From an optimization exercise on the open Yosys and OpenROAD flow, aimed at small area and a short achievable clock period; shortcuts taken in it are not production practice.
Where RTL was checked, it was by simulation tests only, not by an equivalence proof against the original.
Some runs may be left out. An edit can pass the tests and still lose a function that they never use.
No functional check of the RTL was part of runs 14 and 15.

Fig. 1: run 1, cells colored by class
Scale bar: 50 um.
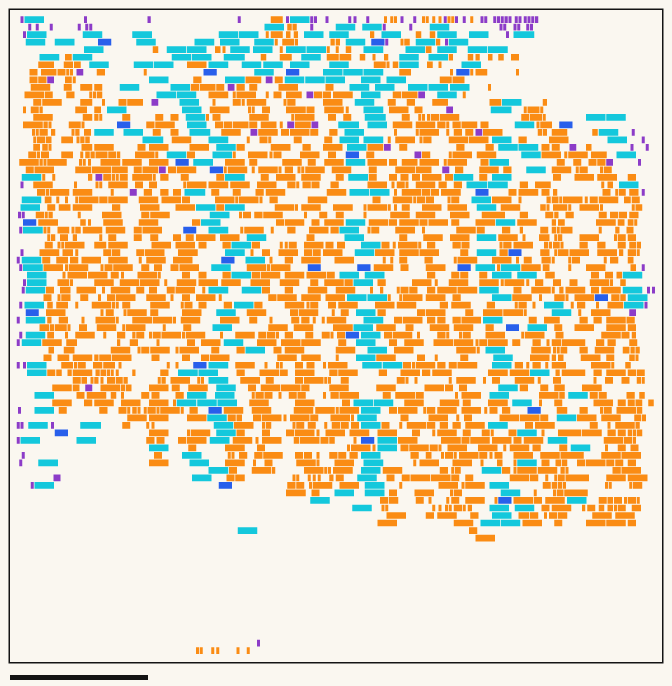
Fig. 2: run 1, power grid
Scale bar: 50 um. Pins as bars on the die edge. Tap cells in gray.
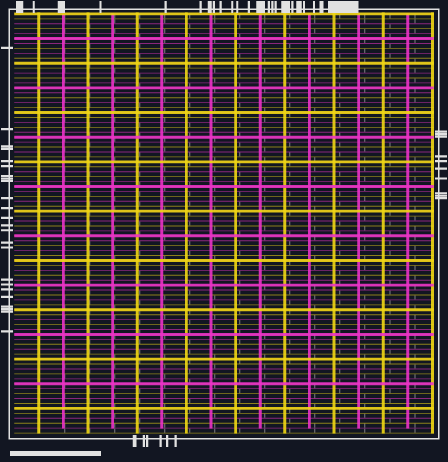
Fig. 3: run 1, pin placement
Pins as bars across the die edge, other pins in gray.
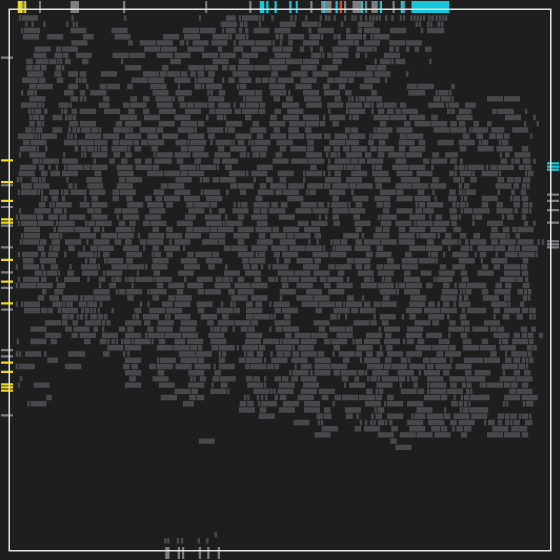
==> flow/design.v, too long to show whole: its modules and the start of the top module <==
// module DSP_modules: 3585 lines
module DSP_modules
(
	input			clk,
	input			reset,
	output			done,
	input	[15:0]	in_a,
	input	[15:0]	in_b,
	output	[31:0]	out_a,
	output	[31:0]	out_b
);
  // ...
==> flow/flow/run.sh <==
#!/bin/bash
set -euo pipefail
R=$PWD/orfs/results/sky130hd/DSP_modules/base
bash standard.sh synth > synth.log 2>&1
cp $R/1_2_yosys.v $R/1_2_yosys.std.v
python3 flow/netopt.py $R/1_2_yosys.std.v $R/1_2_yosys.v --no-polarity --upsize-ff 14 > netopt.log 2>&1
touch $R/1_2_yosys.v
bash standard.sh BUFFER_PORTS_ARGS="-buffer_cell sky130_fd_sc_hd__buf_1" \
  CTS_ARGS="-sink_clustering_enable -repair_clock_nets -dont_use_dummy_load -buf_list sky130_fd_sc_hd__clkbuf_8 -sink_clustering_size 20 -sink_clustering_max_diameter 60" \
  finish > layout.log 2>&1
==> flow/standard.sh <==
#!/bin/bash
# synth_recipe.tcl (not shown) runs the flow's synth.tcl, then flattens the netlist and writes it again
# the make line also repeats each setting of config.mk as NAME=value (left out here)
make -C /OpenROAD-flow-scripts/flow DESIGN_CONFIG=/design/flow/config.mk WORK_HOME=/design/flow/orfs CLKGATE_MAP_FILE= SYNTH_SCRIPT=/design/flow/synth_recipe.tcl "${@:-finish}"
==> flow/config.mk <==
export PLATFORM = sky130hd
export DESIGN_NAME = DSP_modules
export DESIGN_NICKNAME = DSP_modules
export VERILOG_FILES = /design/flow/design.v
export SDC_FILE = /design/flow/constraint.sdc
export NUM_CORES = 4
export LEC_CHECK = 0
export CAP_MARGIN = 20
export CORE_MARGIN = 2
export CORE_UTILIZATION = 40
export CTS_BUF_LIST = sky130_fd_sc_hd__clkbuf_8
export CTS_CLUSTER_DIAMETER = 60
export CTS_CLUSTER_SIZE = 20
export SLEW_MARGIN = 20
==> flow/constraint.sdc <==
create_clock -name core_clock -period 120.0 [get_ports {clk}]
set_input_delay 24.0000 -clock core_clock [delete_from_list [all_inputs] [get_ports {clk}]]
set_output_delay 24.0000 -clock core_clock [all_outputs]
set_load 0.01 [all_outputs]
Not shown: flow/flow/netopt.py
==> impl_metrics.tcl, run 1 <==
set metrics [dict create \
    cp_max_fo 17 \
    final_cells 2606 \
    drt-initial-drc-count 343 \
    path_class "reg2out" \
    cp.depth 1 \
    placed_cell_area_sq_um 22840 \
    arrival_ns 1.23 \
    ctsHoldBuffers 0 \
    crit_path_top_delay_cell "dfxtp_2" \
    area_growth_pct 7.899 \
    grt_pass1_vias 13650 \
    crit_family "flip-flops" \
    cts_max_path_buffers 3 \
    min_period_ns 25.23 \
    synth_warnings 1 \
    status "no timing/DRC/antenna violations" \
    min_path_type "reg2reg" \
    ant_nets 0 \
    remaining_drc_errors 0 \
    grt-ovfl-total 0 \
    syn_avg_cell_area_sq_um 12.01 \
    dp_hpwl_mm 31.04 \
    initial_utilization_pct 40.27 \
    via_count 11700 \
    multi_input_area_sq_um 15040 \
    critPathLaunchType "flip-flop" \
    insertion_delay_ns 0.63 \
    fin_crit_sh_pct 21.03 \
    reg2reg_depth 86 \
    synth_cells 1793 \
    layout.cells.most_common "fa_1" \
    critPathBufInv 1 \
    ios 99 \
    nets 2400 \
    hold_slack_ns 0.2756 \
    die-area_sq_um 55730 \
    fmaxAchievable_ghz 0.03963 \
    cts_tree "done" \
    grt_pass1_wl_mm 65.48 \
    worst_slew_pin_slew_ns 0.7589 \
    viasPerCell 4.490 \
    cts_sinks 264 \
    post-route-util_pct 43.45 \
    setup_tns_ns 0 \
    layout_common_cells "fa_1, inv_1, dfxtp_1" \
    end_kind "output port" \
    finalHoldViolCount 0 \
    cap_violations 0 \
    skew_ns 0.07491 \
    root_buffer "clkbuf_8" \
    timing.slew.headroom_pct 49.41 \
    whs_path_depth 0 \
    track_usage_pct 14.26 \
    first_pass_iters 6 \
    r2r_setup_slack_ns 95.46 \
    wire_per_inst_um 14.20 \
    slew_violations 0 \
    regArea_sq_um 5298 \
    htreeDepth 1 \
    drive_gt1_share_pct 5.916 \
    postCtsResizedCells 0 \
    fillCellCount 5083 \
    post-cts-setup-buffers 0 \
    pre_cts_ws_ns 95.36 \
    cp.required_ns 96.00 \
    setup_slack_ns 94.77 \
    grt_max_degree 24 \
    setup_viol 0 \
    antennaDiodeCount 0 \
    rsz0062_at_grt "false" \
]
-- Fig. 1 (at the start) --
[other buffers and delay cells] purple | cells: 105 | share of their area: 2.1%
[flip-flops] cyan | cells: 264 | share of their area: 24%
[cells driving clock nets] blue | cells: 29 | share of their area: 1.8%
[all other logic] orange | cells: 1512 | share of their area: 72%
Core Area: 53500 sq um
final std cell area, no fill: 23240 sq um
# rows: 85

-- Fig. 2 (at the start) --
[VSS] yellow
[VDD] magenta
rows: 85
signal pins: 99
Die Span Y: 236.1 um

-- Fig. 3 (at the start) --
[reset] red | pins: 1 | direction: input | edge: top
[out_a] cyan | pins: 32 | direction: output | edge: 29 top, 3 right
[in_b] yellow | pins: 16 | direction: input | edge: 13 left, 3 top
all pins by edge: 58 top, 24 left, 10 right, 7 bottom
Die W: 236.1 um
PortBufs: 82

[run 1: area by class of cell]
cell class | instances | share of cell area (%)
multi-input cells | 1204 | 64.70
flip-flops and latches | 264 | 22.79
inverters | 308 | 4.974
well taps | 696 | 3.747
repair buffers | 105 | 2.067
clock buffers | 29 | 1.717
[run 1: worst register-to-register path, delay by kind of cell (launching register included)]
kind / cells / cell delay (ns)
buffers and inverters: 14 / 1.56
XOR/XNOR: 12 / 2.40
adder cells (fa/ha/maj): 60 / 19.82
flip-flops: 1 / 0.68
[run 1: per-layer routing]
layer | GRT usage [%] | vias to the layer above | part of all wire [%]
met3 | 1.791 | 67 | 2.3
met4 | 3.551 | 0 | 2.7
li1 | - | 5536 | -
met5 | 0 | - | 0
met1 | 16.43 | 5981 | 40
met2 | 27.67 | 117 | 55
Fig. 4: run 1, clock nets
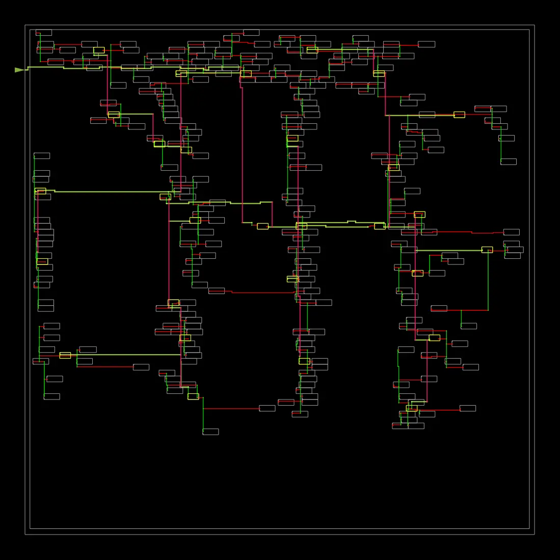

==> run 2: changes to the inputs <==
--- a/flow/flow/run.sh
+++ b/flow/flow/run.sh
@@ -4,5 +4,5 @@
 bash standard.sh synth > synth.log 2>&1
 cp $R/1_2_yosys.v $R/1_2_yosys.std.v
-python3 flow/netopt.py $R/1_2_yosys.std.v $R/1_2_yosys.v --no-polarity --upsize-ff 14 > netopt.log 2>&1
+python3 flow/netopt.py $R/1_2_yosys.std.v $R/1_2_yosys.v --pin-only --upsize-ff 14 > netopt.log 2>&1
 touch $R/1_2_yosys.v
 bash standard.sh BUFFER_PORTS_ARGS="-buffer_cell sky130_fd_sc_hd__buf_1" \
Fig. 5: run 2, clock nets
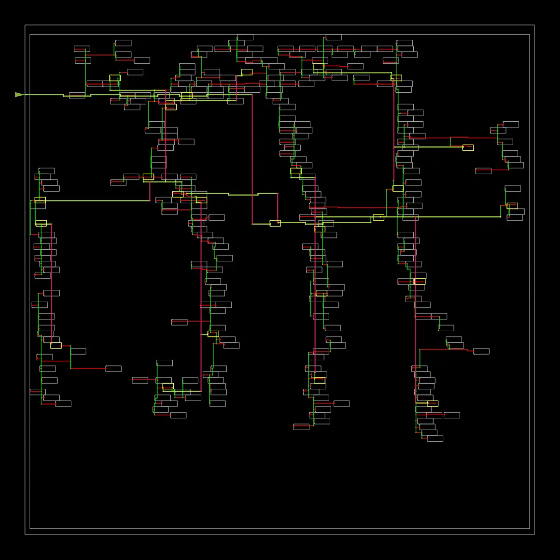
Num CTS Buffers: 25
insertion delay to the later sink of the worst-skew pair: 0.60 ns
clock buffer count: 25
clock sink count: 264

Fig. 6: run 2, pin placement
Pins as bars across the die edge, other pins in gray.
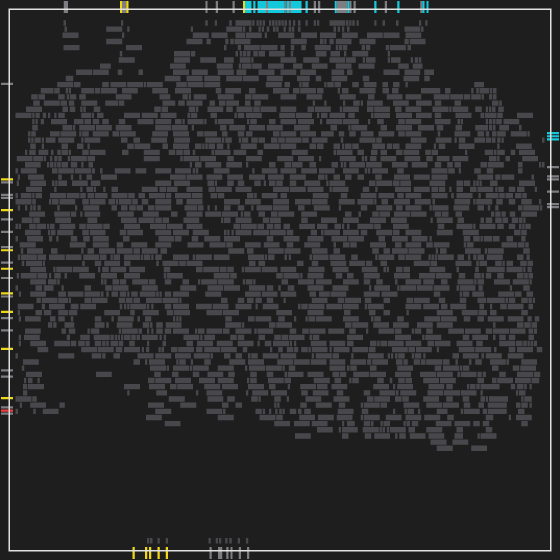
[out_a] cyan | pins: 32 | direction: output | edge: 29 top, 3 right
[in_b] yellow | pins: 16 | direction: input | edge: 8 left, 5 bottom, 3 top
[reset] red | pins: 1 | direction: input | edge: left
all pins by edge: 53 top, 25 left, 12 bottom, 9 right
Die Span Y: 238.3 um
Die W: 238.3 um

==> run 2 against run 1 <==
Compared with the run above: register-to-register slack got worse by 0.12 ns; setup slack got worse by 0.0084 ns; critical path depth did not move; still clean; wire length rose by 3.5%; area after synthesis rose by 1.9%; utilization fell by 0.44 points; cell area barely moved; highest routed layer unchanged; largest cell class unchanged.
==> impl_metrics.tcl, run 2 <==
set metrics [dict create \
    status "no timing/DRC/antenna violations" \
    cts_max_path_buffers 3 \
    root_buffer "clkbuf_8" \
    postCtsResizedCells 0 \
    ctsHoldBuffers 0 \
    end_kind "output port" \
    multi_input_area_sq_um 15040 \
    area_growth_pct 5.824 \
    synth-simple-area-share_pct 2.188 \
    setup_viol 0 \
    via_count 11710 \
    timing.slew.headroom_pct 32.04 \
    yosys-top-cells-area "fa_1, dfxtp_1, xnor2_1, xor2_1, inv_1" \
    core_area_sq_um 54030 \
    cp.depth 1 \
    post-cts-setup-buffers 0 \
    min_path_type "reg2reg" \
    synthAdderAreaFrac_pct 40.94 \
    drt-initial-drc-count 358 \
    grt_pass1_wl_mm 65.76 \
    grt_max_degree 24 \
    r2r_setup_slack_ns 95.34 \
    cp_max_fo 17 \
    fillCellCount 5124 \
    synth_cells 1897 \
    cts_tree "done" \
    synth_warnings 1 \
    first_pass_iters 4 \
    reg2reg_depth 86 \
    drive_gt1_share_pct 5.640 \
    layout_common_cells "fa_1, inv_1, xnor2_1" \
    die-area_sq_um 56780 \
    remaining_drc_errors 0 \
    worst_slew_pin_slew_ns 1.018 \
    track_usage_pct 14.35 \
    whs_path_depth 0 \
    critPathLaunchType "flip-flop" \
    crit_family "flip-flops" \
    cap_violations 0 \
    skew_ns 0.06030 \
    pre_cts_ws_ns 95.22 \
    wire_per_inst_um 14.66 \
    htreeDepth 1 \
    min_period_ns 25.24 \
    grt-ovfl-total 0 \
    arrival_ns 1.24 \
    routed_wl_mm 38.29 \
    slowest_delay_ns 0.46 \
    nets 2405 \
    ant_nets 0 \
    synthTopCellsByCount "fa_1, inv_1, xnor2_1" \
    rows 85 \
    setup_slack_ns 94.76 \
    initial_utilization_pct 40.64 \
    port_buffers 82 \
    crit_path_top_delay_cell "dfxtp_2" \
    fmaxAchievable_ghz 0.03962 \
    fin_crit_sh_pct 21.03 \
    setup_tns_ns 0 \
    finalHoldViolCount 0 \
    slew_violations 0 \
    ios 99 \
    syn_area_sq_um 21960 \
    grt_pass1_vias 13450 \
    regArea_sq_um 5286 \
    syn_avg_cell_area_sq_um 11.57 \
    cp.required_ns 96.00 \
    path_class "reg2out" \
    layout.cells.most_common "fa_1" \
    dp_hpwl_mm 32.10 \
    viasPerCell 4.484 \
    critPathBufInv 1 \
    final_cells 2611 \
    rsz0062_at_grt "false" \
    antennaDiodeCount 0 \
]
Fig. 7: run 2, cells colored by class
Scale bar: 50 um.
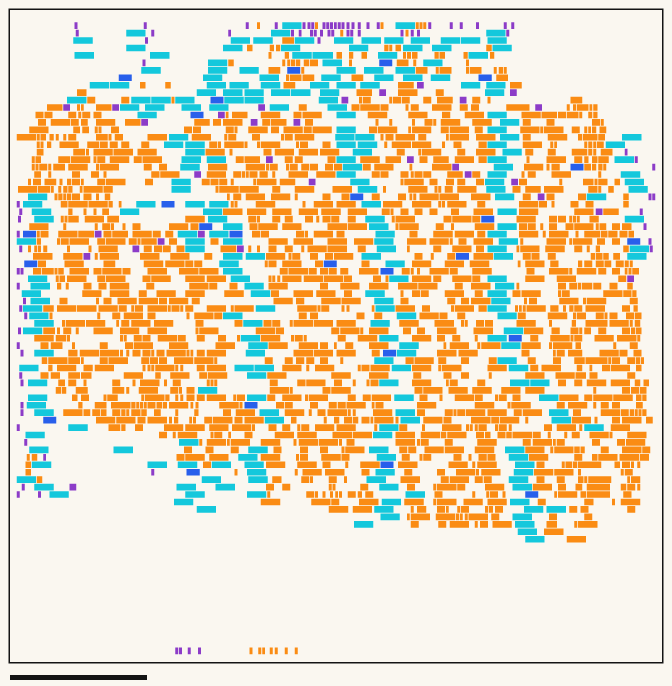
[other buffers and delay cells] purple | cells: 112 | share of their area: 2.4%
[cells driving clock nets] blue | cells: 25 | share of their area: 1.5%
[flip-flops] cyan | cells: 264 | share of their area: 24%
[all other logic] orange | cells: 1514 | share of their area: 72%
fraction of area in registers: 22.75%
post-layout util: 43.01%

-- run 2: cell type report --
cell class	count	share of cell area (%)
inverters	310	5.008
well taps	696	3.748
flip-flops and latches	264	22.75
multi-input cells	1204	64.72
repair buffers	112	2.294
clock buffers	25	1.481
-- run 2: stage by stage --
stage / util, % / hold slack [ns] / area, sq um
global placement: 42.37 / 0.3138 / 22890
global route: 43.01 / 0.3281 / 23230
detailed placement: 42.37 / 0.3121 / 22890
finish: 43.01 / 0.3174 / 23230
CTS: 43.01 / 0.3134 / 23230
floorplan: - / 0.3096 / 22010
-- run 2: cells by family after synthesis --
family / after synthesis
adders and majority gates: 468
AOI/OAI and AO/OA: 116
and+or+nand+nor: 95
buffers and inverters: 444
xor gates and xnor gates: 502
muxes: 7
DFF: 264
other: 1
-- run 2: metal layers --
layer	vias to the layer above	GRT usage [%]	wire, um
li1	5538	-	-
met1	6023	16.20	15400
met2	102	28.39	21120
met3	45	1.712	784
met4	0	3.447	989
met5	-	0	0
Fig. 8: run 2, power grid
Scale bar: 50 um. Pins as bars on the die edge. Tap cells in gray.
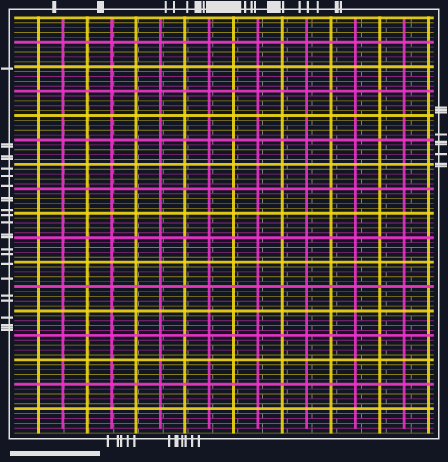

==> run 3: changes to the inputs <==
--- a/flow/flow/run.sh
+++ b/flow/flow/run.sh
@@ -1,8 +1,21 @@
 #!/bin/bash
+# Own layout flow: the standard flow (standard.sh, unchanged synthesis)
+# with these changes:
+#  1. Between synthesis and floorplan, flow/netopt.py (see its header)
+#     - puts each full adder's carry input on the fast CIN pin (the three
+#       adder inputs are interchangeable),
+#     - drops buffers and double inverters that synthesis left around the
+#       adder cells (repair_design re-buffers as it needs),
+#     - uses a stronger drive of the same flip-flop cell for flip-flops that
+#       drive 14 or more pins.
+#     The logic and every register (name, cell type) stay as synthesized.
+#  2. Every port gets its own sky130_fd_sc_hd__buf_1 port buffer.
+#  3. Clock tree: clkbuf_8 buffers, no dummy load cells.
+# Each tool's full output goes to its own log file in this folder.
 set -euo pipefail
 R=$PWD/orfs/results/sky130hd/DSP_modules/base
 bash standard.sh synth > synth.log 2>&1
 cp $R/1_2_yosys.v $R/1_2_yosys.std.v
-python3 flow/netopt.py $R/1_2_yosys.std.v $R/1_2_yosys.v --pin-only --upsize-ff 14 > netopt.log 2>&1
+python3 flow/netopt.py $R/1_2_yosys.std.v $R/1_2_yosys.v --no-polarity --upsize-ff 14 --downsize-xor > netopt.log 2>&1
 touch $R/1_2_yosys.v
 bash standard.sh BUFFER_PORTS_ARGS="-buffer_cell sky130_fd_sc_hd__buf_1" \
--- a/flow/flow/netopt.py
+++ b/flow/flow/netopt.py
@@ -390,7 +390,15 @@
             q = c['pins'].get('Q')
             if q is not None and fo[q] >= UPSIZE:
-                c['type'] = 'sky130_fd_sc_hd__dfxtp_4' if fo[q] >= 2 * UPSIZE else 'sky130_fd_sc_hd__dfxtp_2'
+                c['type'] = 'sky130_fd_sc_hd__dfxtp_4' if fo[q] >= UPSIZE + 3 else 'sky130_fd_sc_hd__dfxtp_2'
                 nup += 1
     sys.stderr.write('netopt2: upsized %d flip-flops\n' % nup)
+if '--downsize-xor' in sys.argv:
+    nd = 0
+    for c in out_cells:
+        m = re.match(r'(x(n)?or2)_[248]$', T(c))
+        if m:
+            c['type'] = 'sky130_fd_sc_hd__' + m.group(1) + '_1'
+            nd += 1
+    sys.stderr.write('netopt2: downsized %d xor/xnor cells\n' % nd)
 ninv0 = sum(1 for c in cells if kind(c) == 'inv')
 nbuf0 = sum(1 for c in cells if kind(c) == 'buf')
Fig. 9: run 3, power grid
Scale bar: 50 um. Pins as bars on the die edge. Tap cells in gray.
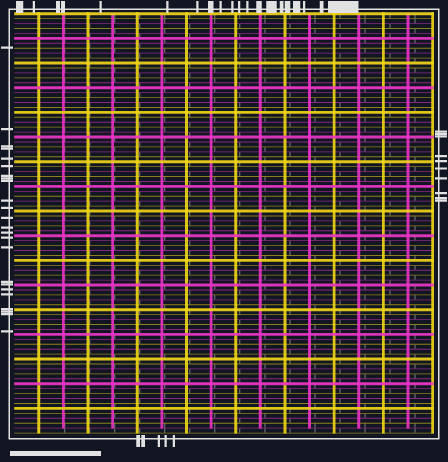
[VDD] magenta
[VSS] yellow
met4 straps: 17
rows: 85
met5 straps: 17
Die Span Y: 236.0 um
Die W: 236.0 um

Fig. 10: run 3, clock nets
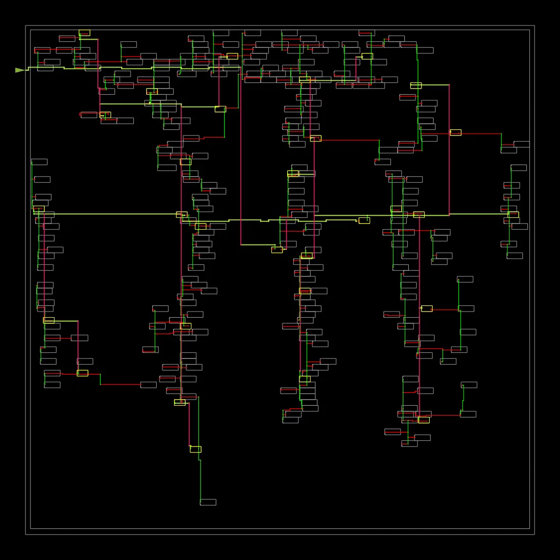
clock buffer count: 30
FFs & Latches: 264

Fig. 11: run 3, pin placement
Pins as bars across the die edge, other pins in gray.
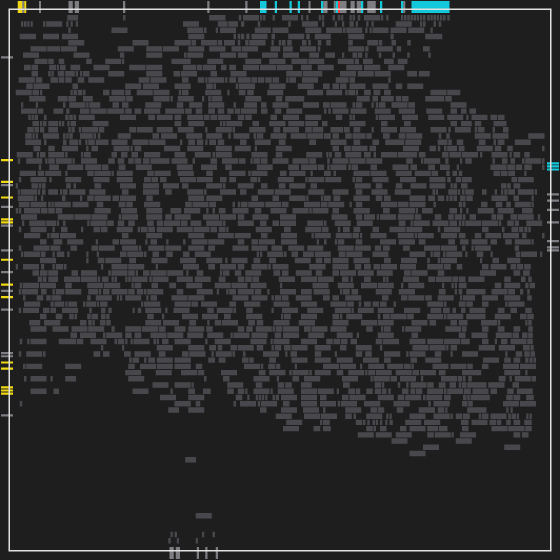
[reset] red | pins: 1 | direction: input | edge: top
[out_a] cyan | pins: 32 | direction: output | edge: 29 top, 3 right
[in_b] yellow | pins: 16 | direction: input | edge: 13 left, 3 top
all pins by edge: 58 top, 24 left, 10 right, 7 bottom

==> run 3 against run 2 <==
Compared with the run above: non-clock buffer count decreased by 7; still clean; critical path depth stayed put; sequential share of layout area rose by 0.099 points; largest cell class unchanged.
==> impl_metrics.tcl, run 3 <==
set metrics [dict create \
    track_usage_pct 14.28 \
    arrival_ns 1.21 \
    wl_met2_mm 20.29 \
    reg2reg_depth 84 \
    critPathLaunchType "flip-flop" \
    insertion_delay_ns 0.62 \
    drt-initial-drc-count 283 \
    slowest_delay_ns 0.45 \
    first_pass_iters 7 \
    final_cells 2607 \
    slew_violations 0 \
    setup_slack_ns 94.79 \
    htreeDepth 1 \
    dp_hpwl_mm 30.81 \
    timing.slew.headroom_pct 34.92 \
    crit_path_top_delay_cell "dfxtp_2" \
    skew_ns 0.06378 \
    initial_utilization_pct 40.23 \
    nets 2401 \
    status "no timing/DRC/antenna violations" \
    cts_buffers 30 \
    crit_family "flip-flops" \
    cp.required_ns 96.00 \
    die-area_sq_um 55680 \
    wl_met3_um 754 \
    grt_pass1_vias 13630 \
    critPathBufInv 1 \
    via_count 11720 \
    ctsHoldBuffers 0 \
    synth_cells 1793 \
    postCtsResizedCells 0 \
    area_growth_pct 8.075 \
    setup_tns_ns 0 \
    rows 85 \
    m1WireLength_mm 14.83 \
    r2r_setup_slack_ns 95.25 \
    cp_max_fo 17 \
    core_area_sq_um 53500 \
]
## run 3: changes by cell type in the layout (fill, tap and decap cells not counted), moves of 5 or more
| cell | delta |
|---|---|
| buf_4 | -7 |
| clkbuf_8 | +5 |
| dfxtp_1 | -9 |
| dfxtp_4 | +7 |
| xnor2_1 | -37 |
| xor2_1 | +39 |
## run 3: metal layers
layer | vias up | global-route usage [%]
li1 | 5543 | -
met1 | 6033 | 16.33
met2 | 93 | 28.16
met3 | 47 | 1.627
met4 | 0 | 3.204
met5 | - | 0
## run 3: layout make-up
| type | count | area share (%) |
|---|---|---|
| multi-input combinational | 1204 | 64.59 |
| sequential | 264 | 22.85 |
| inverter | 308 | 4.970 |
| tap | 696 | 3.744 |
| timing repair buffer | 105 | 2.066 |
| clock buffer | 30 | 1.775 |
## run 3: through the flow
step                instance area, sq um  util [%]
floorplan                          21580         -
global placement                   22850     42.71
detailed placement                 22850     42.71
CTS                                23260     43.48
global route                       23260     43.48
finish                             23260     43.48
Fig. 12: run 3, sizing map
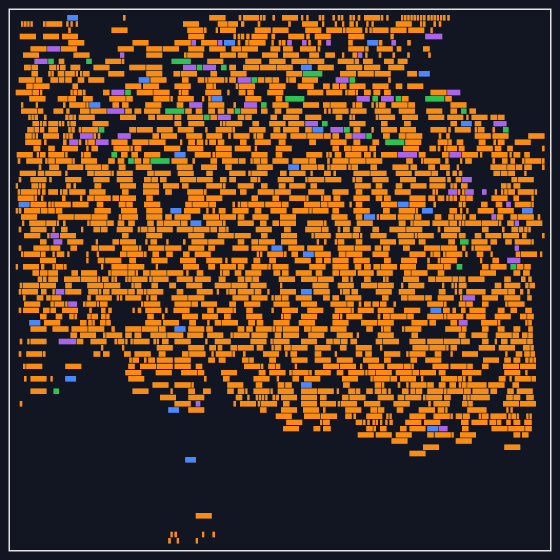

==> run 4: changes to the inputs <==
--- a/flow/flow/run.sh
+++ b/flow/flow/run.sh
@@ -17,5 +17,5 @@
 bash standard.sh synth > synth.log 2>&1
 cp $R/1_2_yosys.v $R/1_2_yosys.std.v
-python3 flow/netopt.py $R/1_2_yosys.std.v $R/1_2_yosys.v --no-polarity --upsize-ff 14 --downsize-xor > netopt.log 2>&1
+python3 flow/netopt.py $R/1_2_yosys.std.v $R/1_2_yosys.v --no-polarity --upsize-ff 14 > netopt.log 2>&1
 touch $R/1_2_yosys.v
 bash standard.sh BUFFER_PORTS_ARGS="-buffer_cell sky130_fd_sc_hd__buf_1" \
--- a/flow/config.mk
+++ b/flow/config.mk
@@ -8,7 +8,5 @@
 export CAP_MARGIN = 20
 export CORE_MARGIN = 2
-export CORE_UTILIZATION = 40
-export CTS_BUF_LIST = sky130_fd_sc_hd__clkbuf_8
-export CTS_CLUSTER_DIAMETER = 60
-export CTS_CLUSTER_SIZE = 20
+export CORE_UTILIZATION = 60
+export PLACE_DENSITY = 0.75
 export SLEW_MARGIN = 20
Fig. 13: run 4, sizing map
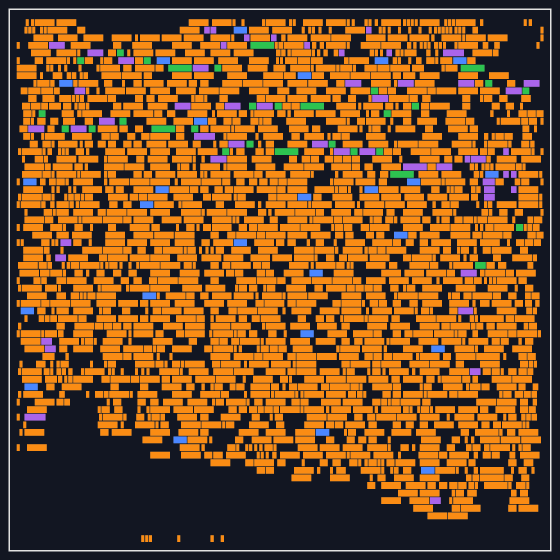
[drive 1 or less] orange | cells: 1797
[drive 6 and up] blue | cells: 25
[drive 2] purple | cells: 53
[drive 3 to 4] green | cells: 30
Non-clock buffers: 104
Area growth, synth to finish: 6.239%
final std cell area, no fill: 22900 sq um
setup ws final: 94.75 ns

Fig. 14: run 4, clock nets
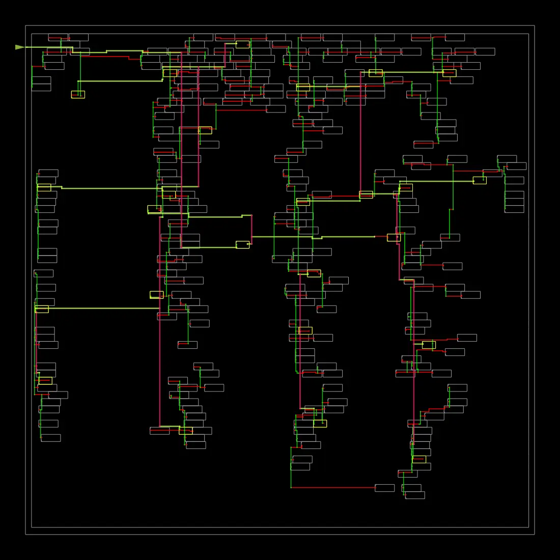
Layout Skew: 0.06913 ns
clock buffer count: 25

==> run 4 against run 3 <==
Compared with the run above: register-to-register slack is essentially flat; via count fell by 0.70%; critical path depth did not move; flip-flop and latch count did not move; hold slack gained 0.012 ns; die area shrank 33%; fmax is 0.14% lower; cell area fell by 1.5%.
==> impl_metrics.tcl, run 4 <==
set metrics [dict create \
    status "no timing/DRC/antenna violations" \
    grt_pass1_wl_mm 63.64 \
    min_period_ns 25.25 \
    syn_area_sq_um 21560 \
    grtUsageMet3_pct 2.301 \
    cp.depth 1 \
    slowest_delay_ns 0.47 \
    remaining_drc_errors 0 \
    grt-ovfl-total 0 \
    wire_per_inst_um 14.85 \
    postCtsResizedCells 0 \
    viasPerCell 4.917 \
    met1_usage_pct 22.57 \
    cap_violations 0 \
    r2r_setup_slack_ns 95.26 \
    fmaxAchievable_ghz 0.03961 \
    crit_family "flip-flops" \
    cts_buffers 25 \
    placed_cell_area_sq_um 22560 \
    post-route-util_pct 64.55 \
    first_pass_iters 4 \
    pre_cts_ws_ns 95.18 \
    reg2reg_depth 82 \
    top_usage_layer "met2" \
    grt_pass1_vias 13620 \
    htreeDepth 1 \
    track_usage_pct 20.58 \
    port_buffers 82 \
    crit_chain "buf_1" \
    arrival_ns 1.25 \
    root_buffer "clkbuf_8" \
    critPathLaunchType "flip-flop" \
    layout.cells.most_common "fa_1" \
    post-cts-setup-buffers 0 \
    cts_sinks 264 \
    drt-initial-drc-count 303 \
    grt_use_met2_pct 41.65 \
    layout_common_cells "fa_1, inv_1, dfxtp_1" \
    path_class "reg2out" \
    fin_crit_sh_pct 21.04 \
    end_kind "output port" \
    fillCellCount 2776 \
    nets 2395 \
    crit_path_top_delay_cell "dfxtp_2" \
    slew_violations 0 \
    setup_viol 0 \
    ios 99 \
    critPathBufInv 1 \
    initial_utilization_pct 60.76 \
    setup_tns_ns 0 \
    rsz0062_at_grt "false" \
    gp_congestion 0.7897 \
    antenna_found_initial 0 \
    ant_nets 0 \
    cts_max_path_buffers 3 \
    syn_avg_cell_area_sq_um 12.02 \
    rows 69 \
    path_clk_slew_ns 0.11 \
    worst_slew_pin_slew_ns 0.7634 \
    synth_cells 1793 \
    synth_warnings 1 \
    via_count 11630 \
    cp.required_ns 96.00 \
    die-area_sq_um 37470 \
    routed_wl_mm 35.13 \
    insertion_delay_ns 0.60 \
    whs_path_depth 0 \
    min_path_type "reg2reg" \
    ctsHoldBuffers 0 \
    dp_hpwl_mm 29.36 \
    cp_max_fo 17 \
    finalHoldViolCount 0 \
    timing.slew.headroom_pct 49.11 \
    grt_max_degree 24 \
    antennaDiodeCount 0 \
    cts_tree "done" \
    drive_gt1_share_pct 5.669 \
]
Fig. 15: run 4, power grid
Scale bar: 50 um. Pins as bars on the die edge. Tap cells in gray.
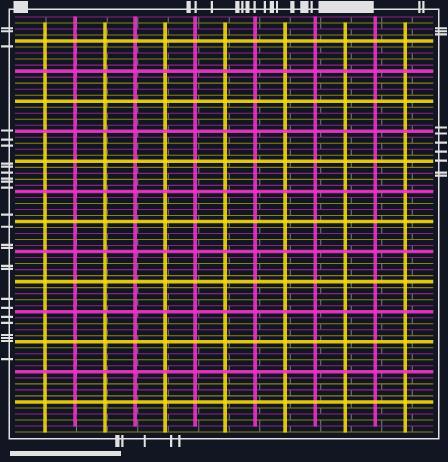
[VDD] magenta
[VSS] yellow
tap cells: 461
signal pins: 99
met4 straps: 13
met5 straps: 13
Core Area: 35480 sq um
Die W: 193.6 um

-- run 4: layout make-up --
cell class	instances	area (sq um)	area share [%]
repair buffers	104	473.0	2.065
flip-flops and latches	264	5315	23.21
inverters	308	1156	5.048
clock buffers	25	344.1	1.502
multi-input cells	1204	15040	65.66
well taps	461	576.8	2.518
-- run 4: metal layers --
layer | wire length [um] | vias up
li1 | - | 5519
met4 | 945 | 0
met5 | 0 | -
met3 | 707 | 50
met2 | 20200 | 122
met1 | 13270 | 5943
-- run 4: per-stage QoR --
step                      hold slack [ns]  cells
final                              0.2685   2366
after global routing               0.2666   2366
after CTS                          0.2612   2366
after detailed placement           0.3121   2341
after global placement             0.3122   2341
after floorplan                    0.3089   1808
Fig. 16: run 4, cells colored by class
Scale bar: 50 um.
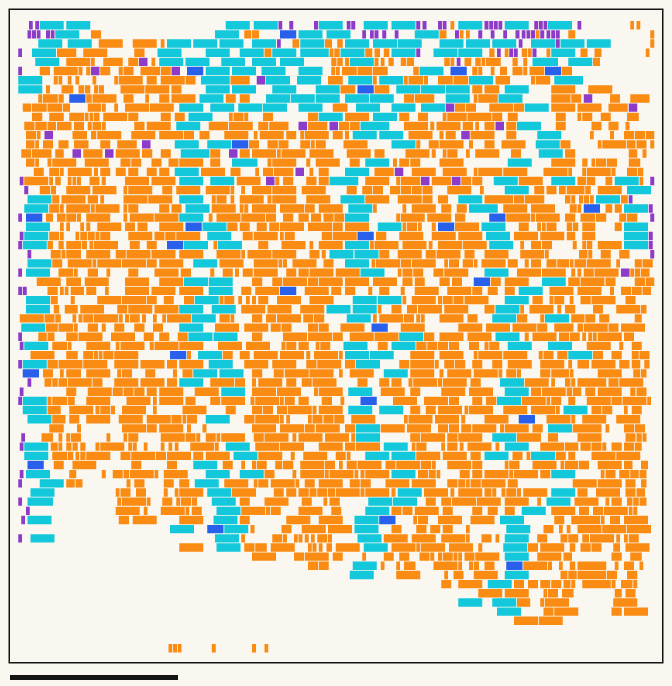

==> run 5: changes to the inputs <==
--- a/flow/config.mk
+++ b/flow/config.mk
@@ -6,7 +6,6 @@
 export NUM_CORES = 4
 export LEC_CHECK = 0
-export CAP_MARGIN = 20
+export CAP_MARGIN = 0
 export CORE_MARGIN = 2
-export CORE_UTILIZATION = 60
-export PLACE_DENSITY = 0.75
-export SLEW_MARGIN = 20
+export CORE_UTILIZATION = 40
+export SLEW_MARGIN = 0
Fig. 17: run 5, cells colored by class
Scale bar: 50 um.
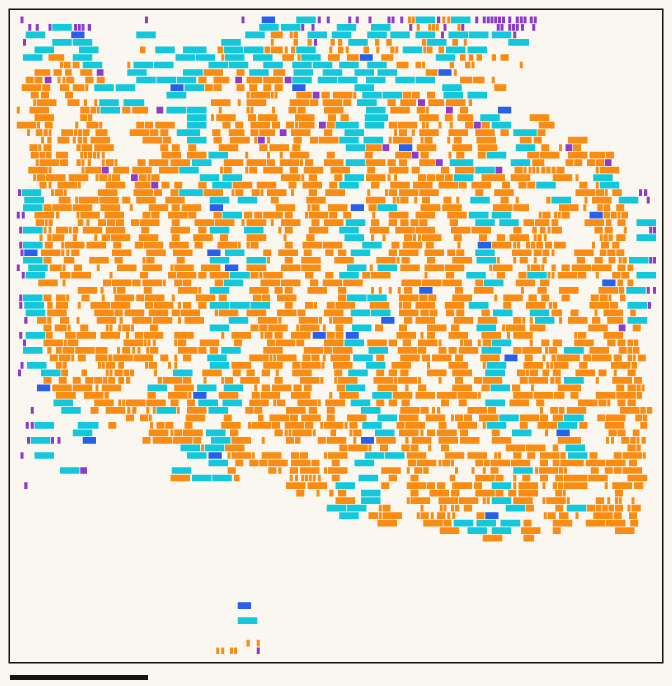
final std cell area, no fill: 23260 sq um
post-layout util: 43.40%
Core Area: 53600 sq um
fraction of area in registers: 22.85%

Fig. 18: run 5, clock nets
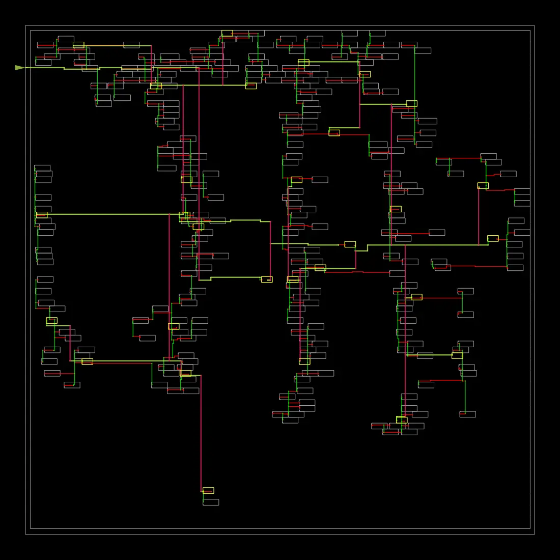
Num CTS Buffers: 29
insertion delay to the later sink of the worst-skew pair: 0.63 ns

Fig. 19: run 5, sizing map
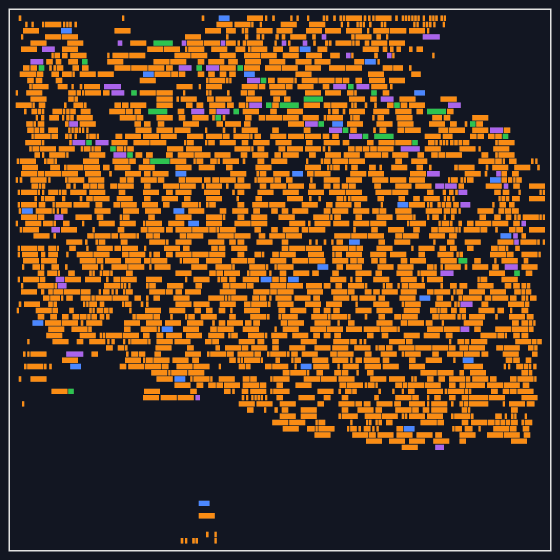
setup ws final: 94.77 ns
Area growth, synth to finish: 7.893%
Non-clock buffers: 105

==> run 5 against run 4 <==
Compared with the run above: clock-buffer cell count grew 4; clock skew up 0.010 ns; fmax hardly changed; cell count grew 10%; largest cell class unchanged; hold slack lost 0.020 ns.
==> impl_metrics.tcl, run 5 <==
set metrics [dict create \
    drive_gt1_share_pct 5.916 \
    highest_layer "met4" \
    die-area_sq_um 55770 \
    grt_pass1_vias 13730 \
    reg2reg_depth 84 \
    slowest_delay_ns 0.45 \
    wl_met3_um 912 \
    skew_ns 0.07946 \
    r2r_setup_slack_ns 95.33 \
    viasPerCell 4.515 \
    die_w_um 236.2 \
    grt_max_degree 24 \
    min_path_type "reg2reg" \
    setup_tns_ns 0 \
    track_usage_pct 14.20 \
    postCtsResizedCells 0 \
    synth_cells 1793 \
    critPathLaunchType "flip-flop" \
    rows 85 \
    port_buffers 82 \
    path_clk_slew_ns 0.11 \
    htreeDepth 1 \
    routed_wl_mm 36.83 \
    ctsHoldBuffers 0 \
    initial_utilization_pct 40.22 \
    crit_chain "buf_1" \
    fillCellCount 5131 \
    m1WireLength_mm 14.74 \
    gp_congestion 0.7966 \
    layout.cells.most_common "fa_1" \
    layout_common_cells "fa_1, inv_1, dfxtp_1" \
    crit_path_top_delay_cell "dfxtp_2" \
    drt-initial-drc-count 323 \
    grt-ovfl-total 0 \
    critPathBufInv 1 \
    antennaDiodeCount 0 \
    cp.depth 1 \
    ios 99 \
    synth_warnings 1 \
    dp_hpwl_mm 30.90 \
    via_count 11770 \
    ant_nets 0 \
    placed_cell_area_sq_um 22860 \
    cap_violations 0 \
    min_period_ns 25.23 \
    first_pass_iters 4 \
    remaining_drc_errors 0 \
    rsz0062_at_grt "false" \
    fmaxAchievable_ghz 0.03963 \
    crit_family "flip-flops" \
    grt_pass1_wl_mm 65.48 \
    timing.slew.headroom_pct 40.43 \
    finalHoldViolCount 0 \
    cts_max_path_buffers 3 \
    fin_crit_sh_pct 21.03 \
    syn_avg_cell_area_sq_um 12.02 \
    wire_per_inst_um 14.13 \
    cp_max_fo 17 \
    cts_sinks 264 \
    arrival_ns 1.23 \
    whs_path_depth 0 \
    cp.required_ns 96.00 \
    setup_viol 0 \
    nets 2400 \
    status "no timing/DRC/antenna violations" \
    post-cts-setup-buffers 0 \
    antenna_found_initial 0 \
    end_kind "output port" \
    root_buffer "clkbuf_8" \
    cts_tree "done" \
    die_h_um 236.2 \
]
==> run 5: area by class of cell <==
cell class | instances | area (sq um) | share of cell area, %
inverters | 308 | 1156 | 4.970
multi-input cells | 1204 | 15040 | 64.65
well taps | 696 | 870.8 | 3.744
clock buffers | 29 | 399.1 | 1.716
repair buffers | 105 | 480.5 | 2.066
flip-flops and latches | 264 | 5315 | 22.85
==> run 5: stage by stage <==
stage	setup WS, ns	instances	util (%)	hold WS (ns)
finish	94.77	2606	43.40	0.2485
CTS	94.68	2606	43.40	0.2468
floorplan	94.64	1808	-	0.3089
global placement	95.26	2577	42.65	0.3113
global route	93.99	2606	43.40	0.2444
detailed placement	95.06	2577	42.65	0.3121
==> run 5: per-layer routing <==
layer	global-route usage [%]	up-vias
met5	0	-
met4	4.028	0
met3	1.673	64
li1	-	5533
met1	16.37	6046
met2	27.43	122
Fig. 20: run 5, pin placement
Pins as bars across the die edge, other pins in gray.
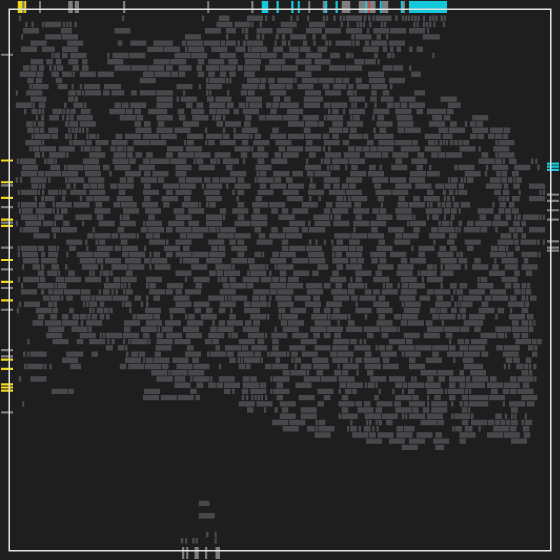

==> run 6: changes to the inputs <==
--- a/flow/flow/run.sh
+++ b/flow/flow/run.sh
@@ -20,4 +20,4 @@
 touch $R/1_2_yosys.v
 bash standard.sh BUFFER_PORTS_ARGS="-buffer_cell sky130_fd_sc_hd__buf_1" \
-  CTS_ARGS="-sink_clustering_enable -repair_clock_nets -dont_use_dummy_load -buf_list sky130_fd_sc_hd__clkbuf_8 -sink_clustering_size 20 -sink_clustering_max_diameter 60" \
+  CTS_ARGS="-sink_clustering_enable -repair_clock_nets -dont_use_dummy_load -buf_list sky130_fd_sc_hd__clkbuf_16 -sink_clustering_size 30 -sink_clustering_max_diameter 100" \
   finish > layout.log 2>&1
--- a/flow/config.mk
+++ b/flow/config.mk
@@ -6,6 +6,9 @@
 export NUM_CORES = 4
 export LEC_CHECK = 0
-export CAP_MARGIN = 0
+export CAP_MARGIN = 20
 export CORE_MARGIN = 2
 export CORE_UTILIZATION = 40
-export SLEW_MARGIN = 0
+export CTS_BUF_LIST = sky130_fd_sc_hd__clkbuf_8
+export CTS_CLUSTER_DIAMETER = 60
+export CTS_CLUSTER_SIZE = 20
+export SLEW_MARGIN = 20
Fig. 21: run 6, pin placement
Pins as bars across the die edge, other pins in gray.
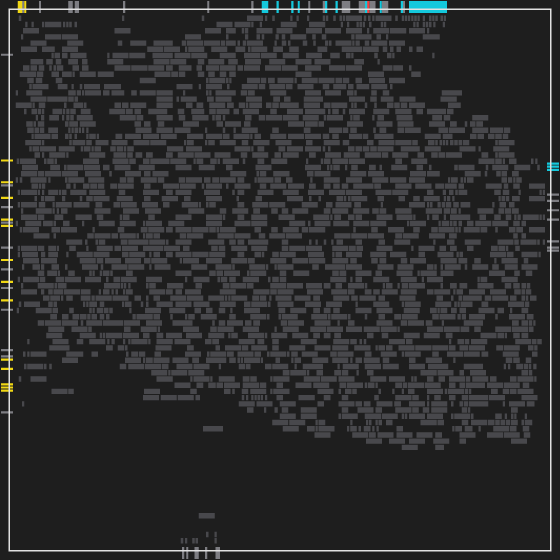
[reset] red | pins: 1 | direction: input | edge: top
[out_a] cyan | pins: 32 | direction: output | edge: 29 top, 3 right
[in_b] yellow | pins: 16 | direction: input | edge: 13 left, 3 top
all pins by edge: 58 top, 24 left, 10 right, 7 bottom
Die Span Y: 236.2 um
Die W: 236.2 um

Fig. 22: run 6, cells colored by class
Scale bar: 50 um.
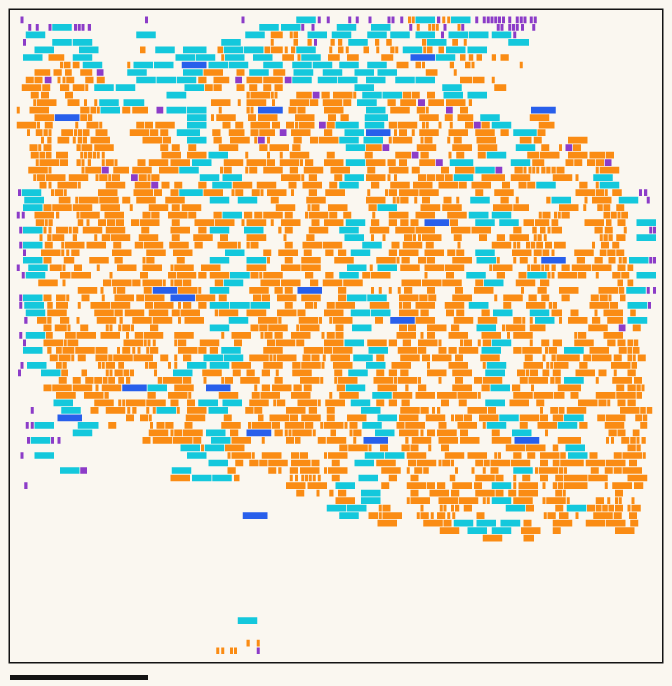
[all other logic] orange | cells: 1512 | share of their area: 72%
[flip-flops] cyan | cells: 264 | share of their area: 24%
[other buffers and delay cells] purple | cells: 105 | share of their area: 2.1%
[cells driving clock nets] blue | cells: 19 | share of their area: 2.1%
post-layout util: 43.54%
final std cell area, no fill: 23340 sq um
fraction of area in registers: 22.78%

Fig. 23: run 6, power grid
Scale bar: 50 um. Pins as bars on the die edge. Tap cells in gray.
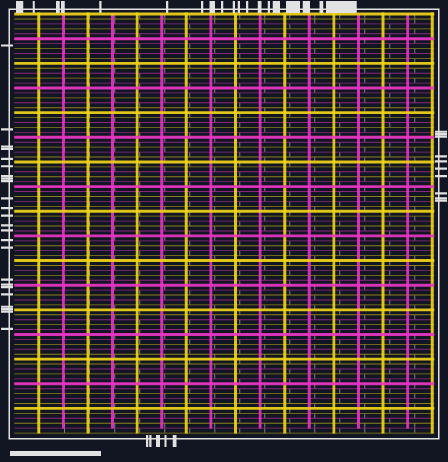
[VSS] yellow
[VDD] magenta
met5 straps: 17
rows: 85

==> run 6 against run 5 <==
Compared with the run above: still clean on timing, DRC and antenna; sequential share of layout area is 0.075 points lower; utilization is 0.14 points higher; first-iteration DRC count down 6.8%; flip-flop and latch count is the same; largest cell class unchanged.
==> impl_metrics.tcl, run 6 <==
set metrics [dict create \
    status "no timing/DRC/antenna violations" \
    syn_area_sq_um 21560 \
    min_path_type "reg2reg" \
    worst_slew_pin_slew_ns 0.8992 \
    port_buffers 82 \
    crit_family "flip-flops" \
    wire_per_inst_um 14.26 \
    slew_violations 0 \
    htreeDepth 1 \
    rsz0062_at_grt "false" \
    cts_max_path_buffers 3 \
    cts_tree "done" \
    grt_pass1_wl_mm 65.76 \
    remaining_drc_errors 0 \
    reg2reg_depth 84 \
    track_usage_pct 14.29 \
    skew_ns 0.06544 \
    grt-ovfl-total 0 \
    multi_input_area_sq_um 15040 \
    cp.depth 1 \
    first_pass_iters 5 \
    path_clk_slew_ns 0.10 \
    drt-initial-drc-count 301 \
    critPathLaunchType "flip-flop" \
    synth_cells 1793 \
    crit_chain "buf_1" \
    crit_path_top_delay_cell "dfxtp_2" \
    ant_nets 0 \
    setup_tns_ns 0 \
    regArea_sq_um 5315 \
    cp.required_ns 96.00 \
    viasPerCell 4.521 \
    antenna_found_initial 0 \
    core_area_sq_um 53600 \
    dp_hpwl_mm 30.90 \
    finalHoldViolCount 0 \
    cp_max_fo 17 \
    layout_common_cells "fa_1, inv_1, dfxtp_1" \
    cap_violations 0 \
    fillCellCount 5101 \
    ios 99 \
]
run 6: cell count changes in the layout (fill, tap and decap cells not counted), sizes merged:
cell,change
clkbuf,-10
run 6: layout make-up:
type	instances	area share [%]
flip-flops and latches	264	22.78
well taps	696	3.731
inverters	308	4.954
clock buffers	19	2.037
repair buffers	105	2.059
multi-input cells	1204	64.44
run 6: metal layers:
metal  vias up  part of all wire, %  routed length, um  global-route usage, %
li1       5525                    -                  -                      -
met1      6035                   40              14910                  16.58
met2       129                   55              20430                  27.89
met3        48                  2.1                791                  1.556
met4         0                  2.4                889                  3.395
met5         -                    0                  0                      0
run 6: through the flow:
stage / worst slack (ns) / cells
2_1_floorplan: 94.64 / 1808
3_3_place_gp: 95.26 / 2577
3_5_place_dp: 95.06 / 2577
4_1_cts: 94.84 / 2596
5_1_grt: 94.00 / 2596
6_report: 94.88 / 2596
Fig. 24: run 6, sizing map
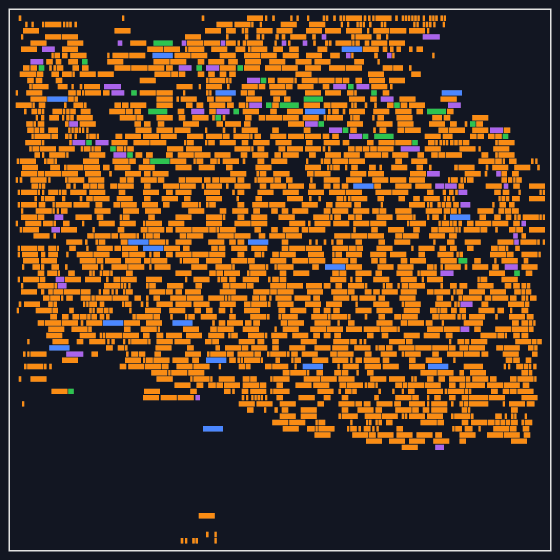

==> run 7: changes to the inputs <==
--- a/flow/flow/run.sh
+++ b/flow/flow/run.sh
@@ -20,4 +20,4 @@
 touch $R/1_2_yosys.v
 bash standard.sh BUFFER_PORTS_ARGS="-buffer_cell sky130_fd_sc_hd__buf_1" \
-  CTS_ARGS="-sink_clustering_enable -repair_clock_nets -dont_use_dummy_load -buf_list sky130_fd_sc_hd__clkbuf_16 -sink_clustering_size 30 -sink_clustering_max_diameter 100" \
+  CTS_ARGS="-sink_clustering_enable -repair_clock_nets -dont_use_dummy_load -buf_list sky130_fd_sc_hd__clkbuf_8 -sink_clustering_size 20 -sink_clustering_max_diameter 60" \
   finish > layout.log 2>&1
--- a/flow/flow/netopt.py
+++ b/flow/flow/netopt.py
@@ -390,15 +390,7 @@
             q = c['pins'].get('Q')
             if q is not None and fo[q] >= UPSIZE:
-                c['type'] = 'sky130_fd_sc_hd__dfxtp_4' if fo[q] >= UPSIZE + 3 else 'sky130_fd_sc_hd__dfxtp_2'
+                c['type'] = 'sky130_fd_sc_hd__dfxtp_4' if fo[q] >= 2 * UPSIZE else 'sky130_fd_sc_hd__dfxtp_2'
                 nup += 1
     sys.stderr.write('netopt2: upsized %d flip-flops\n' % nup)
-if '--downsize-xor' in sys.argv:
-    nd = 0
-    for c in out_cells:
-        m = re.match(r'(x(n)?or2)_[248]$', T(c))
-        if m:
-            c['type'] = 'sky130_fd_sc_hd__' + m.group(1) + '_1'
-            nd += 1
-    sys.stderr.write('netopt2: downsized %d xor/xnor cells\n' % nd)
 ninv0 = sum(1 for c in cells if kind(c) == 'inv')
 nbuf0 = sum(1 for c in cells if kind(c) == 'buf')
Fig. 25: run 7, sizing map
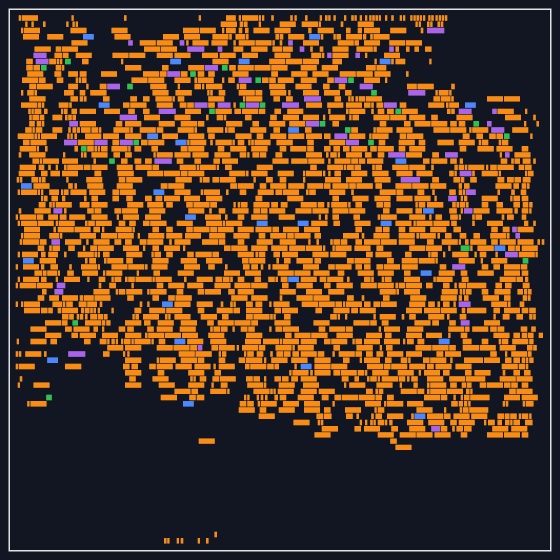
[drive 1 or less] orange | cells: 1797
[drive 2] purple | cells: 60
[drive 3 to 4] green | cells: 24
[drive 6 and up] blue | cells: 29
setup ws final: 94.77 ns
final std cell area, no fill: 23240 sq um
Area growth, synth to finish: 7.899%

==> run 7 against run 6 <==
Compared with the run above: still clean; cell area fell by 0.40%; critical path depth unchanged; global-route usage hardly changed; clock skew increased by 0.0095 ns; critical endpoint is now out_a[17].
==> impl_metrics.tcl, run 7 <==
set metrics [dict create \
    syn_avg_cell_area_sq_um 12.01 \
    post-cts-setup-buffers 0 \
    cp.required_ns 96.00 \
    die-area_sq_um 55730 \
    synth_cells 1793 \
    grt_max_degree 24 \
    core_area_sq_um 53500 \
    postCtsResizedCells 0 \
    cts_sinks 264 \
    viasPerCell 4.490 \
    pre_cts_ws_ns 95.36 \
    syn_area_sq_um 21540 \
    arrival_ns 1.23 \
    finalHoldViolCount 0 \
    routed_wl_mm 37.00 \
    worst_slew_pin_slew_ns 0.7589 \
    die_w_um 236.1 \
    whs_path_depth 0 \
    synth_warnings 1 \
    cap_violations 0 \
    dp_hpwl_mm 31.04 \
    reg2reg_depth 86 \
    critPathLaunchType "flip-flop" \
    min_path_type "reg2reg" \
    remaining_drc_errors 0 \
    cts_tree "done" \
    status "no timing/DRC/antenna violations" \
    setup_tns_ns 0 \
    slowest_delay_ns 0.45 \
    r2r_setup_slack_ns 95.46 \
    wire_per_inst_um 14.20 \
    drt-initial-drc-count 343 \
    fillCellCount 5083 \
    post-route-util_pct 43.45 \
    port_buffers 82 \
    cp_max_fo 17 \
    initial_utilization_pct 40.27 \
    timing.slew.headroom_pct 49.41 \
    ctsHoldBuffers 0 \
    rows 85 \
    insertion_delay_ns 0.63 \
    fmaxAchievable_ghz 0.03963 \
    grt_pass1_vias 13650 \
    via_count 11700 \
    track_usage_pct 14.26 \
    crit_family "flip-flops" \
    root_buffer "clkbuf_8" \
    min_period_ns 25.23 \
    die_h_um 236.1 \
    path_clk_slew_ns 0.10 \
    cts_buffers 29 \
    critPathBufInv 1 \
]
## run 7: final cells by class
class                      count  area (sq um)  share of cell area (%)
multi-input combinational   1204         15040                   64.70
timing repair buffer         105         480.5                   2.067
sequential                   264          5298                   22.79
clock buffer                  29         399.1                   1.717
inverter                     308          1156                   4.974
tap                          696         870.8                   3.747
## run 7: per-layer routing
metal | track usage (%) | share of wire (%)
met5 | 0 | 0
met4 | 3.551 | 2.7
met2 | 27.67 | 55
met3 | 1.791 | 2.3
met1 | 16.43 | 40
## run 7: metrics by stage
stage / instances / instance area [sq um]
after floorplan: 1808 / 21600
after CTS: 2606 / 23240
after global placement: 2577 / 22840
after global routing: 2606 / 23240
final: 2606 / 23240
after detailed placement: 2577 / 22840
==> run 8: changes to the inputs <==
--- a/flow/flow/run.sh
+++ b/flow/flow/run.sh
@@ -17,5 +17,5 @@
 bash standard.sh synth > synth.log 2>&1
 cp $R/1_2_yosys.v $R/1_2_yosys.std.v
-python3 flow/netopt.py $R/1_2_yosys.std.v $R/1_2_yosys.v --no-polarity --upsize-ff 14 > netopt.log 2>&1
+python3 flow/netopt.py $R/1_2_yosys.std.v $R/1_2_yosys.v --band 8 --carry-weight 3 --upsize-ff 14 > netopt.log 2>&1
 touch $R/1_2_yosys.v
 bash standard.sh BUFFER_PORTS_ARGS="-buffer_cell sky130_fd_sc_hd__buf_1" \
--- a/flow/flow/netopt.py
+++ b/flow/flow/netopt.py
@@ -25,5 +25,5 @@
         _skip = False
         continue
-    if _a in ('--seed', '--carry-weight', '--split', '--upsize-ff'):
+    if _a in ('--seed', '--carry-weight', '--split', '--upsize-ff', '--band'):
         _skip = True
         continue
@@ -208,4 +208,17 @@
 
 start = total()
+if '--chain-groups' in sys.argv:
+    # keep every carry edge as it is (timing): only flip whole carry-connected
+    # groups of adders, and xor output polarities, when that saves inverters
+    do_pol = False
+    xors = [i for i in var if kind(cells[i]) == 'xor']
+    for rnd in range(30):
+        ch = False
+        for g in group_list + [[i] for i in var if kind(cells[i]) == 'fa' and find(i) == i and len(groups[find(i)]) == 1]:
+            ch |= try_group(g)
+        for i in xors:
+            ch |= try_group([i])
+        if not ch:
+            break
 if do_pol:
     # weighted parity union-find: satisfy as many "no inverter" constraints as
@@ -277,5 +290,43 @@
         zr, zp = ufind('ZERO')
         var[i] = pr ^ zp if r == zr else pr
-    for rnd in range(0 if (SPLIT or '--keep-chains' in sys.argv) else 20):
+    BAND = None
+    for ii, a in enumerate(sys.argv):
+        if a == '--band':
+            BAND = int(sys.argv[ii + 1])
+    if BAND is not None:
+        # flip a diagonal band of every adder array (cells with chain position
+        # minus row >= BAND): the carry chain of each row then changes polarity
+        # once, near its middle, so no row's carry ripples all-falling; sum
+        # edges run along the diagonals and need no inverter.
+        sum_pred = {}
+        for (i, p, r, e) in L:
+            s_ = src_cell(r)
+            if s_ is not None and kind(cells[i]) == 'fa' and kind(cells[s_]) == 'fa' and drv[r][1] == 'SUM':
+                sum_pred[i] = s_
+        row_cache = {}
+        def crow(i):
+            if i in row_cache:
+                return row_cache[i]
+            k = 0
+            j = i
+            while j in sum_pred and k < 64:
+                j = sum_pred[j]
+                k += 1
+            row_cache[i] = k
+            return k
+        nb = 0
+        for i in var:
+            if kind(cells[i]) == 'fa' and cpos(i) - crow(i) >= BAND:
+                var[i] ^= 1
+                nb += 1
+        sys.stderr.write('netopt2: band %d flips %d adders\n' % (BAND, nb))
+        for rnd in range(10):
+            ch = False
+            for i in var:
+                if kind(cells[i]) == 'xor':
+                    ch |= try_group([i])
+            if not ch:
+                break
+    for rnd in range(0 if (SPLIT or '--keep-chains' in sys.argv or '--band' in sys.argv) else 20):
         ch = False
         for g in group_list:
@@ -286,5 +337,5 @@
             break
     order = list(var)
-    for rnd in range(0 if (SPLIT or '--keep-chains' in sys.argv) else 60):
+    for rnd in range(0 if (SPLIT or '--keep-chains' in sys.argv or '--band' in sys.argv) else 60):
         improved = False
         random.shuffle(order)
@@ -390,7 +441,15 @@
             q = c['pins'].get('Q')
             if q is not None and fo[q] >= UPSIZE:
-                c['type'] = 'sky130_fd_sc_hd__dfxtp_4' if fo[q] >= 2 * UPSIZE else 'sky130_fd_sc_hd__dfxtp_2'
+                c['type'] = 'sky130_fd_sc_hd__dfxtp_4' if fo[q] >= UPSIZE + 3 else 'sky130_fd_sc_hd__dfxtp_2'
                 nup += 1
     sys.stderr.write('netopt2: upsized %d flip-flops\n' % nup)
+if '--downsize-xor' in sys.argv:
+    nd = 0
+    for c in out_cells:
+        m = re.match(r'(x(n)?or2)_[248]$', T(c))
+        if m:
+            c['type'] = 'sky130_fd_sc_hd__' + m.group(1) + '_1'
+            nd += 1
+    sys.stderr.write('netopt2: downsized %d xor/xnor cells\n' % nd)
 ninv0 = sum(1 for c in cells if kind(c) == 'inv')
 nbuf0 = sum(1 for c in cells if kind(c) == 'buf')
Fig. 26: run 8, clock nets
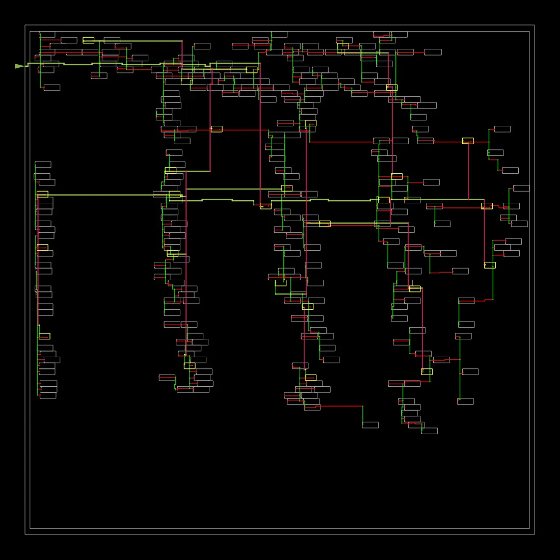
clock buffer count: 27
Num CTS Buffers: 27
Layout Skew: 0.08723 ns

Fig. 27: run 8, power grid
Scale bar: 50 um. Pins as bars on the die edge. Tap cells in gray.
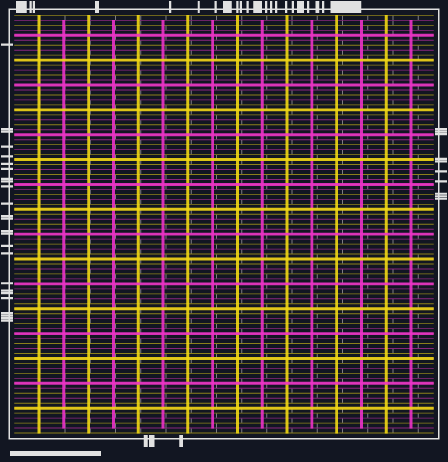
[VSS] yellow
[VDD] magenta
met5 straps: 16
signal pins: 99
met1 rails: 85
Die Span Y: 234.2 um
Die W: 234.2 um
Core Area: 52450 sq um

==> run 8 against run 7 <==
Compared with the run above: global-route usage fell by 0.31 points; first-iteration DRC count rose by 0.58%; critical path depth did not move; critical path type unchanged; sequential share of layout area rose by 0.47 points; cell count fell by 4.2%; synthesized cell count fell by 5.5%; utilization rose by 0.13 points; clock-buffer cell count fell by 2; cell area fell by 1.7%.
==> impl_metrics.tcl, run 8 <==
set metrics [dict create \
    syn_area_sq_um 21190 \
    fmaxAchievable_ghz 0.03964 \
    fillCellCount 4937 \
    drt-initial-drc-count 345 \
    cts_sinks 264 \
    end_kind "output port" \
    via_count 11240 \
    post-cts-setup-buffers 0 \
    drive_gt1_share_pct 6.136 \
    synth_cells 1694 \
    status "no timing/DRC/antenna violations" \
    hold_slack_ns 0.3128 \
    r2r_setup_slack_ns 96.14 \
    reg2reg_depth 78 \
    crit_path_top_delay_cell "dfxtp_2" \
    dp_hpwl_mm 29.54 \
    area_growth_pct 7.854 \
    layout_common_cells "fa_1, dfxtp_1, xor2_1" \
    crit_chain "buf_1" \
    initial_utilization_pct 40.40 \
    cp.depth 1 \
    pre_cts_ws_ns 95.38 \
    remaining_drc_errors 0 \
    grt_pass1_vias 13160 \
    whs_path_depth 0 \
    setup_tns_ns 0 \
    ios 99 \
    placedCellCount 2470 \
    postCtsResizedCells 0 \
    fin_crit_sh_pct 21.02 \
    die-area_sq_um 54830 \
    grt_pass1_wl_mm 62.80 \
    viasPerCell 4.501 \
    layout.cells.most_common "fa_1" \
    cts_tree "done" \
    cp.required_ns 96.00 \
    cp_max_fo 17 \
    arrival_ns 1.23 \
    ant_nets 0 \
    final_cells 2497 \
    insertion_delay_ns 0.63 \
    antenna_found_initial 0 \
    finalHoldViolCount 0 \
    grt_max_degree 24 \
    cts_max_path_buffers 3 \
    slowest_delay_ns 0.45 \
    critPathLaunchType "flip-flop" \
    min_period_ns 25.23 \
    path_clk_slew_ns 0.09 \
    post-route-util_pct 43.58 \
    gp_congestion 0.7731 \
    worst_slew_pin_slew_ns 0.8837 \
    wire_per_inst_um 14.03 \
    htreeDepth 1 \
    critPathBufInv 1 \
    synth_warnings 1 \
    ctsHoldBuffers 0 \
]
Fig. 28: run 8, pin placement
Pins as bars across the die edge, other pins in gray.
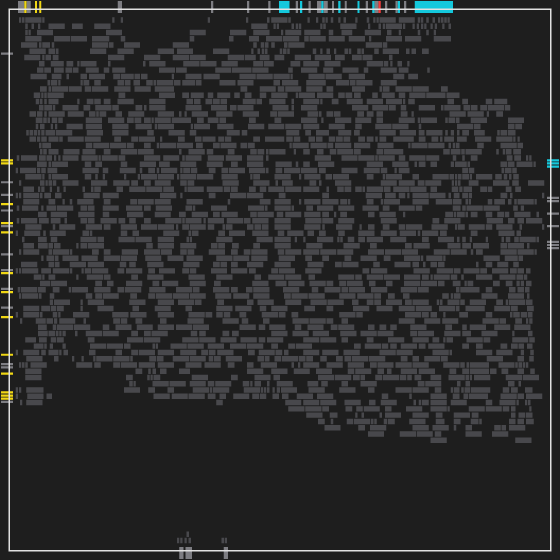

-- run 8: worst register-to-register path, delay by kind of cell, from the launching register on --
family / cells / cell delay, ns
adder cells (fa/ha/maj): 57 / 19.64
buffers and inverters: 10 / 1.46
XOR/XNOR: 8 / 1.32
flip-flops: 1 / 0.76
AND/OR/NAND/NOR: 2 / 0.44
AO/OA/AOI/OAI: 1 / 0.19
-- run 8: routing by layer --
layer / GRT usage (%) / vias up / routed length [um]
li1: - / 5324 / -
met1: 15.97 / 5749 / 14080
met2: 27.30 / 115 / 19280
met3: 1.727 / 52 / 832
met4: 3.204 / 0 / 831
met5: 0 / - / 0
-- run 8: final cells by class --
cell class / count / area [sq um] / share of cell area, %
Sequential cell: 264 / 5315 / 23.26
Inverter: 209 / 784.5 / 3.433
Clock buffer: 27 / 371.6 / 1.626
Timing Repair Buffer: 105 / 480.5 / 2.102
Multi-Input combinational cell: 1204 / 15040 / 65.81
Tap cell: 688 / 860.8 / 3.767
Fig. 29: run 8, cells colored by class
Scale bar: 50 um.
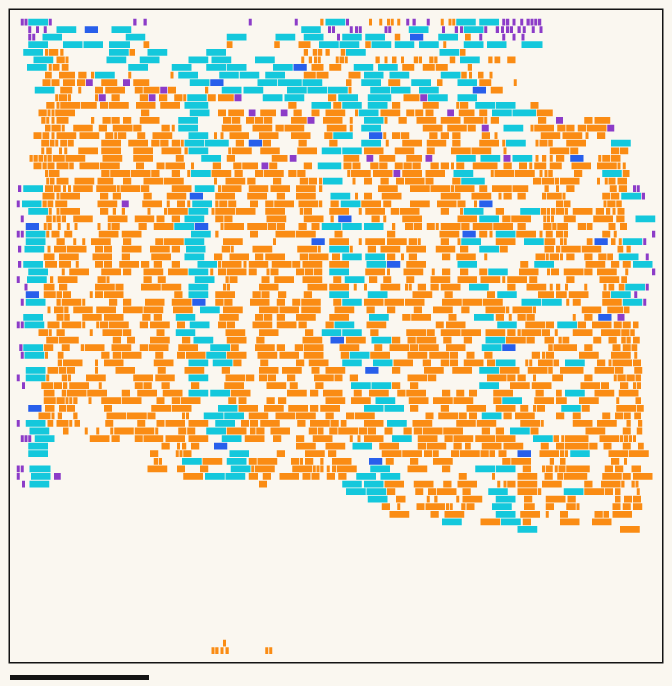

==> run 9: changes to the inputs <==
--- a/flow/flow/run.sh
+++ b/flow/flow/run.sh
@@ -17,5 +17,5 @@
 bash standard.sh synth > synth.log 2>&1
 cp $R/1_2_yosys.v $R/1_2_yosys.std.v
-python3 flow/netopt.py $R/1_2_yosys.std.v $R/1_2_yosys.v --band 8 --carry-weight 3 --upsize-ff 14 > netopt.log 2>&1
+python3 flow/netopt.py $R/1_2_yosys.std.v $R/1_2_yosys.v --band 6 --carry-weight 3 --upsize-ff 14 > netopt.log 2>&1
 touch $R/1_2_yosys.v
 bash standard.sh BUFFER_PORTS_ARGS="-buffer_cell sky130_fd_sc_hd__buf_1" \
Fig. 30: run 9, cells colored by class
Scale bar: 50 um.
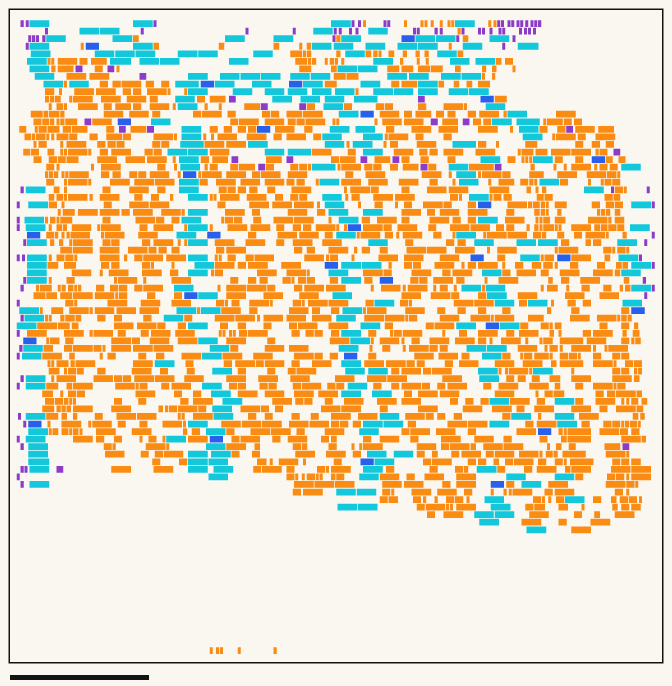
[all other logic] orange | cells: 1441 | share of their area: 72%
[flip-flops] cyan | cells: 264 | share of their area: 24%
[cells driving clock nets] blue | cells: 28 | share of their area: 1.7%
[other buffers and delay cells] purple | cells: 105 | share of their area: 2.2%
Core Area: 52550 sq um
# rows: 84

Fig. 31: run 9, pin placement
Pins as bars across the die edge, other pins in gray.
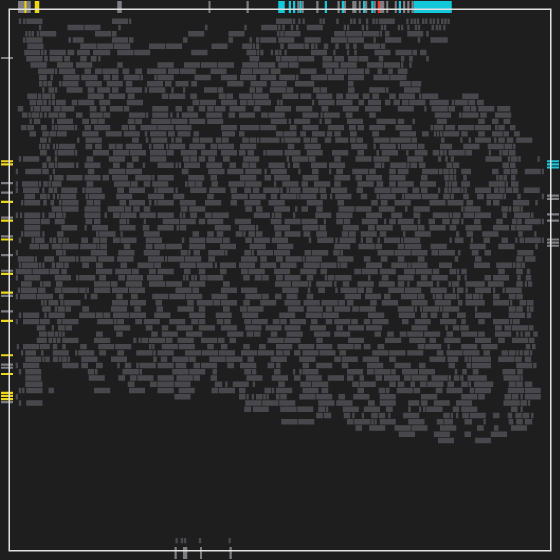
[out_a] cyan | pins: 32 | direction: output | edge: 29 top, 3 right
[reset] red | pins: 1 | direction: input | edge: top
[in_b] yellow | pins: 16 | direction: input | edge: 13 left, 3 top
all pins by edge: 59 top, 25 left, 10 right, 5 bottom
Die W: 234.7 um
Die Span Y: 234.7 um

==> run 9 against run 8 <==
Compared with the run above: still clean on timing, DRC and antenna; wire length up 0.37%; sequential share of layout area fell by 0.12 points; largest cell class unchanged; flip-flop and latch count unchanged; register-to-register slack improved by 1.0 ns; utilization up 0.14 points; cell count up 1.2%; clock-buffer cell count grew 1; setup slack worse by 0.029 ns; global-route usage shrank 0.27 points; critical path depth unchanged; critical path type unchanged; critical endpoint is now out_a[26].
==> impl_metrics.tcl, run 9 <==
set metrics [dict create \
    crit_family "flip-flops" \
    crit_path_top_delay_cell "dfxtp_2" \
    htreeDepth 1 \
    synth_cells 1722 \
    cp.depth 1 \
    placed_cell_area_sq_um 22590 \
    cts_tree "done" \
    ctsHoldBuffers 0 \
    end_kind "output port" \
    postCtsResizedCells 0 \
    timing.slew.headroom_pct 42.27 \
    dp_hpwl_mm 29.55 \
    drive_gt1_share_pct 6.094 \
    arrival_ns 1.26 \
    cts_buffers 28 \
    first_pass_iters 6 \
    cts_max_path_buffers 3 \
    grt-ovfl-total 0 \
    root_buffer "clkbuf_8" \
    initial_utilization_pct 40.52 \
    cts_sinks 264 \
    syn_area_sq_um 21290 \
    pre_cts_ws_ns 95.37 \
    ios 99 \
    crit_chain "buf_1" \
    critPathBufInv 1 \
    grt_pass1_wl_mm 63.65 \
    layout.cells.most_common "fa_1" \
    critPathLaunchType "flip-flop" \
    worst_slew_pin_slew_ns 0.8659 \
    min_period_ns 25.26 \
    grt_pass1_vias 13300 \
    path_clk_slew_ns 0.10 \
    antennaDiodeCount 0 \
    syn_avg_cell_area_sq_um 12.37 \
    fin_crit_sh_pct 21.05 \
    finalHoldViolCount 0 \
    routed_wl_mm 35.16 \
    antenna_found_initial 0 \
    post-route-util_pct 43.71 \
    insertion_delay_ns 0.63 \
    drt-initial-drc-count 277 \
    gp_congestion 0.7613 \
    status "no timing/DRC/antenna violations" \
    cap_violations 0 \
    r2r_setup_slack_ns 97.15 \
]
Fig. 32: run 9, sizing map
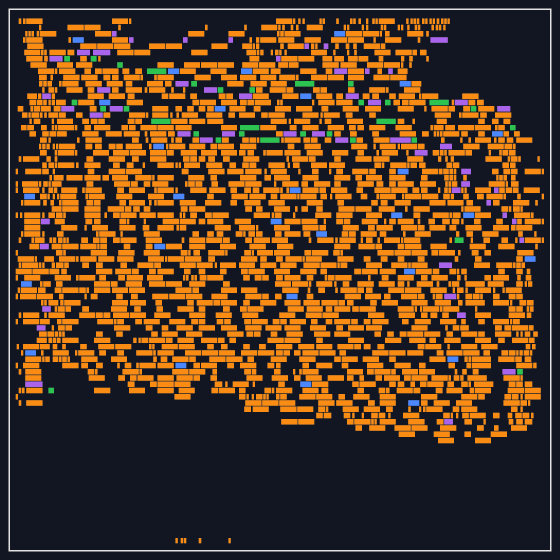
[drive 1 or less] orange | cells: 1726
[drive 6 and up] blue | cells: 28
[drive 2] purple | cells: 53
[drive 3 to 4] green | cells: 31
setup ws final: 94.74 ns
final std cell area, no fill: 22970 sq um
Area growth, synth to finish: 7.879%

[run 9: cell type report]
type	count	area, sq um	area share [%]
clock buffers	28	385.4	1.678
inverters	237	889.6	3.873
multi-input cells	1204	15040	65.47
flip-flops and latches	264	5315	23.14
well taps	688	860.8	3.747
repair buffers	105	480.5	2.092
[run 9: worst reg2reg max path: cells and delay by family, from the launching register on]
family	cells	cell delay [ns]
AOI/OAI and AO/OA	1	0.20
xor gates and xnor gates	8	1.36
adders and majority gates	57	18.61
buffers and inverters	10	1.46
DFF	1	0.78
and+or+nand+nor	2	0.36
[run 9: metal layers]
metal / part of all wire [%] / vias up / global-route usage [%]
li1: - / 5387 / -
met1: 41 / 5817 / 15.74
met2: 55 / 103 / 26.79
met3: 2.2 / 50 / 1.715
met4: 2.0 / 0 / 2.896
met5: 0 / - / 0
[run 9: through the flow]
step | hold slack [ns] | instances
floorplan | 0.3089 | 1737
global placement | 0.3101 | 2498
detailed placement | 0.3121 | 2498
CTS | 0.2797 | 2526
global route | 0.2680 | 2526
finish | 0.2755 | 2526
Fig. 33: run 9, clock nets
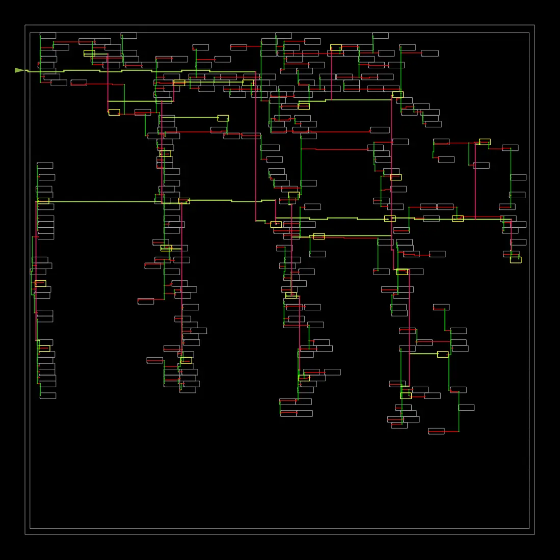

==> run 10: changes to the inputs <==
--- a/flow/flow/run.sh
+++ b/flow/flow/run.sh
@@ -17,5 +17,5 @@
 bash standard.sh synth > synth.log 2>&1
 cp $R/1_2_yosys.v $R/1_2_yosys.std.v
-python3 flow/netopt.py $R/1_2_yosys.std.v $R/1_2_yosys.v --band 6 --carry-weight 3 --upsize-ff 14 > netopt.log 2>&1
+python3 flow/netopt.py $R/1_2_yosys.std.v $R/1_2_yosys.v --band 10 --carry-weight 3 --upsize-ff 14 > netopt.log 2>&1
 touch $R/1_2_yosys.v
 bash standard.sh BUFFER_PORTS_ARGS="-buffer_cell sky130_fd_sc_hd__buf_1" \
--- a/flow/flow/netopt.py
+++ b/flow/flow/netopt.py
@@ -441,5 +441,5 @@
             q = c['pins'].get('Q')
             if q is not None and fo[q] >= UPSIZE:
-                c['type'] = 'sky130_fd_sc_hd__dfxtp_4' if fo[q] >= UPSIZE + 3 else 'sky130_fd_sc_hd__dfxtp_2'
+                c['type'] = 'sky130_fd_sc_hd__dfxtp_4' if fo[q] >= UPSIZE + 2 else 'sky130_fd_sc_hd__dfxtp_2'
                 nup += 1
     sys.stderr.write('netopt2: upsized %d flip-flops\n' % nup)
Fig. 34: run 10, clock nets
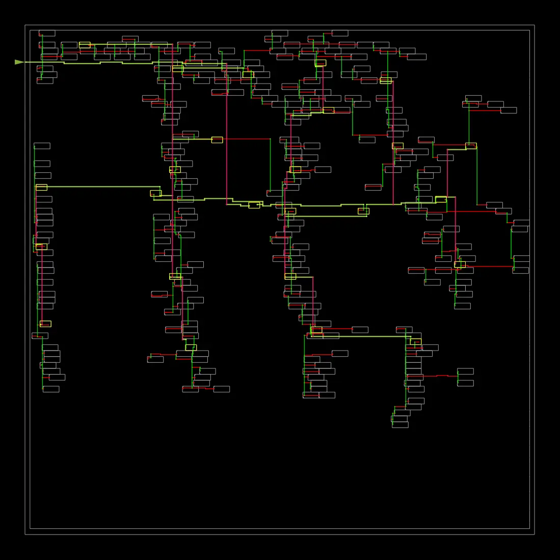
clock buffer count: 25
insertion delay to the later sink of the worst-skew pair: 0.61 ns
Layout Skew: 0.08306 ns
Num CTS Buffers: 25

Fig. 35: run 10, cells colored by class
Scale bar: 50 um.
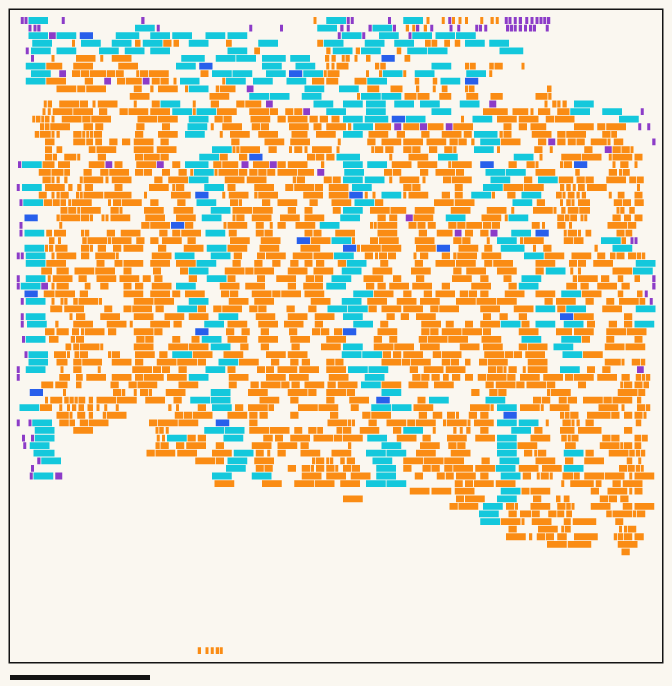
[all other logic] orange | cells: 1384 | share of their area: 72%
[flip-flops] cyan | cells: 264 | share of their area: 24%
[other buffers and delay cells] purple | cells: 106 | share of their area: 2.2%
[cells driving clock nets] blue | cells: 25 | share of their area: 1.6%
final std cell area, no fill: 22740 sq um
post-layout util: 43.45%

==> run 10 against run 9 <==
Compared with the run above: still clean; utilization shrank 0.27 points; via count shrank 1.7%; cell area shrank 1.0%; non-clock buffer count grew 1; cell count shrank 2.3%; highest routed layer unchanged.
==> impl_metrics.tcl, run 10 <==
set metrics [dict create \
    status "no timing/DRC/antenna violations" \
    root_buffer "clkbuf_8" \
    min_period_ns 25.72 \
    hold_slack_ns 0.2963 \
    fillCellCount 4903 \
    dp_hpwl_mm 30.38 \
    placed_cell_area_sq_um 22400 \
    nets 2269 \
    synth_warnings 1 \
    reg2reg_depth 77 \
    cts_sinks 264 \
    die-area_sq_um 54570 \
    cts_tree "done" \
    grt_pass1_wl_mm 63.19 \
    setup_tns_ns 0 \
    setup_viol 0 \
    layout_common_cells "fa_1, xor2_1, dfxtp_1" \
    ant_nets 0 \
    finalHoldViolCount 0 \
    timing.slew.headroom_pct 41.19 \
    first_pass_iters 4 \
    min_path_type "reg2reg" \
    grt_max_degree 24 \
    ios 99 \
    final_cells 2467 \
    cts_max_path_buffers 3 \
    cap_violations 0 \
    whs_path_depth 0 \
    htreeDepth 1 \
    routed_wl_mm 36.43 \
    viasPerCell 4.526 \
    drt-initial-drc-count 292 \
    path_class "reg2reg" \
    syn_avg_cell_area_sq_um 12.66 \
    die_h_um 233.6 \
    initial_utilization_pct 40.28 \
    antennaDiodeCount 0 \
    synth_cells 1665 \
    regArea_sq_um 5320 \
    wire_per_inst_um 14.77 \
]
Fig. 36: run 10, sizing map
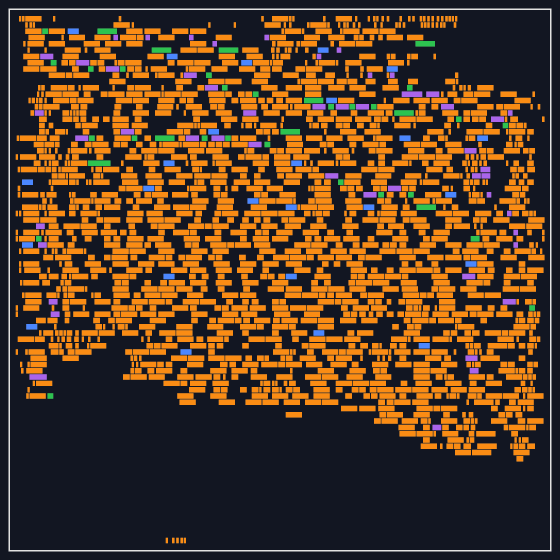
[drive 2] purple | cells: 50
[drive 6 and up] blue | cells: 25
[drive 3 to 4] green | cells: 35
[drive 1 or less] orange | cells: 1669
Area growth, synth to finish: 7.851%
Non-clock buffers: 106

run 10: cell count changes in the layout (fill, tap and decap cells not counted):
cell	change
xnor2_2	-1
buf_4	+1
inv_1	-57
dfxtp_2	-2
dfxtp_4	+2
xnor2_4	+1
xnor2_1	-58
xor2_1	+58
clkbuf_8	-3
run 10: layout make-up:
class                   instances  area share, %
multi-input cells            1204          66.19
flip-flops and latches        264          23.39
well taps                     688          3.785
inverters                     180          2.971
repair buffers                106          2.146
clock buffers                  25          1.513
run 10: routing by layer:
metal	vias up	global-route usage (%)	share of wire, %
met1	5746	16.70	41
met3	47	1.697	2.3
li1	5262	-	-
met4	0	2.729	2.0
met5	-	0	0
met2	111	27.94	55
run 10: critical path: cells and delay by family (launching register included):
family,cells,cell delay (ns)
compound gates,2,0.34
xor+xnor,7,1.59
simple gates,2,0.45
fa+ha+maj,57,21.17
flops,1,0.72
buf+inv,9,1.33
Fig. 37: run 10, power grid
Scale bar: 50 um. Pins as bars on the die edge. Tap cells in gray.
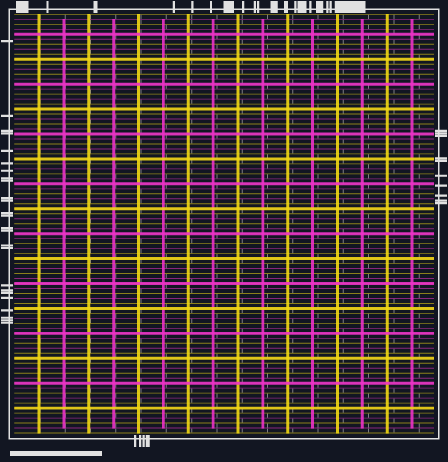

==> run 11: changes to the inputs <==
--- a/flow/flow/run.sh
+++ b/flow/flow/run.sh
@@ -17,5 +17,5 @@
 bash standard.sh synth > synth.log 2>&1
 cp $R/1_2_yosys.v $R/1_2_yosys.std.v
-python3 flow/netopt.py $R/1_2_yosys.std.v $R/1_2_yosys.v --band 10 --carry-weight 3 --upsize-ff 14 > netopt.log 2>&1
+python3 flow/netopt.py $R/1_2_yosys.std.v $R/1_2_yosys.v --band 8 --carry-weight 3 --upsize-ff 14 > netopt.log 2>&1
 touch $R/1_2_yosys.v
 bash standard.sh BUFFER_PORTS_ARGS="-buffer_cell sky130_fd_sc_hd__buf_1" \
Fig. 38: run 11, power grid
Scale bar: 50 um. Pins as bars on the die edge. Tap cells in gray.
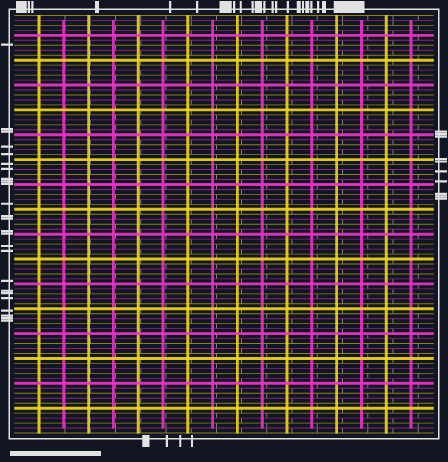
[VDD] magenta
[VSS] yellow
tap cells: 688
met4 straps: 16
met1 rails: 85
met5 straps: 16
signal pins: 99
Die W: 234.2 um
Core Area: 52450 sq um

Fig. 39: run 11, pin placement
Pins as bars across the die edge, other pins in gray.
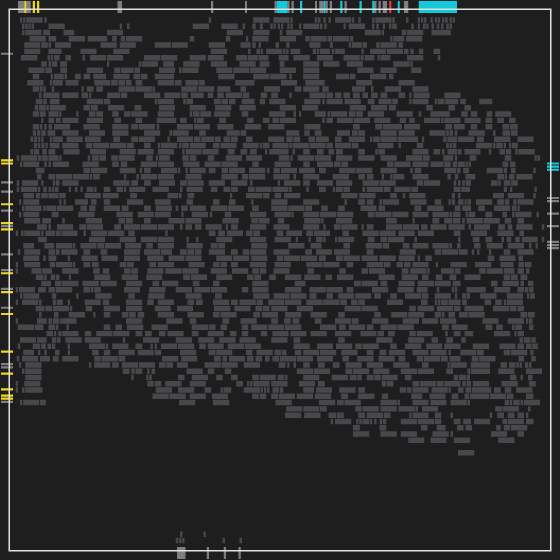
[out_a] cyan | pins: 32 | direction: output | edge: 29 top, 3 right
[reset] red | pins: 1 | direction: input | edge: top
[in_b] yellow | pins: 16 | direction: input | edge: 13 left, 3 top
all pins by edge: 57 top, 25 left, 10 right, 7 bottom
Die Span Y: 234.2 um

==> run 11 against run 10 <==
Compared with the run above: hold slack worse by 0.011 ns; sequential share of layout area fell by 0.12 points; die area is 0.51% higher; flip-flop and latch count unchanged; non-clock buffer count fell by 1; largest cell class unchanged; highest routed layer unchanged.
==> impl_metrics.tcl, run 11 <==
set metrics [dict create \
    reg2reg_depth 79 \
    slew_violations 0 \
    drt-initial-drc-count 298 \
    antenna_found_initial 0 \
    worst_slew_pin_slew_ns 0.8403 \
    cts_tree "done" \
    track_usage_pct 14.02 \
    r2r_setup_slack_ns 96.23 \
    finalHoldViolCount 0 \
    antennaDiodeCount 0 \
    ctsHoldBuffers 0 \
    critPathBufInv 1 \
    via_count 11310 \
    first_pass_iters 4 \
    postCtsResizedCells 0 \
    synth_cells 1694 \
    min_path_type "reg2reg" \
    min_period_ns 25.21 \
    ant_nets 0 \
    synth_warnings 1 \
    insertion_delay_ns 0.63 \
    wire_per_inst_um 14.26 \
    root_buffer "clkbuf_8" \
    skew_ns 0.09819 \
    layout.cells.most_common "fa_1" \
    whs_path_depth 0 \
    fillCellCount 4915 \
    setup_tns_ns 0 \
    viasPerCell 4.529 \
    htreeDepth 1 \
    cts_buffers 27 \
    grt_pass1_vias 13210 \
    end_kind "output port" \
    drive_gt1_share_pct 6.136 \
    slowest_delay_ns 0.42 \
    port_buffers 82 \
    nets 2299 \
    ios 99 \
    multi_input_area_sq_um 15040 \
    die-area_sq_um 54840 \
    syn_area_sq_um 21190 \
    rows 84 \
    remaining_drc_errors 0 \
    path_clk_slew_ns 0.11 \
    syn_avg_cell_area_sq_um 12.51 \
    crit_path_top_delay_cell "dfxtp_4" \
    cp.required_ns 96.00 \
    post-cts-setup-buffers 0 \
    cts_sinks 264 \
    cap_violations 0 \
    rsz0062_at_grt "false" \
    cp.depth 1 \
    grt-ovfl-total 0 \
    fmaxAchievable_ghz 0.03966 \
    grt_pass1_wl_mm 62.91 \
    regArea_sq_um 5320 \
    gp_congestion 0.7814 \
    cts_max_path_buffers 3 \
    arrival_ns 1.21 \
    cp_max_fo 17 \
    crit_family "flip-flops" \
    fin_crit_sh_pct 21.01 \
    initial_utilization_pct 40.41 \
    layout_common_cells "fa_1, dfxtp_1, xor2_1" \
    path_class "reg2out" \
    routed_wl_mm 35.60 \
    hold_slack_ns 0.2852 \
    grt_max_degree 24 \
    timing.slew.headroom_pct 43.98 \
    crit_chain "buf_1" \
    setup_viol 0 \
    critPathLaunchType "flip-flop" \
    status "no timing/DRC/antenna violations" \
    dp_hpwl_mm 30.01 \
    placed_cell_area_sq_um 22490 \
]
Fig. 40: run 11, sizing map
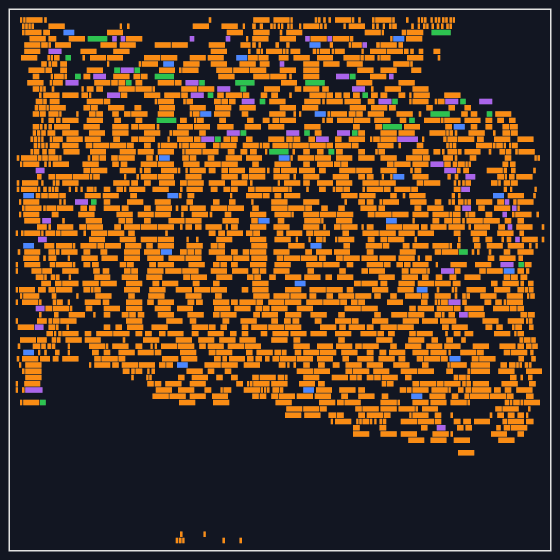
[drive 1 or less] orange | cells: 1698
[drive 3 to 4] green | cells: 33
[drive 2] purple | cells: 51
[drive 6 and up] blue | cells: 27
Non-clock buffers: 105
Area growth, synth to finish: 7.852%
setup ws final: 94.79 ns
final std cell area, no fill: 22860 sq um

## run 11: cell type report
class	instances	share of cell area, %
multi-input cells	1204	65.80
flip-flops and latches	264	23.27
well taps	688	3.766
inverters	209	3.432
repair buffers	105	2.102
clock buffers	27	1.626
## run 11: through the flow
| step | setup WS, ns | util, % | cells |
|---|---|---|---|
| 3_3_place_gp | 95.44 | 42.88 | 2470 |
| 4_1_cts | 94.72 | 43.58 | 2497 |
| 3_5_place_dp | 95.43 | 42.88 | 2470 |
| 2_1_floorplan | 95.45 | - | 1709 |
| 5_1_grt | 94.66 | 43.58 | 2497 |
| 6_report | 94.79 | 43.58 | 2497 |
## run 11: per-layer routing
metal | GRT usage, % | vias up | share of wire [%] | routed length, um
li1 | - | 5326 | - | -
met4 | 3.244 | 0 | 2.5 | 876
met5 | 0 | - | 0 | 0
met3 | 1.909 | 45 | 2.4 | 868
met2 | 27.71 | 111 | 55 | 19670
met1 | 15.71 | 5827 | 40 | 14180
Fig. 41: run 11, clock nets
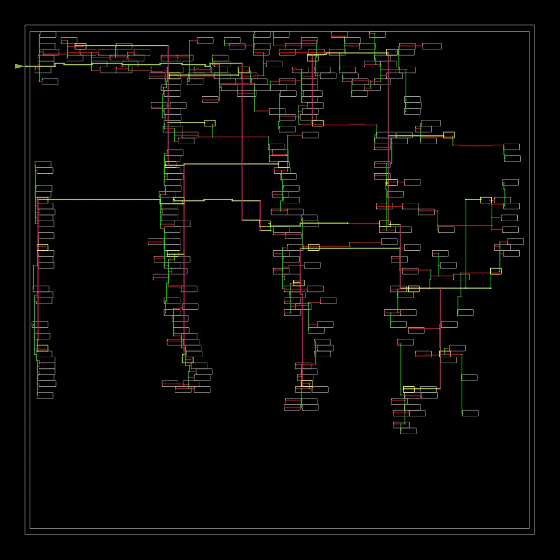

==> run 12: changes to the inputs <==
--- a/flow/flow/run.sh
+++ b/flow/flow/run.sh
@@ -20,4 +20,4 @@
 touch $R/1_2_yosys.v
 bash standard.sh BUFFER_PORTS_ARGS="-buffer_cell sky130_fd_sc_hd__buf_1" \
-  CTS_ARGS="-sink_clustering_enable -repair_clock_nets -dont_use_dummy_load -buf_list sky130_fd_sc_hd__clkbuf_8 -sink_clustering_size 20 -sink_clustering_max_diameter 60" \
+  CTS_ARGS="-sink_clustering_enable -repair_clock_nets -dont_use_dummy_load -root_buf sky130_fd_sc_hd__clkbuf_16 -buf_list sky130_fd_sc_hd__clkbuf_8 -sink_clustering_size 20 -sink_clustering_max_diameter 60" \
   finish > layout.log 2>&1
Fig. 42: run 12, clock nets
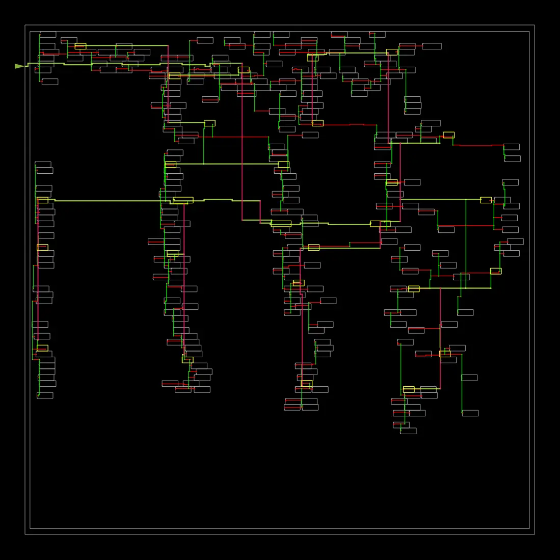
clock buffer count: 27

Fig. 43: run 12, sizing map
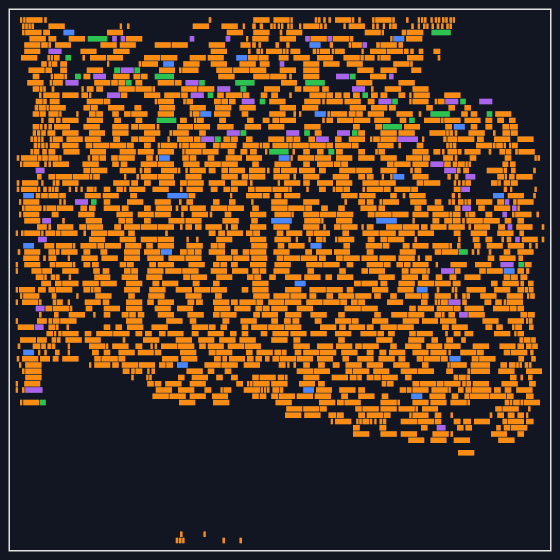
[drive 1 or less] orange | cells: 1698
[drive 3 to 4] green | cells: 33
[drive 2] purple | cells: 51
[drive 6 and up] blue | cells: 27
Area growth, synth to finish: 8.011%
setup ws final: 94.87 ns
final std cell area, no fill: 22890 sq um

==> run 12 against run 11 <==
Compared with the run above: critical endpoint unchanged; global-route usage about the same; synthesized cell count did not move; largest cell class unchanged; still clean on timing, DRC and antenna; setup slack better by 0.085 ns; clock skew fell by 0.015 ns; first-iteration DRC count rose by 2.7%; clock-buffer cell count did not move; cell area increased by 0.15%; die area did not move.
==> impl_metrics.tcl, run 12 <==
set metrics [dict create \
    pre_cts_ws_ns 95.43 \
    grt_pass1_vias 13210 \
    gp_congestion 0.7814 \
    setup_tns_ns 0 \
    post-cts-setup-buffers 0 \
    min_period_ns 25.13 \
    antennaDiodeCount 0 \
    syn_avg_cell_area_sq_um 12.51 \
    grt_max_degree 24 \
    timing.slew.headroom_pct 43.93 \
    syn_area_sq_um 21190 \
    crit_chain "buf_1" \
    cp_max_fo 17 \
    critPathLaunchType "flip-flop" \
    slew_violations 0 \
    initial_utilization_pct 40.41 \
    antenna_found_initial 0 \
    port_buffers 82 \
    via_count 11300 \
    cts_max_path_buffers 3 \
    status "no timing/DRC/antenna violations" \
    grt-ovfl-total 0 \
    fmaxAchievable_ghz 0.03979 \
    crit_family "flip-flops" \
    viasPerCell 4.526 \
    setup_viol 0 \
    die_w_um 234.2 \
    drive_gt1_share_pct 6.136 \
    whs_path_depth 0 \
    hold_slack_ns 0.3006 \
    wire_per_inst_um 14.26 \
    synth_warnings 1 \
    first_pass_iters 6 \
    path_clk_slew_ns 0.11 \
    cap_violations 0 \
    root_buffer "clkbuf_16" \
    worst_slew_pin_slew_ns 0.8411 \
    routed_wl_mm 35.62 \
    layout.cells.most_common "fa_1" \
    cts_sinks 264 \
    crit_path_top_delay_cell "dfxtp_4" \
    remaining_drc_errors 0 \
    end_kind "output port" \
    core_area_sq_um 52450 \
    cts_buffers 27 \
    arrival_ns 1.13 \
    die-area_sq_um 54840 \
    fillCellCount 4914 \
    path_class "reg2out" \
    insertion_delay_ns 0.55 \
    track_usage_pct 14.05 \
    multi_input_area_sq_um 15040 \
    cts_tree "done" \
    ant_nets 0 \
    ios 99 \
    die_h_um 234.2 \
]
Fig. 44: run 12, cells colored by class
Scale bar: 50 um.
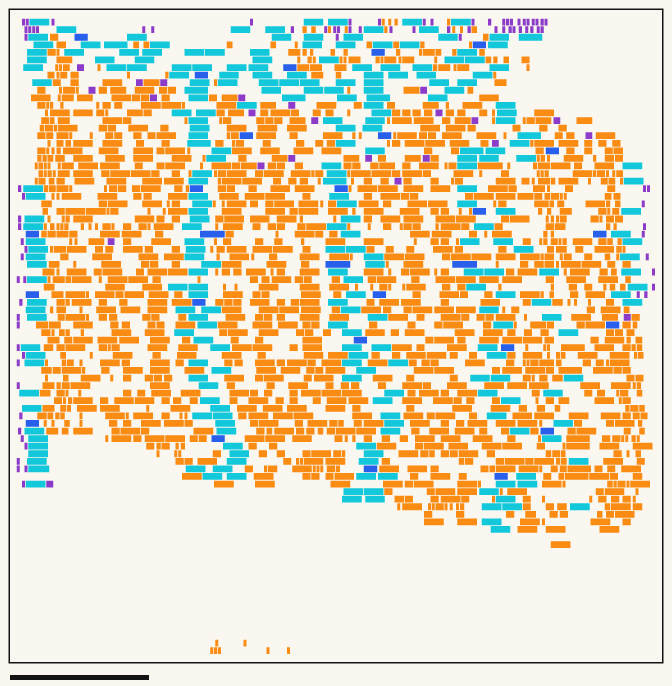
[flip-flops] cyan | cells: 264 | share of their area: 24%
[cells driving clock nets] blue | cells: 27 | share of their area: 1.8%
[other buffers and delay cells] purple | cells: 105 | share of their area: 2.2%
[all other logic] orange | cells: 1413 | share of their area: 72%
fraction of area in registers: 23.24%
post-layout util: 43.65%

## run 12: layer usage
layer | track usage [%] | part of all wire (%) | vias to the layer above
met1 | 15.71 | 40 | 5815
met5 | 0 | 0 | -
met2 | 27.76 | 55 | 116
met4 | 3.244 | 2.3 | 0
li1 | - | - | 5327
met3 | 1.958 | 2.5 | 44
## run 12: final cells by class
type	instances	area share [%]
Tap cell	688	3.760
Timing Repair Buffer	105	2.099
Sequential cell	264	23.24
Inverter	209	3.427
Multi-Input combinational cell	1204	65.70
Clock buffer	27	1.771
## run 12: through the flow
step	cells	area [sq um]
floorplan	1709	21250
global route	2497	22890
detailed placement	2470	22490
global placement	2470	22490
CTS	2497	22890
finish	2497	22890
Fig. 45: run 12, pin placement
Pins as bars across the die edge, other pins in gray.
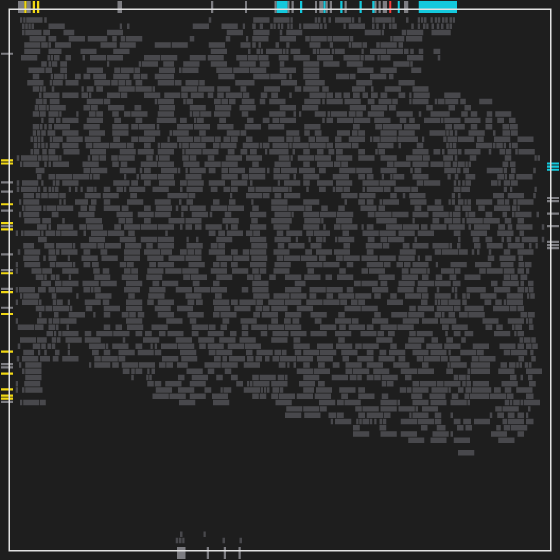

==> run 13: changes to the inputs <==
--- a/flow/flow/run.sh
+++ b/flow/flow/run.sh
@@ -20,4 +20,4 @@
 touch $R/1_2_yosys.v
 bash standard.sh BUFFER_PORTS_ARGS="-buffer_cell sky130_fd_sc_hd__buf_1" \
-  CTS_ARGS="-sink_clustering_enable -repair_clock_nets -dont_use_dummy_load -root_buf sky130_fd_sc_hd__clkbuf_16 -buf_list sky130_fd_sc_hd__clkbuf_8 -sink_clustering_size 20 -sink_clustering_max_diameter 60" \
+  CTS_ARGS="-sink_clustering_enable -repair_clock_nets -dont_use_dummy_load -buf_list {sky130_fd_sc_hd__clkbuf_8 sky130_fd_sc_hd__clkbuf_16} -sink_clustering_size 20 -sink_clustering_max_diameter 60" \
   finish > layout.log 2>&1
Fig. 46: run 13, pin placement
Pins as bars across the die edge, other pins in gray.
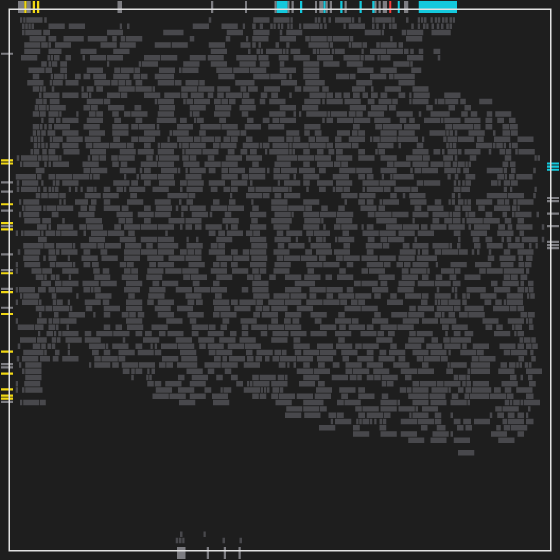
[reset] red | pins: 1 | direction: input | edge: top
[out_a] cyan | pins: 32 | direction: output | edge: 29 top, 3 right
[in_b] yellow | pins: 16 | direction: input | edge: 13 left, 3 top
all pins by edge: 57 top, 25 left, 10 right, 7 bottom

Fig. 47: run 13, clock nets
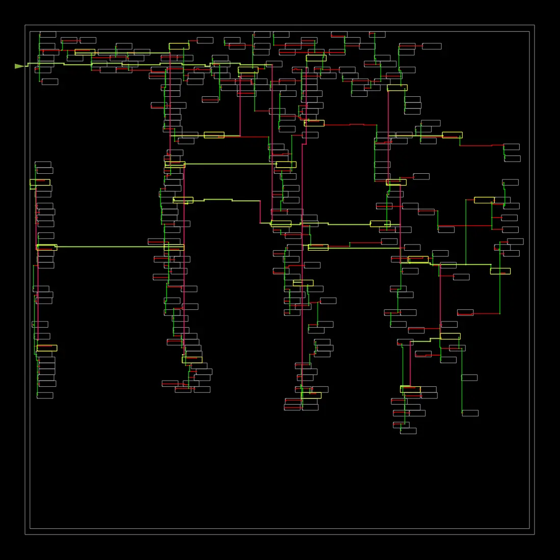
insertion delay to the later sink of the worst-skew pair: 0.57 ns
Num CTS Buffers: 27
Layout Skew: 0.06352 ns

Fig. 48: run 13, cells colored by class
Scale bar: 50 um.
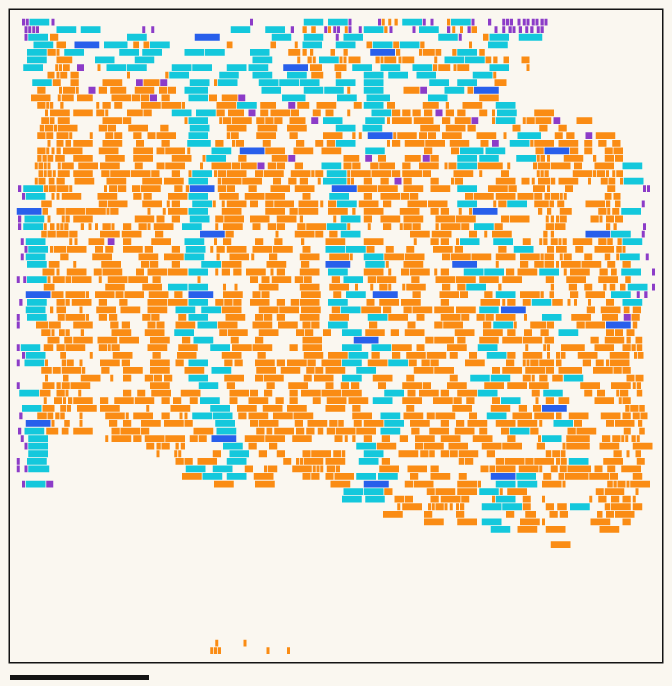
[all other logic] orange | cells: 1413 | share of their area: 71%
[cells driving clock nets] blue | cells: 27 | share of their area: 3.0%
[other buffers and delay cells] purple | cells: 105 | share of their area: 2.2%
[flip-flops] cyan | cells: 264 | share of their area: 24%
final std cell area, no fill: 23160 sq um
post-layout util: 44.16%
fraction of area in registers: 22.97%

==> run 13 against run 12 <==
Compared with the run above: still clean on timing, DRC and antenna; critical path depth is the same; cell count unchanged; hold slack got worse by 0.0067 ns; area after synthesis is the same; global-route usage up 0.055 points; critical path type unchanged; largest cell class unchanged; highest routed layer unchanged.
==> impl_metrics.tcl, run 13 <==
set metrics [dict create \
    reg2reg_depth 79 \
    routed_wl_mm 35.76 \
    antenna_found_initial 0 \
    cts_sinks 264 \
    path_class "reg2out" \
    first_pass_iters 6 \
    grt_pass1_vias 13260 \
    fmaxAchievable_ghz 0.03977 \
    crit_path_top_delay_cell "dfxtp_4" \
    drt-initial-drc-count 271 \
    min_path_type "reg2reg" \
    synth_cells 1694 \
    setup_slack_ns 94.86 \
    gp_congestion 0.7814 \
    root_buffer "clkbuf_16" \
    cp_max_fo 17 \
    worst_slew_pin_slew_ns 0.8414 \
    syn_area_sq_um 21190 \
    nets 2299 \
    post-cts-setup-buffers 0 \
    r2r_setup_slack_ns 96.23 \
    end_kind "output port" \
    fillCellCount 4868 \
    slowest_delay_ns 0.41 \
    ios 99 \
    track_usage_pct 14.10 \
    viasPerCell 4.544 \
    setup_tns_ns 0 \
    layout.cells.most_common "fa_1" \
    critPathBufInv 1 \
    setup_viol 0 \
    status "no timing/DRC/antenna violations" \
    path_clk_slew_ns 0.08 \
    wire_per_inst_um 14.32 \
    whs_path_depth 0 \
    slew_violations 0 \
    crit_chain "buf_1" \
    arrival_ns 1.14 \
    rows 84 \
    core_area_sq_um 52450 \
    port_buffers 82 \
    drive_gt1_share_pct 6.136 \
    cts_max_path_buffers 3 \
    grt_max_degree 24 \
    cts_tree "done" \
    ctsHoldBuffers 0 \
    antennaDiodeCount 0 \
    die_h_um 234.2 \
    postCtsResizedCells 0 \
    rsz0062_at_grt "false" \
    remaining_drc_errors 0 \
    cap_violations 0 \
    die-area_sq_um 54840 \
    cp.required_ns 96.00 \
    initial_utilization_pct 40.41 \
    area_growth_pct 9.286 \
    ant_nets 0 \
    min_period_ns 25.14 \
    grt-ovfl-total 0 \
    die_w_um 234.2 \
    dp_hpwl_mm 30.01 \
    layout_common_cells "fa_1, dfxtp_1, xor2_1" \
    pre_cts_ws_ns 95.43 \
    cp.depth 1 \
    critPathLaunchType "flip-flop" \
]
==> run 13: routing by layer <==
metal | vias to the layer above | wire [um] | share of wire (%) | global-route usage, %
met5 | - | 0 | 0 | 0
met4 | 0 | 944 | 2.6 | 3.422
li1 | 5338 | - | - | -
met2 | 118 | 19860 | 56 | 27.99
met1 | 5841 | 14130 | 39 | 15.69
met3 | 49 | 832 | 2.3 | 1.836
==> run 13: layout make-up <==
type	count	area (sq um)	share of cell area, %
clock buffer	27	675.6	2.917
inverter	209	784.5	3.387
multi-input combinational	1204	15040	64.94
sequential	264	5320	22.97
tap	688	860.8	3.717
timing repair buffer	105	480.5	2.074
==> run 13: stage by stage <==
step                      hold slack [ns]  cell area [sq um]  util, %  instances
after floorplan                    0.3089              21250        -       1709
after global placement             0.3133              22490    42.88       2470
after detailed placement           0.3121              22490    42.88       2470
after CTS                          0.3048              23160    44.16       2497
after global routing               0.3106              23160    44.16       2497
final                              0.2939              23160    44.16       2497
Fig. 49: run 13, sizing map
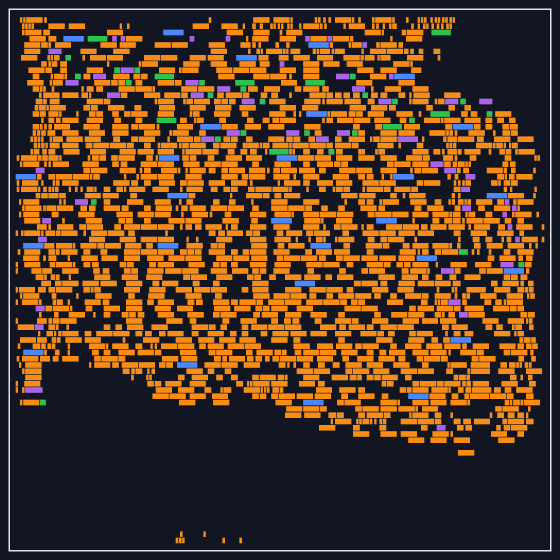

==> run 14: changes to the inputs <==
--- a/flow/design.v
+++ b/flow/design.v
@@ -1119,4 +1119,7 @@
 	wire ys15;
 	wire yu15;
+	wire sall;
+	wire sgn1;
+	wire sgn2;
 	wire u1_c1;
 	wire u1_c2;
@@ -3576,10 +3579,16 @@
 	assign ys15 = r3_ssat ? neg : smag15;
 	assign yu15 = r3_u1_inv | r3_usat;
+	assign sall = s15_inv & s14_inv & s13_inv & r3_s12_inv & r3_s11_inv & r3_s10_inv & r3_s9_inv & r3_s8_inv & r3_s7_inv & r3_s6_inv & r3_s5_inv & r3_s4_inv & r3_s3_inv & r3_s2_inv & r3_s1_inv;
+	assign sgn1 = neg & (r3_ssat | ~sall);
+	assign sgn2 = (r3_ssat & neg) | (neg & ~sall);
 	reg [15:0] ya_r, yb_r;
+	reg sg1_r, sg2_r;
 	always @(posedge clk) begin
 		ya_r <= {ys15, ys14, ys13, ys12, ys11, ys10, ys9, ys8, ys7, ys6, ys5, ys4, ys3, ys2, ys1, ys0};
 		yb_r <= {yu15, yu14, yu13, yu12, yu11, yu10, yu9, yu8, yu7, yu6, yu5, yu4, yu3, yu2, yu1, yu0};
+		sg1_r <= sgn1;
+		sg2_r <= sgn2;
 	end
-	assign out_a = {{16{ya_r[15]}}, ya_r};
+	assign out_a = {{5{sg2_r}}, {6{sg1_r}}, {5{ya_r[15]}}, ya_r};
 	assign out_b = {16'd0, yb_r};
 endmodule
--- a/flow/flow/run.sh
+++ b/flow/flow/run.sh
@@ -20,4 +20,4 @@
 touch $R/1_2_yosys.v
 bash standard.sh BUFFER_PORTS_ARGS="-buffer_cell sky130_fd_sc_hd__buf_1" \
-  CTS_ARGS="-sink_clustering_enable -repair_clock_nets -dont_use_dummy_load -buf_list {sky130_fd_sc_hd__clkbuf_8 sky130_fd_sc_hd__clkbuf_16} -sink_clustering_size 20 -sink_clustering_max_diameter 60" \
+  CTS_ARGS="-sink_clustering_enable -repair_clock_nets -dont_use_dummy_load -root_buf sky130_fd_sc_hd__clkbuf_16 -buf_list sky130_fd_sc_hd__clkbuf_8 -sink_clustering_size 20 -sink_clustering_max_diameter 60" \
   finish > layout.log 2>&1
Fig. 50: run 14, sizing map
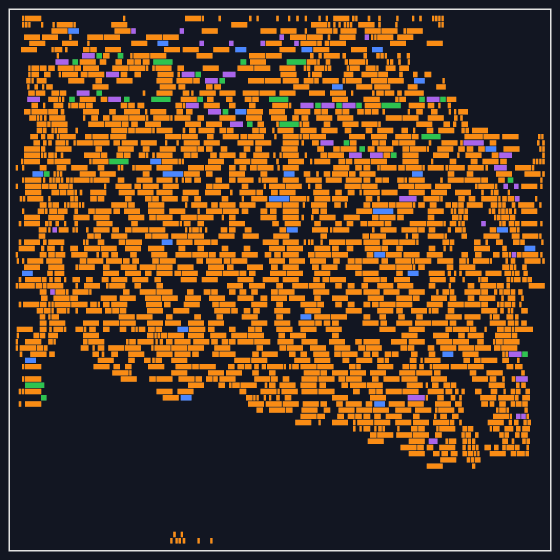
[drive 2] purple | cells: 44
[drive 3 to 4] green | cells: 33
[drive 6 and up] blue | cells: 29
[drive 1 or less] orange | cells: 1781
Non-clock buffers: 106
Area growth, synth to finish: 7.901%
setup ws final: 94.90 ns

Fig. 51: run 14, pin placement
Pins as bars across the die edge, other pins in gray.
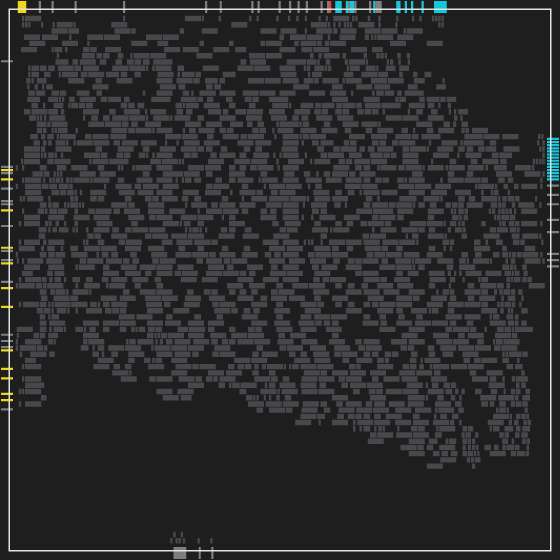
[out_a] cyan | pins: 32 | direction: output | edge: 18 top, 14 right
[in_b] yellow | pins: 16 | direction: input | edge: 12 left, 4 top
[reset] red | pins: 1 | direction: input | edge: top
Die Span Y: 236.3 um
Die W: 236.3 um

Fig. 52: run 14, power grid
Scale bar: 50 um. Pins as bars on the die edge. Tap cells in gray.
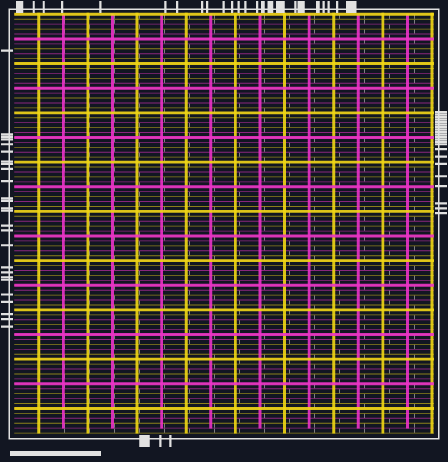
[VDD] magenta
[VSS] yellow
tap cells: 696
rows: 85
met4 straps: 17
met1 rails: 86
Core Area: 53600 sq um

==> run 14 against run 13 <==
Compared with the run above: flip-flop and latch count up 2; fmax up 0.19%; cell count up 3.4%; setup slack better by 0.049 ns; via count up 4.9%; critical path type unchanged.
==> impl_metrics.tcl, run 14 <==
set metrics [dict create \
    arrival_ns 1.10 \
    final_cells 2583 \
    end_kind "output port" \
    finalHoldViolCount 0 \
    cp.required_ns 96.00 \
    ctsHoldBuffers 0 \
    grt_pass1_vias 13710 \
    postCtsResizedCells 0 \
    nets 2377 \
    rsz0062_at_grt "false" \
    synth_warnings 1 \
    crit_path_top_delay_cell "dfxtp_1" \
    fmaxAchievable_ghz 0.03985 \
    port_buffers 82 \
    min_period_ns 25.10 \
    cp_max_fo 6 \
    dp_hpwl_mm 31.42 \
    cp.depth 1 \
    cts_buffers 29 \
    root_buffer "clkbuf_16" \
    fin_crit_sh_pct 20.91 \
    reg2reg_depth 79 \
    insertion_delay_ns 0.56 \
    slowest_delay_ns 0.40 \
    routed_wl_mm 37.62 \
    track_usage_pct 14.37 \
    regArea_sq_um 5361 \
    timing.slew.headroom_pct 29.50 \
    path_clk_slew_ns 0.11 \
    placed_cell_area_sq_um 22850 \
    status "no timing/DRC/antenna violations" \
    drt-initial-drc-count 348 \
    critPathBufInv 1 \
    slew_violations 0 \
    stdcell_area_sq_um 23290 \
    r2r_setup_slack_ns 96.77 \
    synth_cells 1769 \
    setup_viol 0 \
    rows 85 \
    layout.cells.most_common "fa_1" \
    grt_max_degree 24 \
    post-cts-setup-buffers 0 \
    cts_sinks 266 \
    wire_per_inst_um 14.56 \
    die-area_sq_um 55840 \
    layout_common_cells "fa_1, dfxtp_1, xor2_1" \
    remaining_drc_errors 0 \
    syn_avg_cell_area_sq_um 12.20 \
    initial_utilization_pct 40.27 \
    setup_tns_ns 0 \
    drive_gt1_share_pct 5.617 \
    viasPerCell 4.609 \
    htreeDepth 1 \
    first_pass_iters 4 \
    critPathLaunchType "flip-flop" \
    via_count 11910 \
    fillCellCount 5049 \
    path_class "reg2out" \
    grt_pass1_wl_mm 66.41 \
    placedCellCount 2554 \
    multi_input_area_sq_um 15340 \
    crit_chain "buf_1" \
    cap_violations 0 \
    grt-ovfl-total 0 \
    cts_max_path_buffers 3 \
    antenna_found_initial 1 \
]
run 14: area by class of cell:
| class | instances | area share [%] |
|---|---|---|
| tap | 696 | 3.739 |
| inverter | 211 | 3.401 |
| clock buffer | 29 | 1.859 |
| sequential | 266 | 23.02 |
| multi-input combinational | 1275 | 65.89 |
| timing repair buffer | 106 | 2.095 |
run 14: layer usage:
layer | track usage (%) | vias up | wire, um | part of all wire (%)
met1 | 16.64 | 6057 | 15130 | 40
met3 | 1.673 | 59 | 1002 | 2.7
met2 | 27.90 | 167 | 20530 | 55
li1 | - | 5623 | - | -
met5 | 0 | - | 0 | 0
met4 | 3.548 | 0 | 957 | 2.5
run 14: per-stage QoR:
step,utilization [%],worst slack [ns]
2_1_floorplan,-,95.43
3_3_place_gp,42.63,95.47
3_5_place_dp,42.63,95.44
4_1_cts,43.44,94.86
5_1_grt,43.45,94.83
6_report,43.45,94.90
Fig. 53: run 14, clock nets
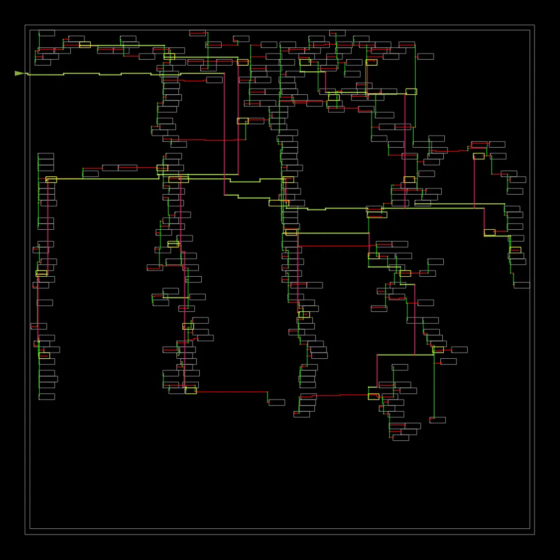

==> run 15: changes to the inputs <==
--- a/flow/flow/run.sh
+++ b/flow/flow/run.sh
@@ -17,5 +17,5 @@
 bash standard.sh synth > synth.log 2>&1
 cp $R/1_2_yosys.v $R/1_2_yosys.std.v
-python3 flow/netopt.py $R/1_2_yosys.std.v $R/1_2_yosys.v --band 8 --carry-weight 3 --upsize-ff 14 > netopt.log 2>&1
+python3 flow/netopt.py $R/1_2_yosys.std.v $R/1_2_yosys.v --band 7 --carry-weight 3 --upsize-ff 14 > netopt.log 2>&1
 touch $R/1_2_yosys.v
 bash standard.sh BUFFER_PORTS_ARGS="-buffer_cell sky130_fd_sc_hd__buf_1" \
Fig. 54: run 15, clock nets
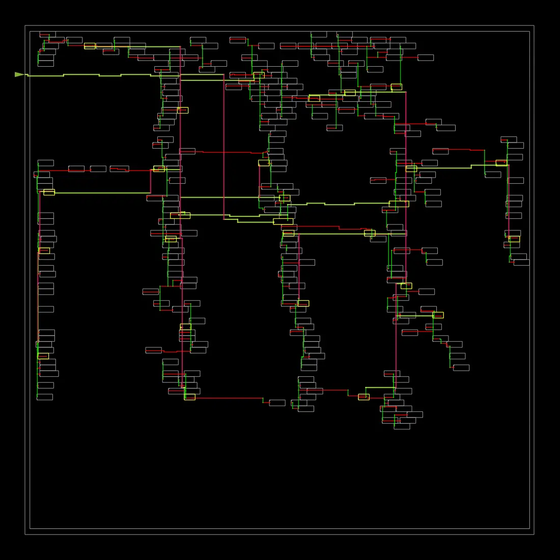
FFs & Latches: 266
insertion delay to the later sink of the worst-skew pair: 0.53 ns

Fig. 55: run 15, sizing map
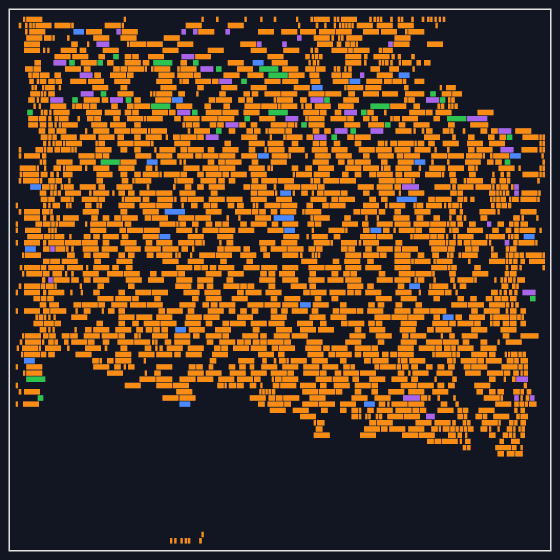
[drive 1 or less] orange | cells: 1799
[drive 2] purple | cells: 44
[drive 6 and up] blue | cells: 27
[drive 3 to 4] green | cells: 34
setup ws final: 94.93 ns
Area growth, synth to finish: 7.784%
final std cell area, no fill: 23340 sq um

Fig. 56: run 15, power grid
Scale bar: 50 um. Pins as bars on the die edge. Tap cells in gray.
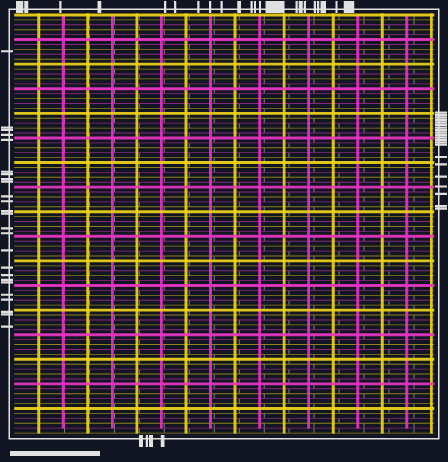
[VDD] magenta
[VSS] yellow
rows: 85
met4 straps: 17
tap cells: 696
met5 straps: 17
Core Area: 53710 sq um
Die W: 236.7 um

==> run 15 against run 14 <==
Compared with the run above: critical path type unchanged; cell area is 0.20% higher; first-iteration DRC count is 6.0% higher; highest routed layer unchanged; sequential share of layout area hardly changed; via count is 1.5% higher; still clean; cell count is 0.66% higher; fmax hardly changed.
==> impl_metrics.tcl, run 15 <==
set metrics [dict create \
    post-cts-setup-buffers 0 \
    status "no timing/DRC/antenna violations" \
    grt-ovfl-total 0 \
    drt-initial-drc-count 369 \
    timing.slew.headroom_pct 33.54 \
    critPathLaunchType "flip-flop" \
    crit_path_top_delay_cell "dfxtp_1" \
    drive_gt1_share_pct 5.515 \
    syn_area_sq_um 21650 \
    syn_avg_cell_area_sq_um 12.12 \
    slew_violations 0 \
    min_path_type "reg2reg" \
    end_kind "output port" \
    cts_sinks 266 \
    ctsHoldBuffers 0 \
    layout_common_cells "fa_1, dfxtp_1, xnor2_1" \
    reg2reg_depth 79 \
    cap_violations 0 \
    whs_path_depth 0 \
    remaining_drc_errors 0 \
    critPathBufInv 1 \
    antennaDiodeCount 0 \
    synth_cells 1787 \
    finalHoldViolCount 0 \
    grt_pass1_wl_mm 66.27 \
    setup_viol 0 \
    viasPerCell 4.647 \
    slowest_delay_ns 0.40 \
    ant_nets 0 \
    cts_buffers 27 \
    arrival_ns 1.07 \
    initial_utilization_pct 40.31 \
    nets 2394 \
    min_period_ns 25.07 \
    die-area_sq_um 56010 \
    grt_max_degree 24 \
    ios 99 \
    path_clk_slew_ns 0.09 \
    cts_tree "done" \
    skew_ns 0.06311 \
    setup_tns_ns 0 \
    rsz0062_at_grt "false" \
    wire_per_inst_um 14.34 \
    crit_chain "buf_1" \
    cp_max_fo 6 \
    htreeDepth 1 \
    fmaxAchievable_ghz 0.03988 \
    postCtsResizedCells 0 \
    cp.depth 1 \
    cts_max_path_buffers 3 \
    path_class "reg2out" \
    port_buffers 82 \
    grt_pass1_vias 13810 \
    first_pass_iters 4 \
    fin_crit_sh_pct 20.90 \
    synth_warnings 1 \
    r2r_setup_slack_ns 97.37 \
    via_count 12080 \
    rows 85 \
]
run 15: cell types whose count changed in the layout (fill, tap and decap cells not counted):
cell      delta
buf_4        +1
xor2_1      -13
xnor2_1     +13
clkbuf_8     -2
inv_1       +18
run 15: routing by layer:
metal  GRT usage [%]  vias up  wire length (um)
li1                -     5673                 -
met1           16.43     6173             15020
met2           27.83      173             20380
met3           1.819       62               960
met4           3.299        0               922
met5               0        -                 0
run 15: final cells by class:
cell class,instances,area [sq um]
well taps,696,870.8
inverters,229,859.6
fillers,5034,30370
flip-flops and latches,266,5361
multi-input cells,1275,15340
clock buffers,27,405.4
repair buffers,107,495.5
run 15: through the flow:
step                      util (%)  cell area, sq um  setup slack (ns)  cells
after detailed placement     42.68             22920             95.44   2573
after global placement       42.68             22920             95.46   2573
after CTS                    43.44             23330             94.87   2600
after global routing         43.45             23340             94.85   2600
final                        43.45             23340             94.93   2600
after floorplan                  -             21710             95.43   1802

-- what the ideal ports hide --
Ports are ideal in the flow. The routed layouts listed here were re-timed in OpenROAD.
Step 1 sets driving cells, clkbuf_16 on the clock port and buf_2 on the other inputs (assumed; they add their load-dependent delay and slew).
Step 2 adds t to the input delays and takes it off the output delays; t is the mean of the earliest and latest rising clock arrival at the registers after step 1. Input paths then give back, and output paths get back, about the clock's delay inside the block.
Slacks: no drivers / after step 1 / after step 2; pairs: no drivers / after step 1.
run	t, ns	setup slack, ns	latest minus earliest clock arrival (ns)	slew at the worst register clock pin (ns)	worst data-port slew with drivers (ns)
run 1	0.637	94.767 / 94.718 / 95.355	0.075 / 0.075	0.11 / 0.11	0.04
run 2	0.615	94.758 / 94.710 / 95.326	0.063 / 0.063	0.11 / 0.11	0.05
run 3	0.645	94.788 / 94.735 / 95.247	0.066 / 0.065	0.11 / 0.11	0.04
run 4	0.601	94.753 / 94.708 / 95.258	0.089 / 0.089	0.11 / 0.11	0.04
run 5	0.639	94.768 / 94.717 / 95.334	0.088 / 0.088	0.11 / 0.11	0.04
run 6	0.563	94.882 / 94.827 / 95.311	0.065 / 0.066	0.11 / 0.11	0.04
run 7	0.637	94.767 / 94.718 / 95.355	0.075 / 0.075	0.11 / 0.11	0.04
run 8	0.623	94.771 / 94.726 / 95.350	0.093 / 0.093	0.11 / 0.11	0.03
run 9	0.635	94.742 / 94.694 / 95.329	0.105 / 0.104	0.11 / 0.11	0.03
run 10	0.603	94.281 / 94.281 / 94.281	0.096 / 0.097	0.11 / 0.11	0.04
run 11	0.631	94.786 / 94.738 / 95.369	0.099 / 0.098	0.11 / 0.11	0.03
run 12	0.558	94.871 / 94.819 / 95.377	0.083 / 0.083	0.11 / 0.11	0.03
run 13	0.591	94.856 / 94.804 / 95.395	0.064 / 0.063	0.08 / 0.08	0.03
run 14	0.568	94.905 / 94.855 / 95.422	0.079 / 0.079	0.11 / 0.11	0.03
run 15	0.549	94.925 / 94.872 / 95.421	0.064 / 0.064	0.11 / 0.11	0.03
After both steps setup and hold are still met in every run listed.
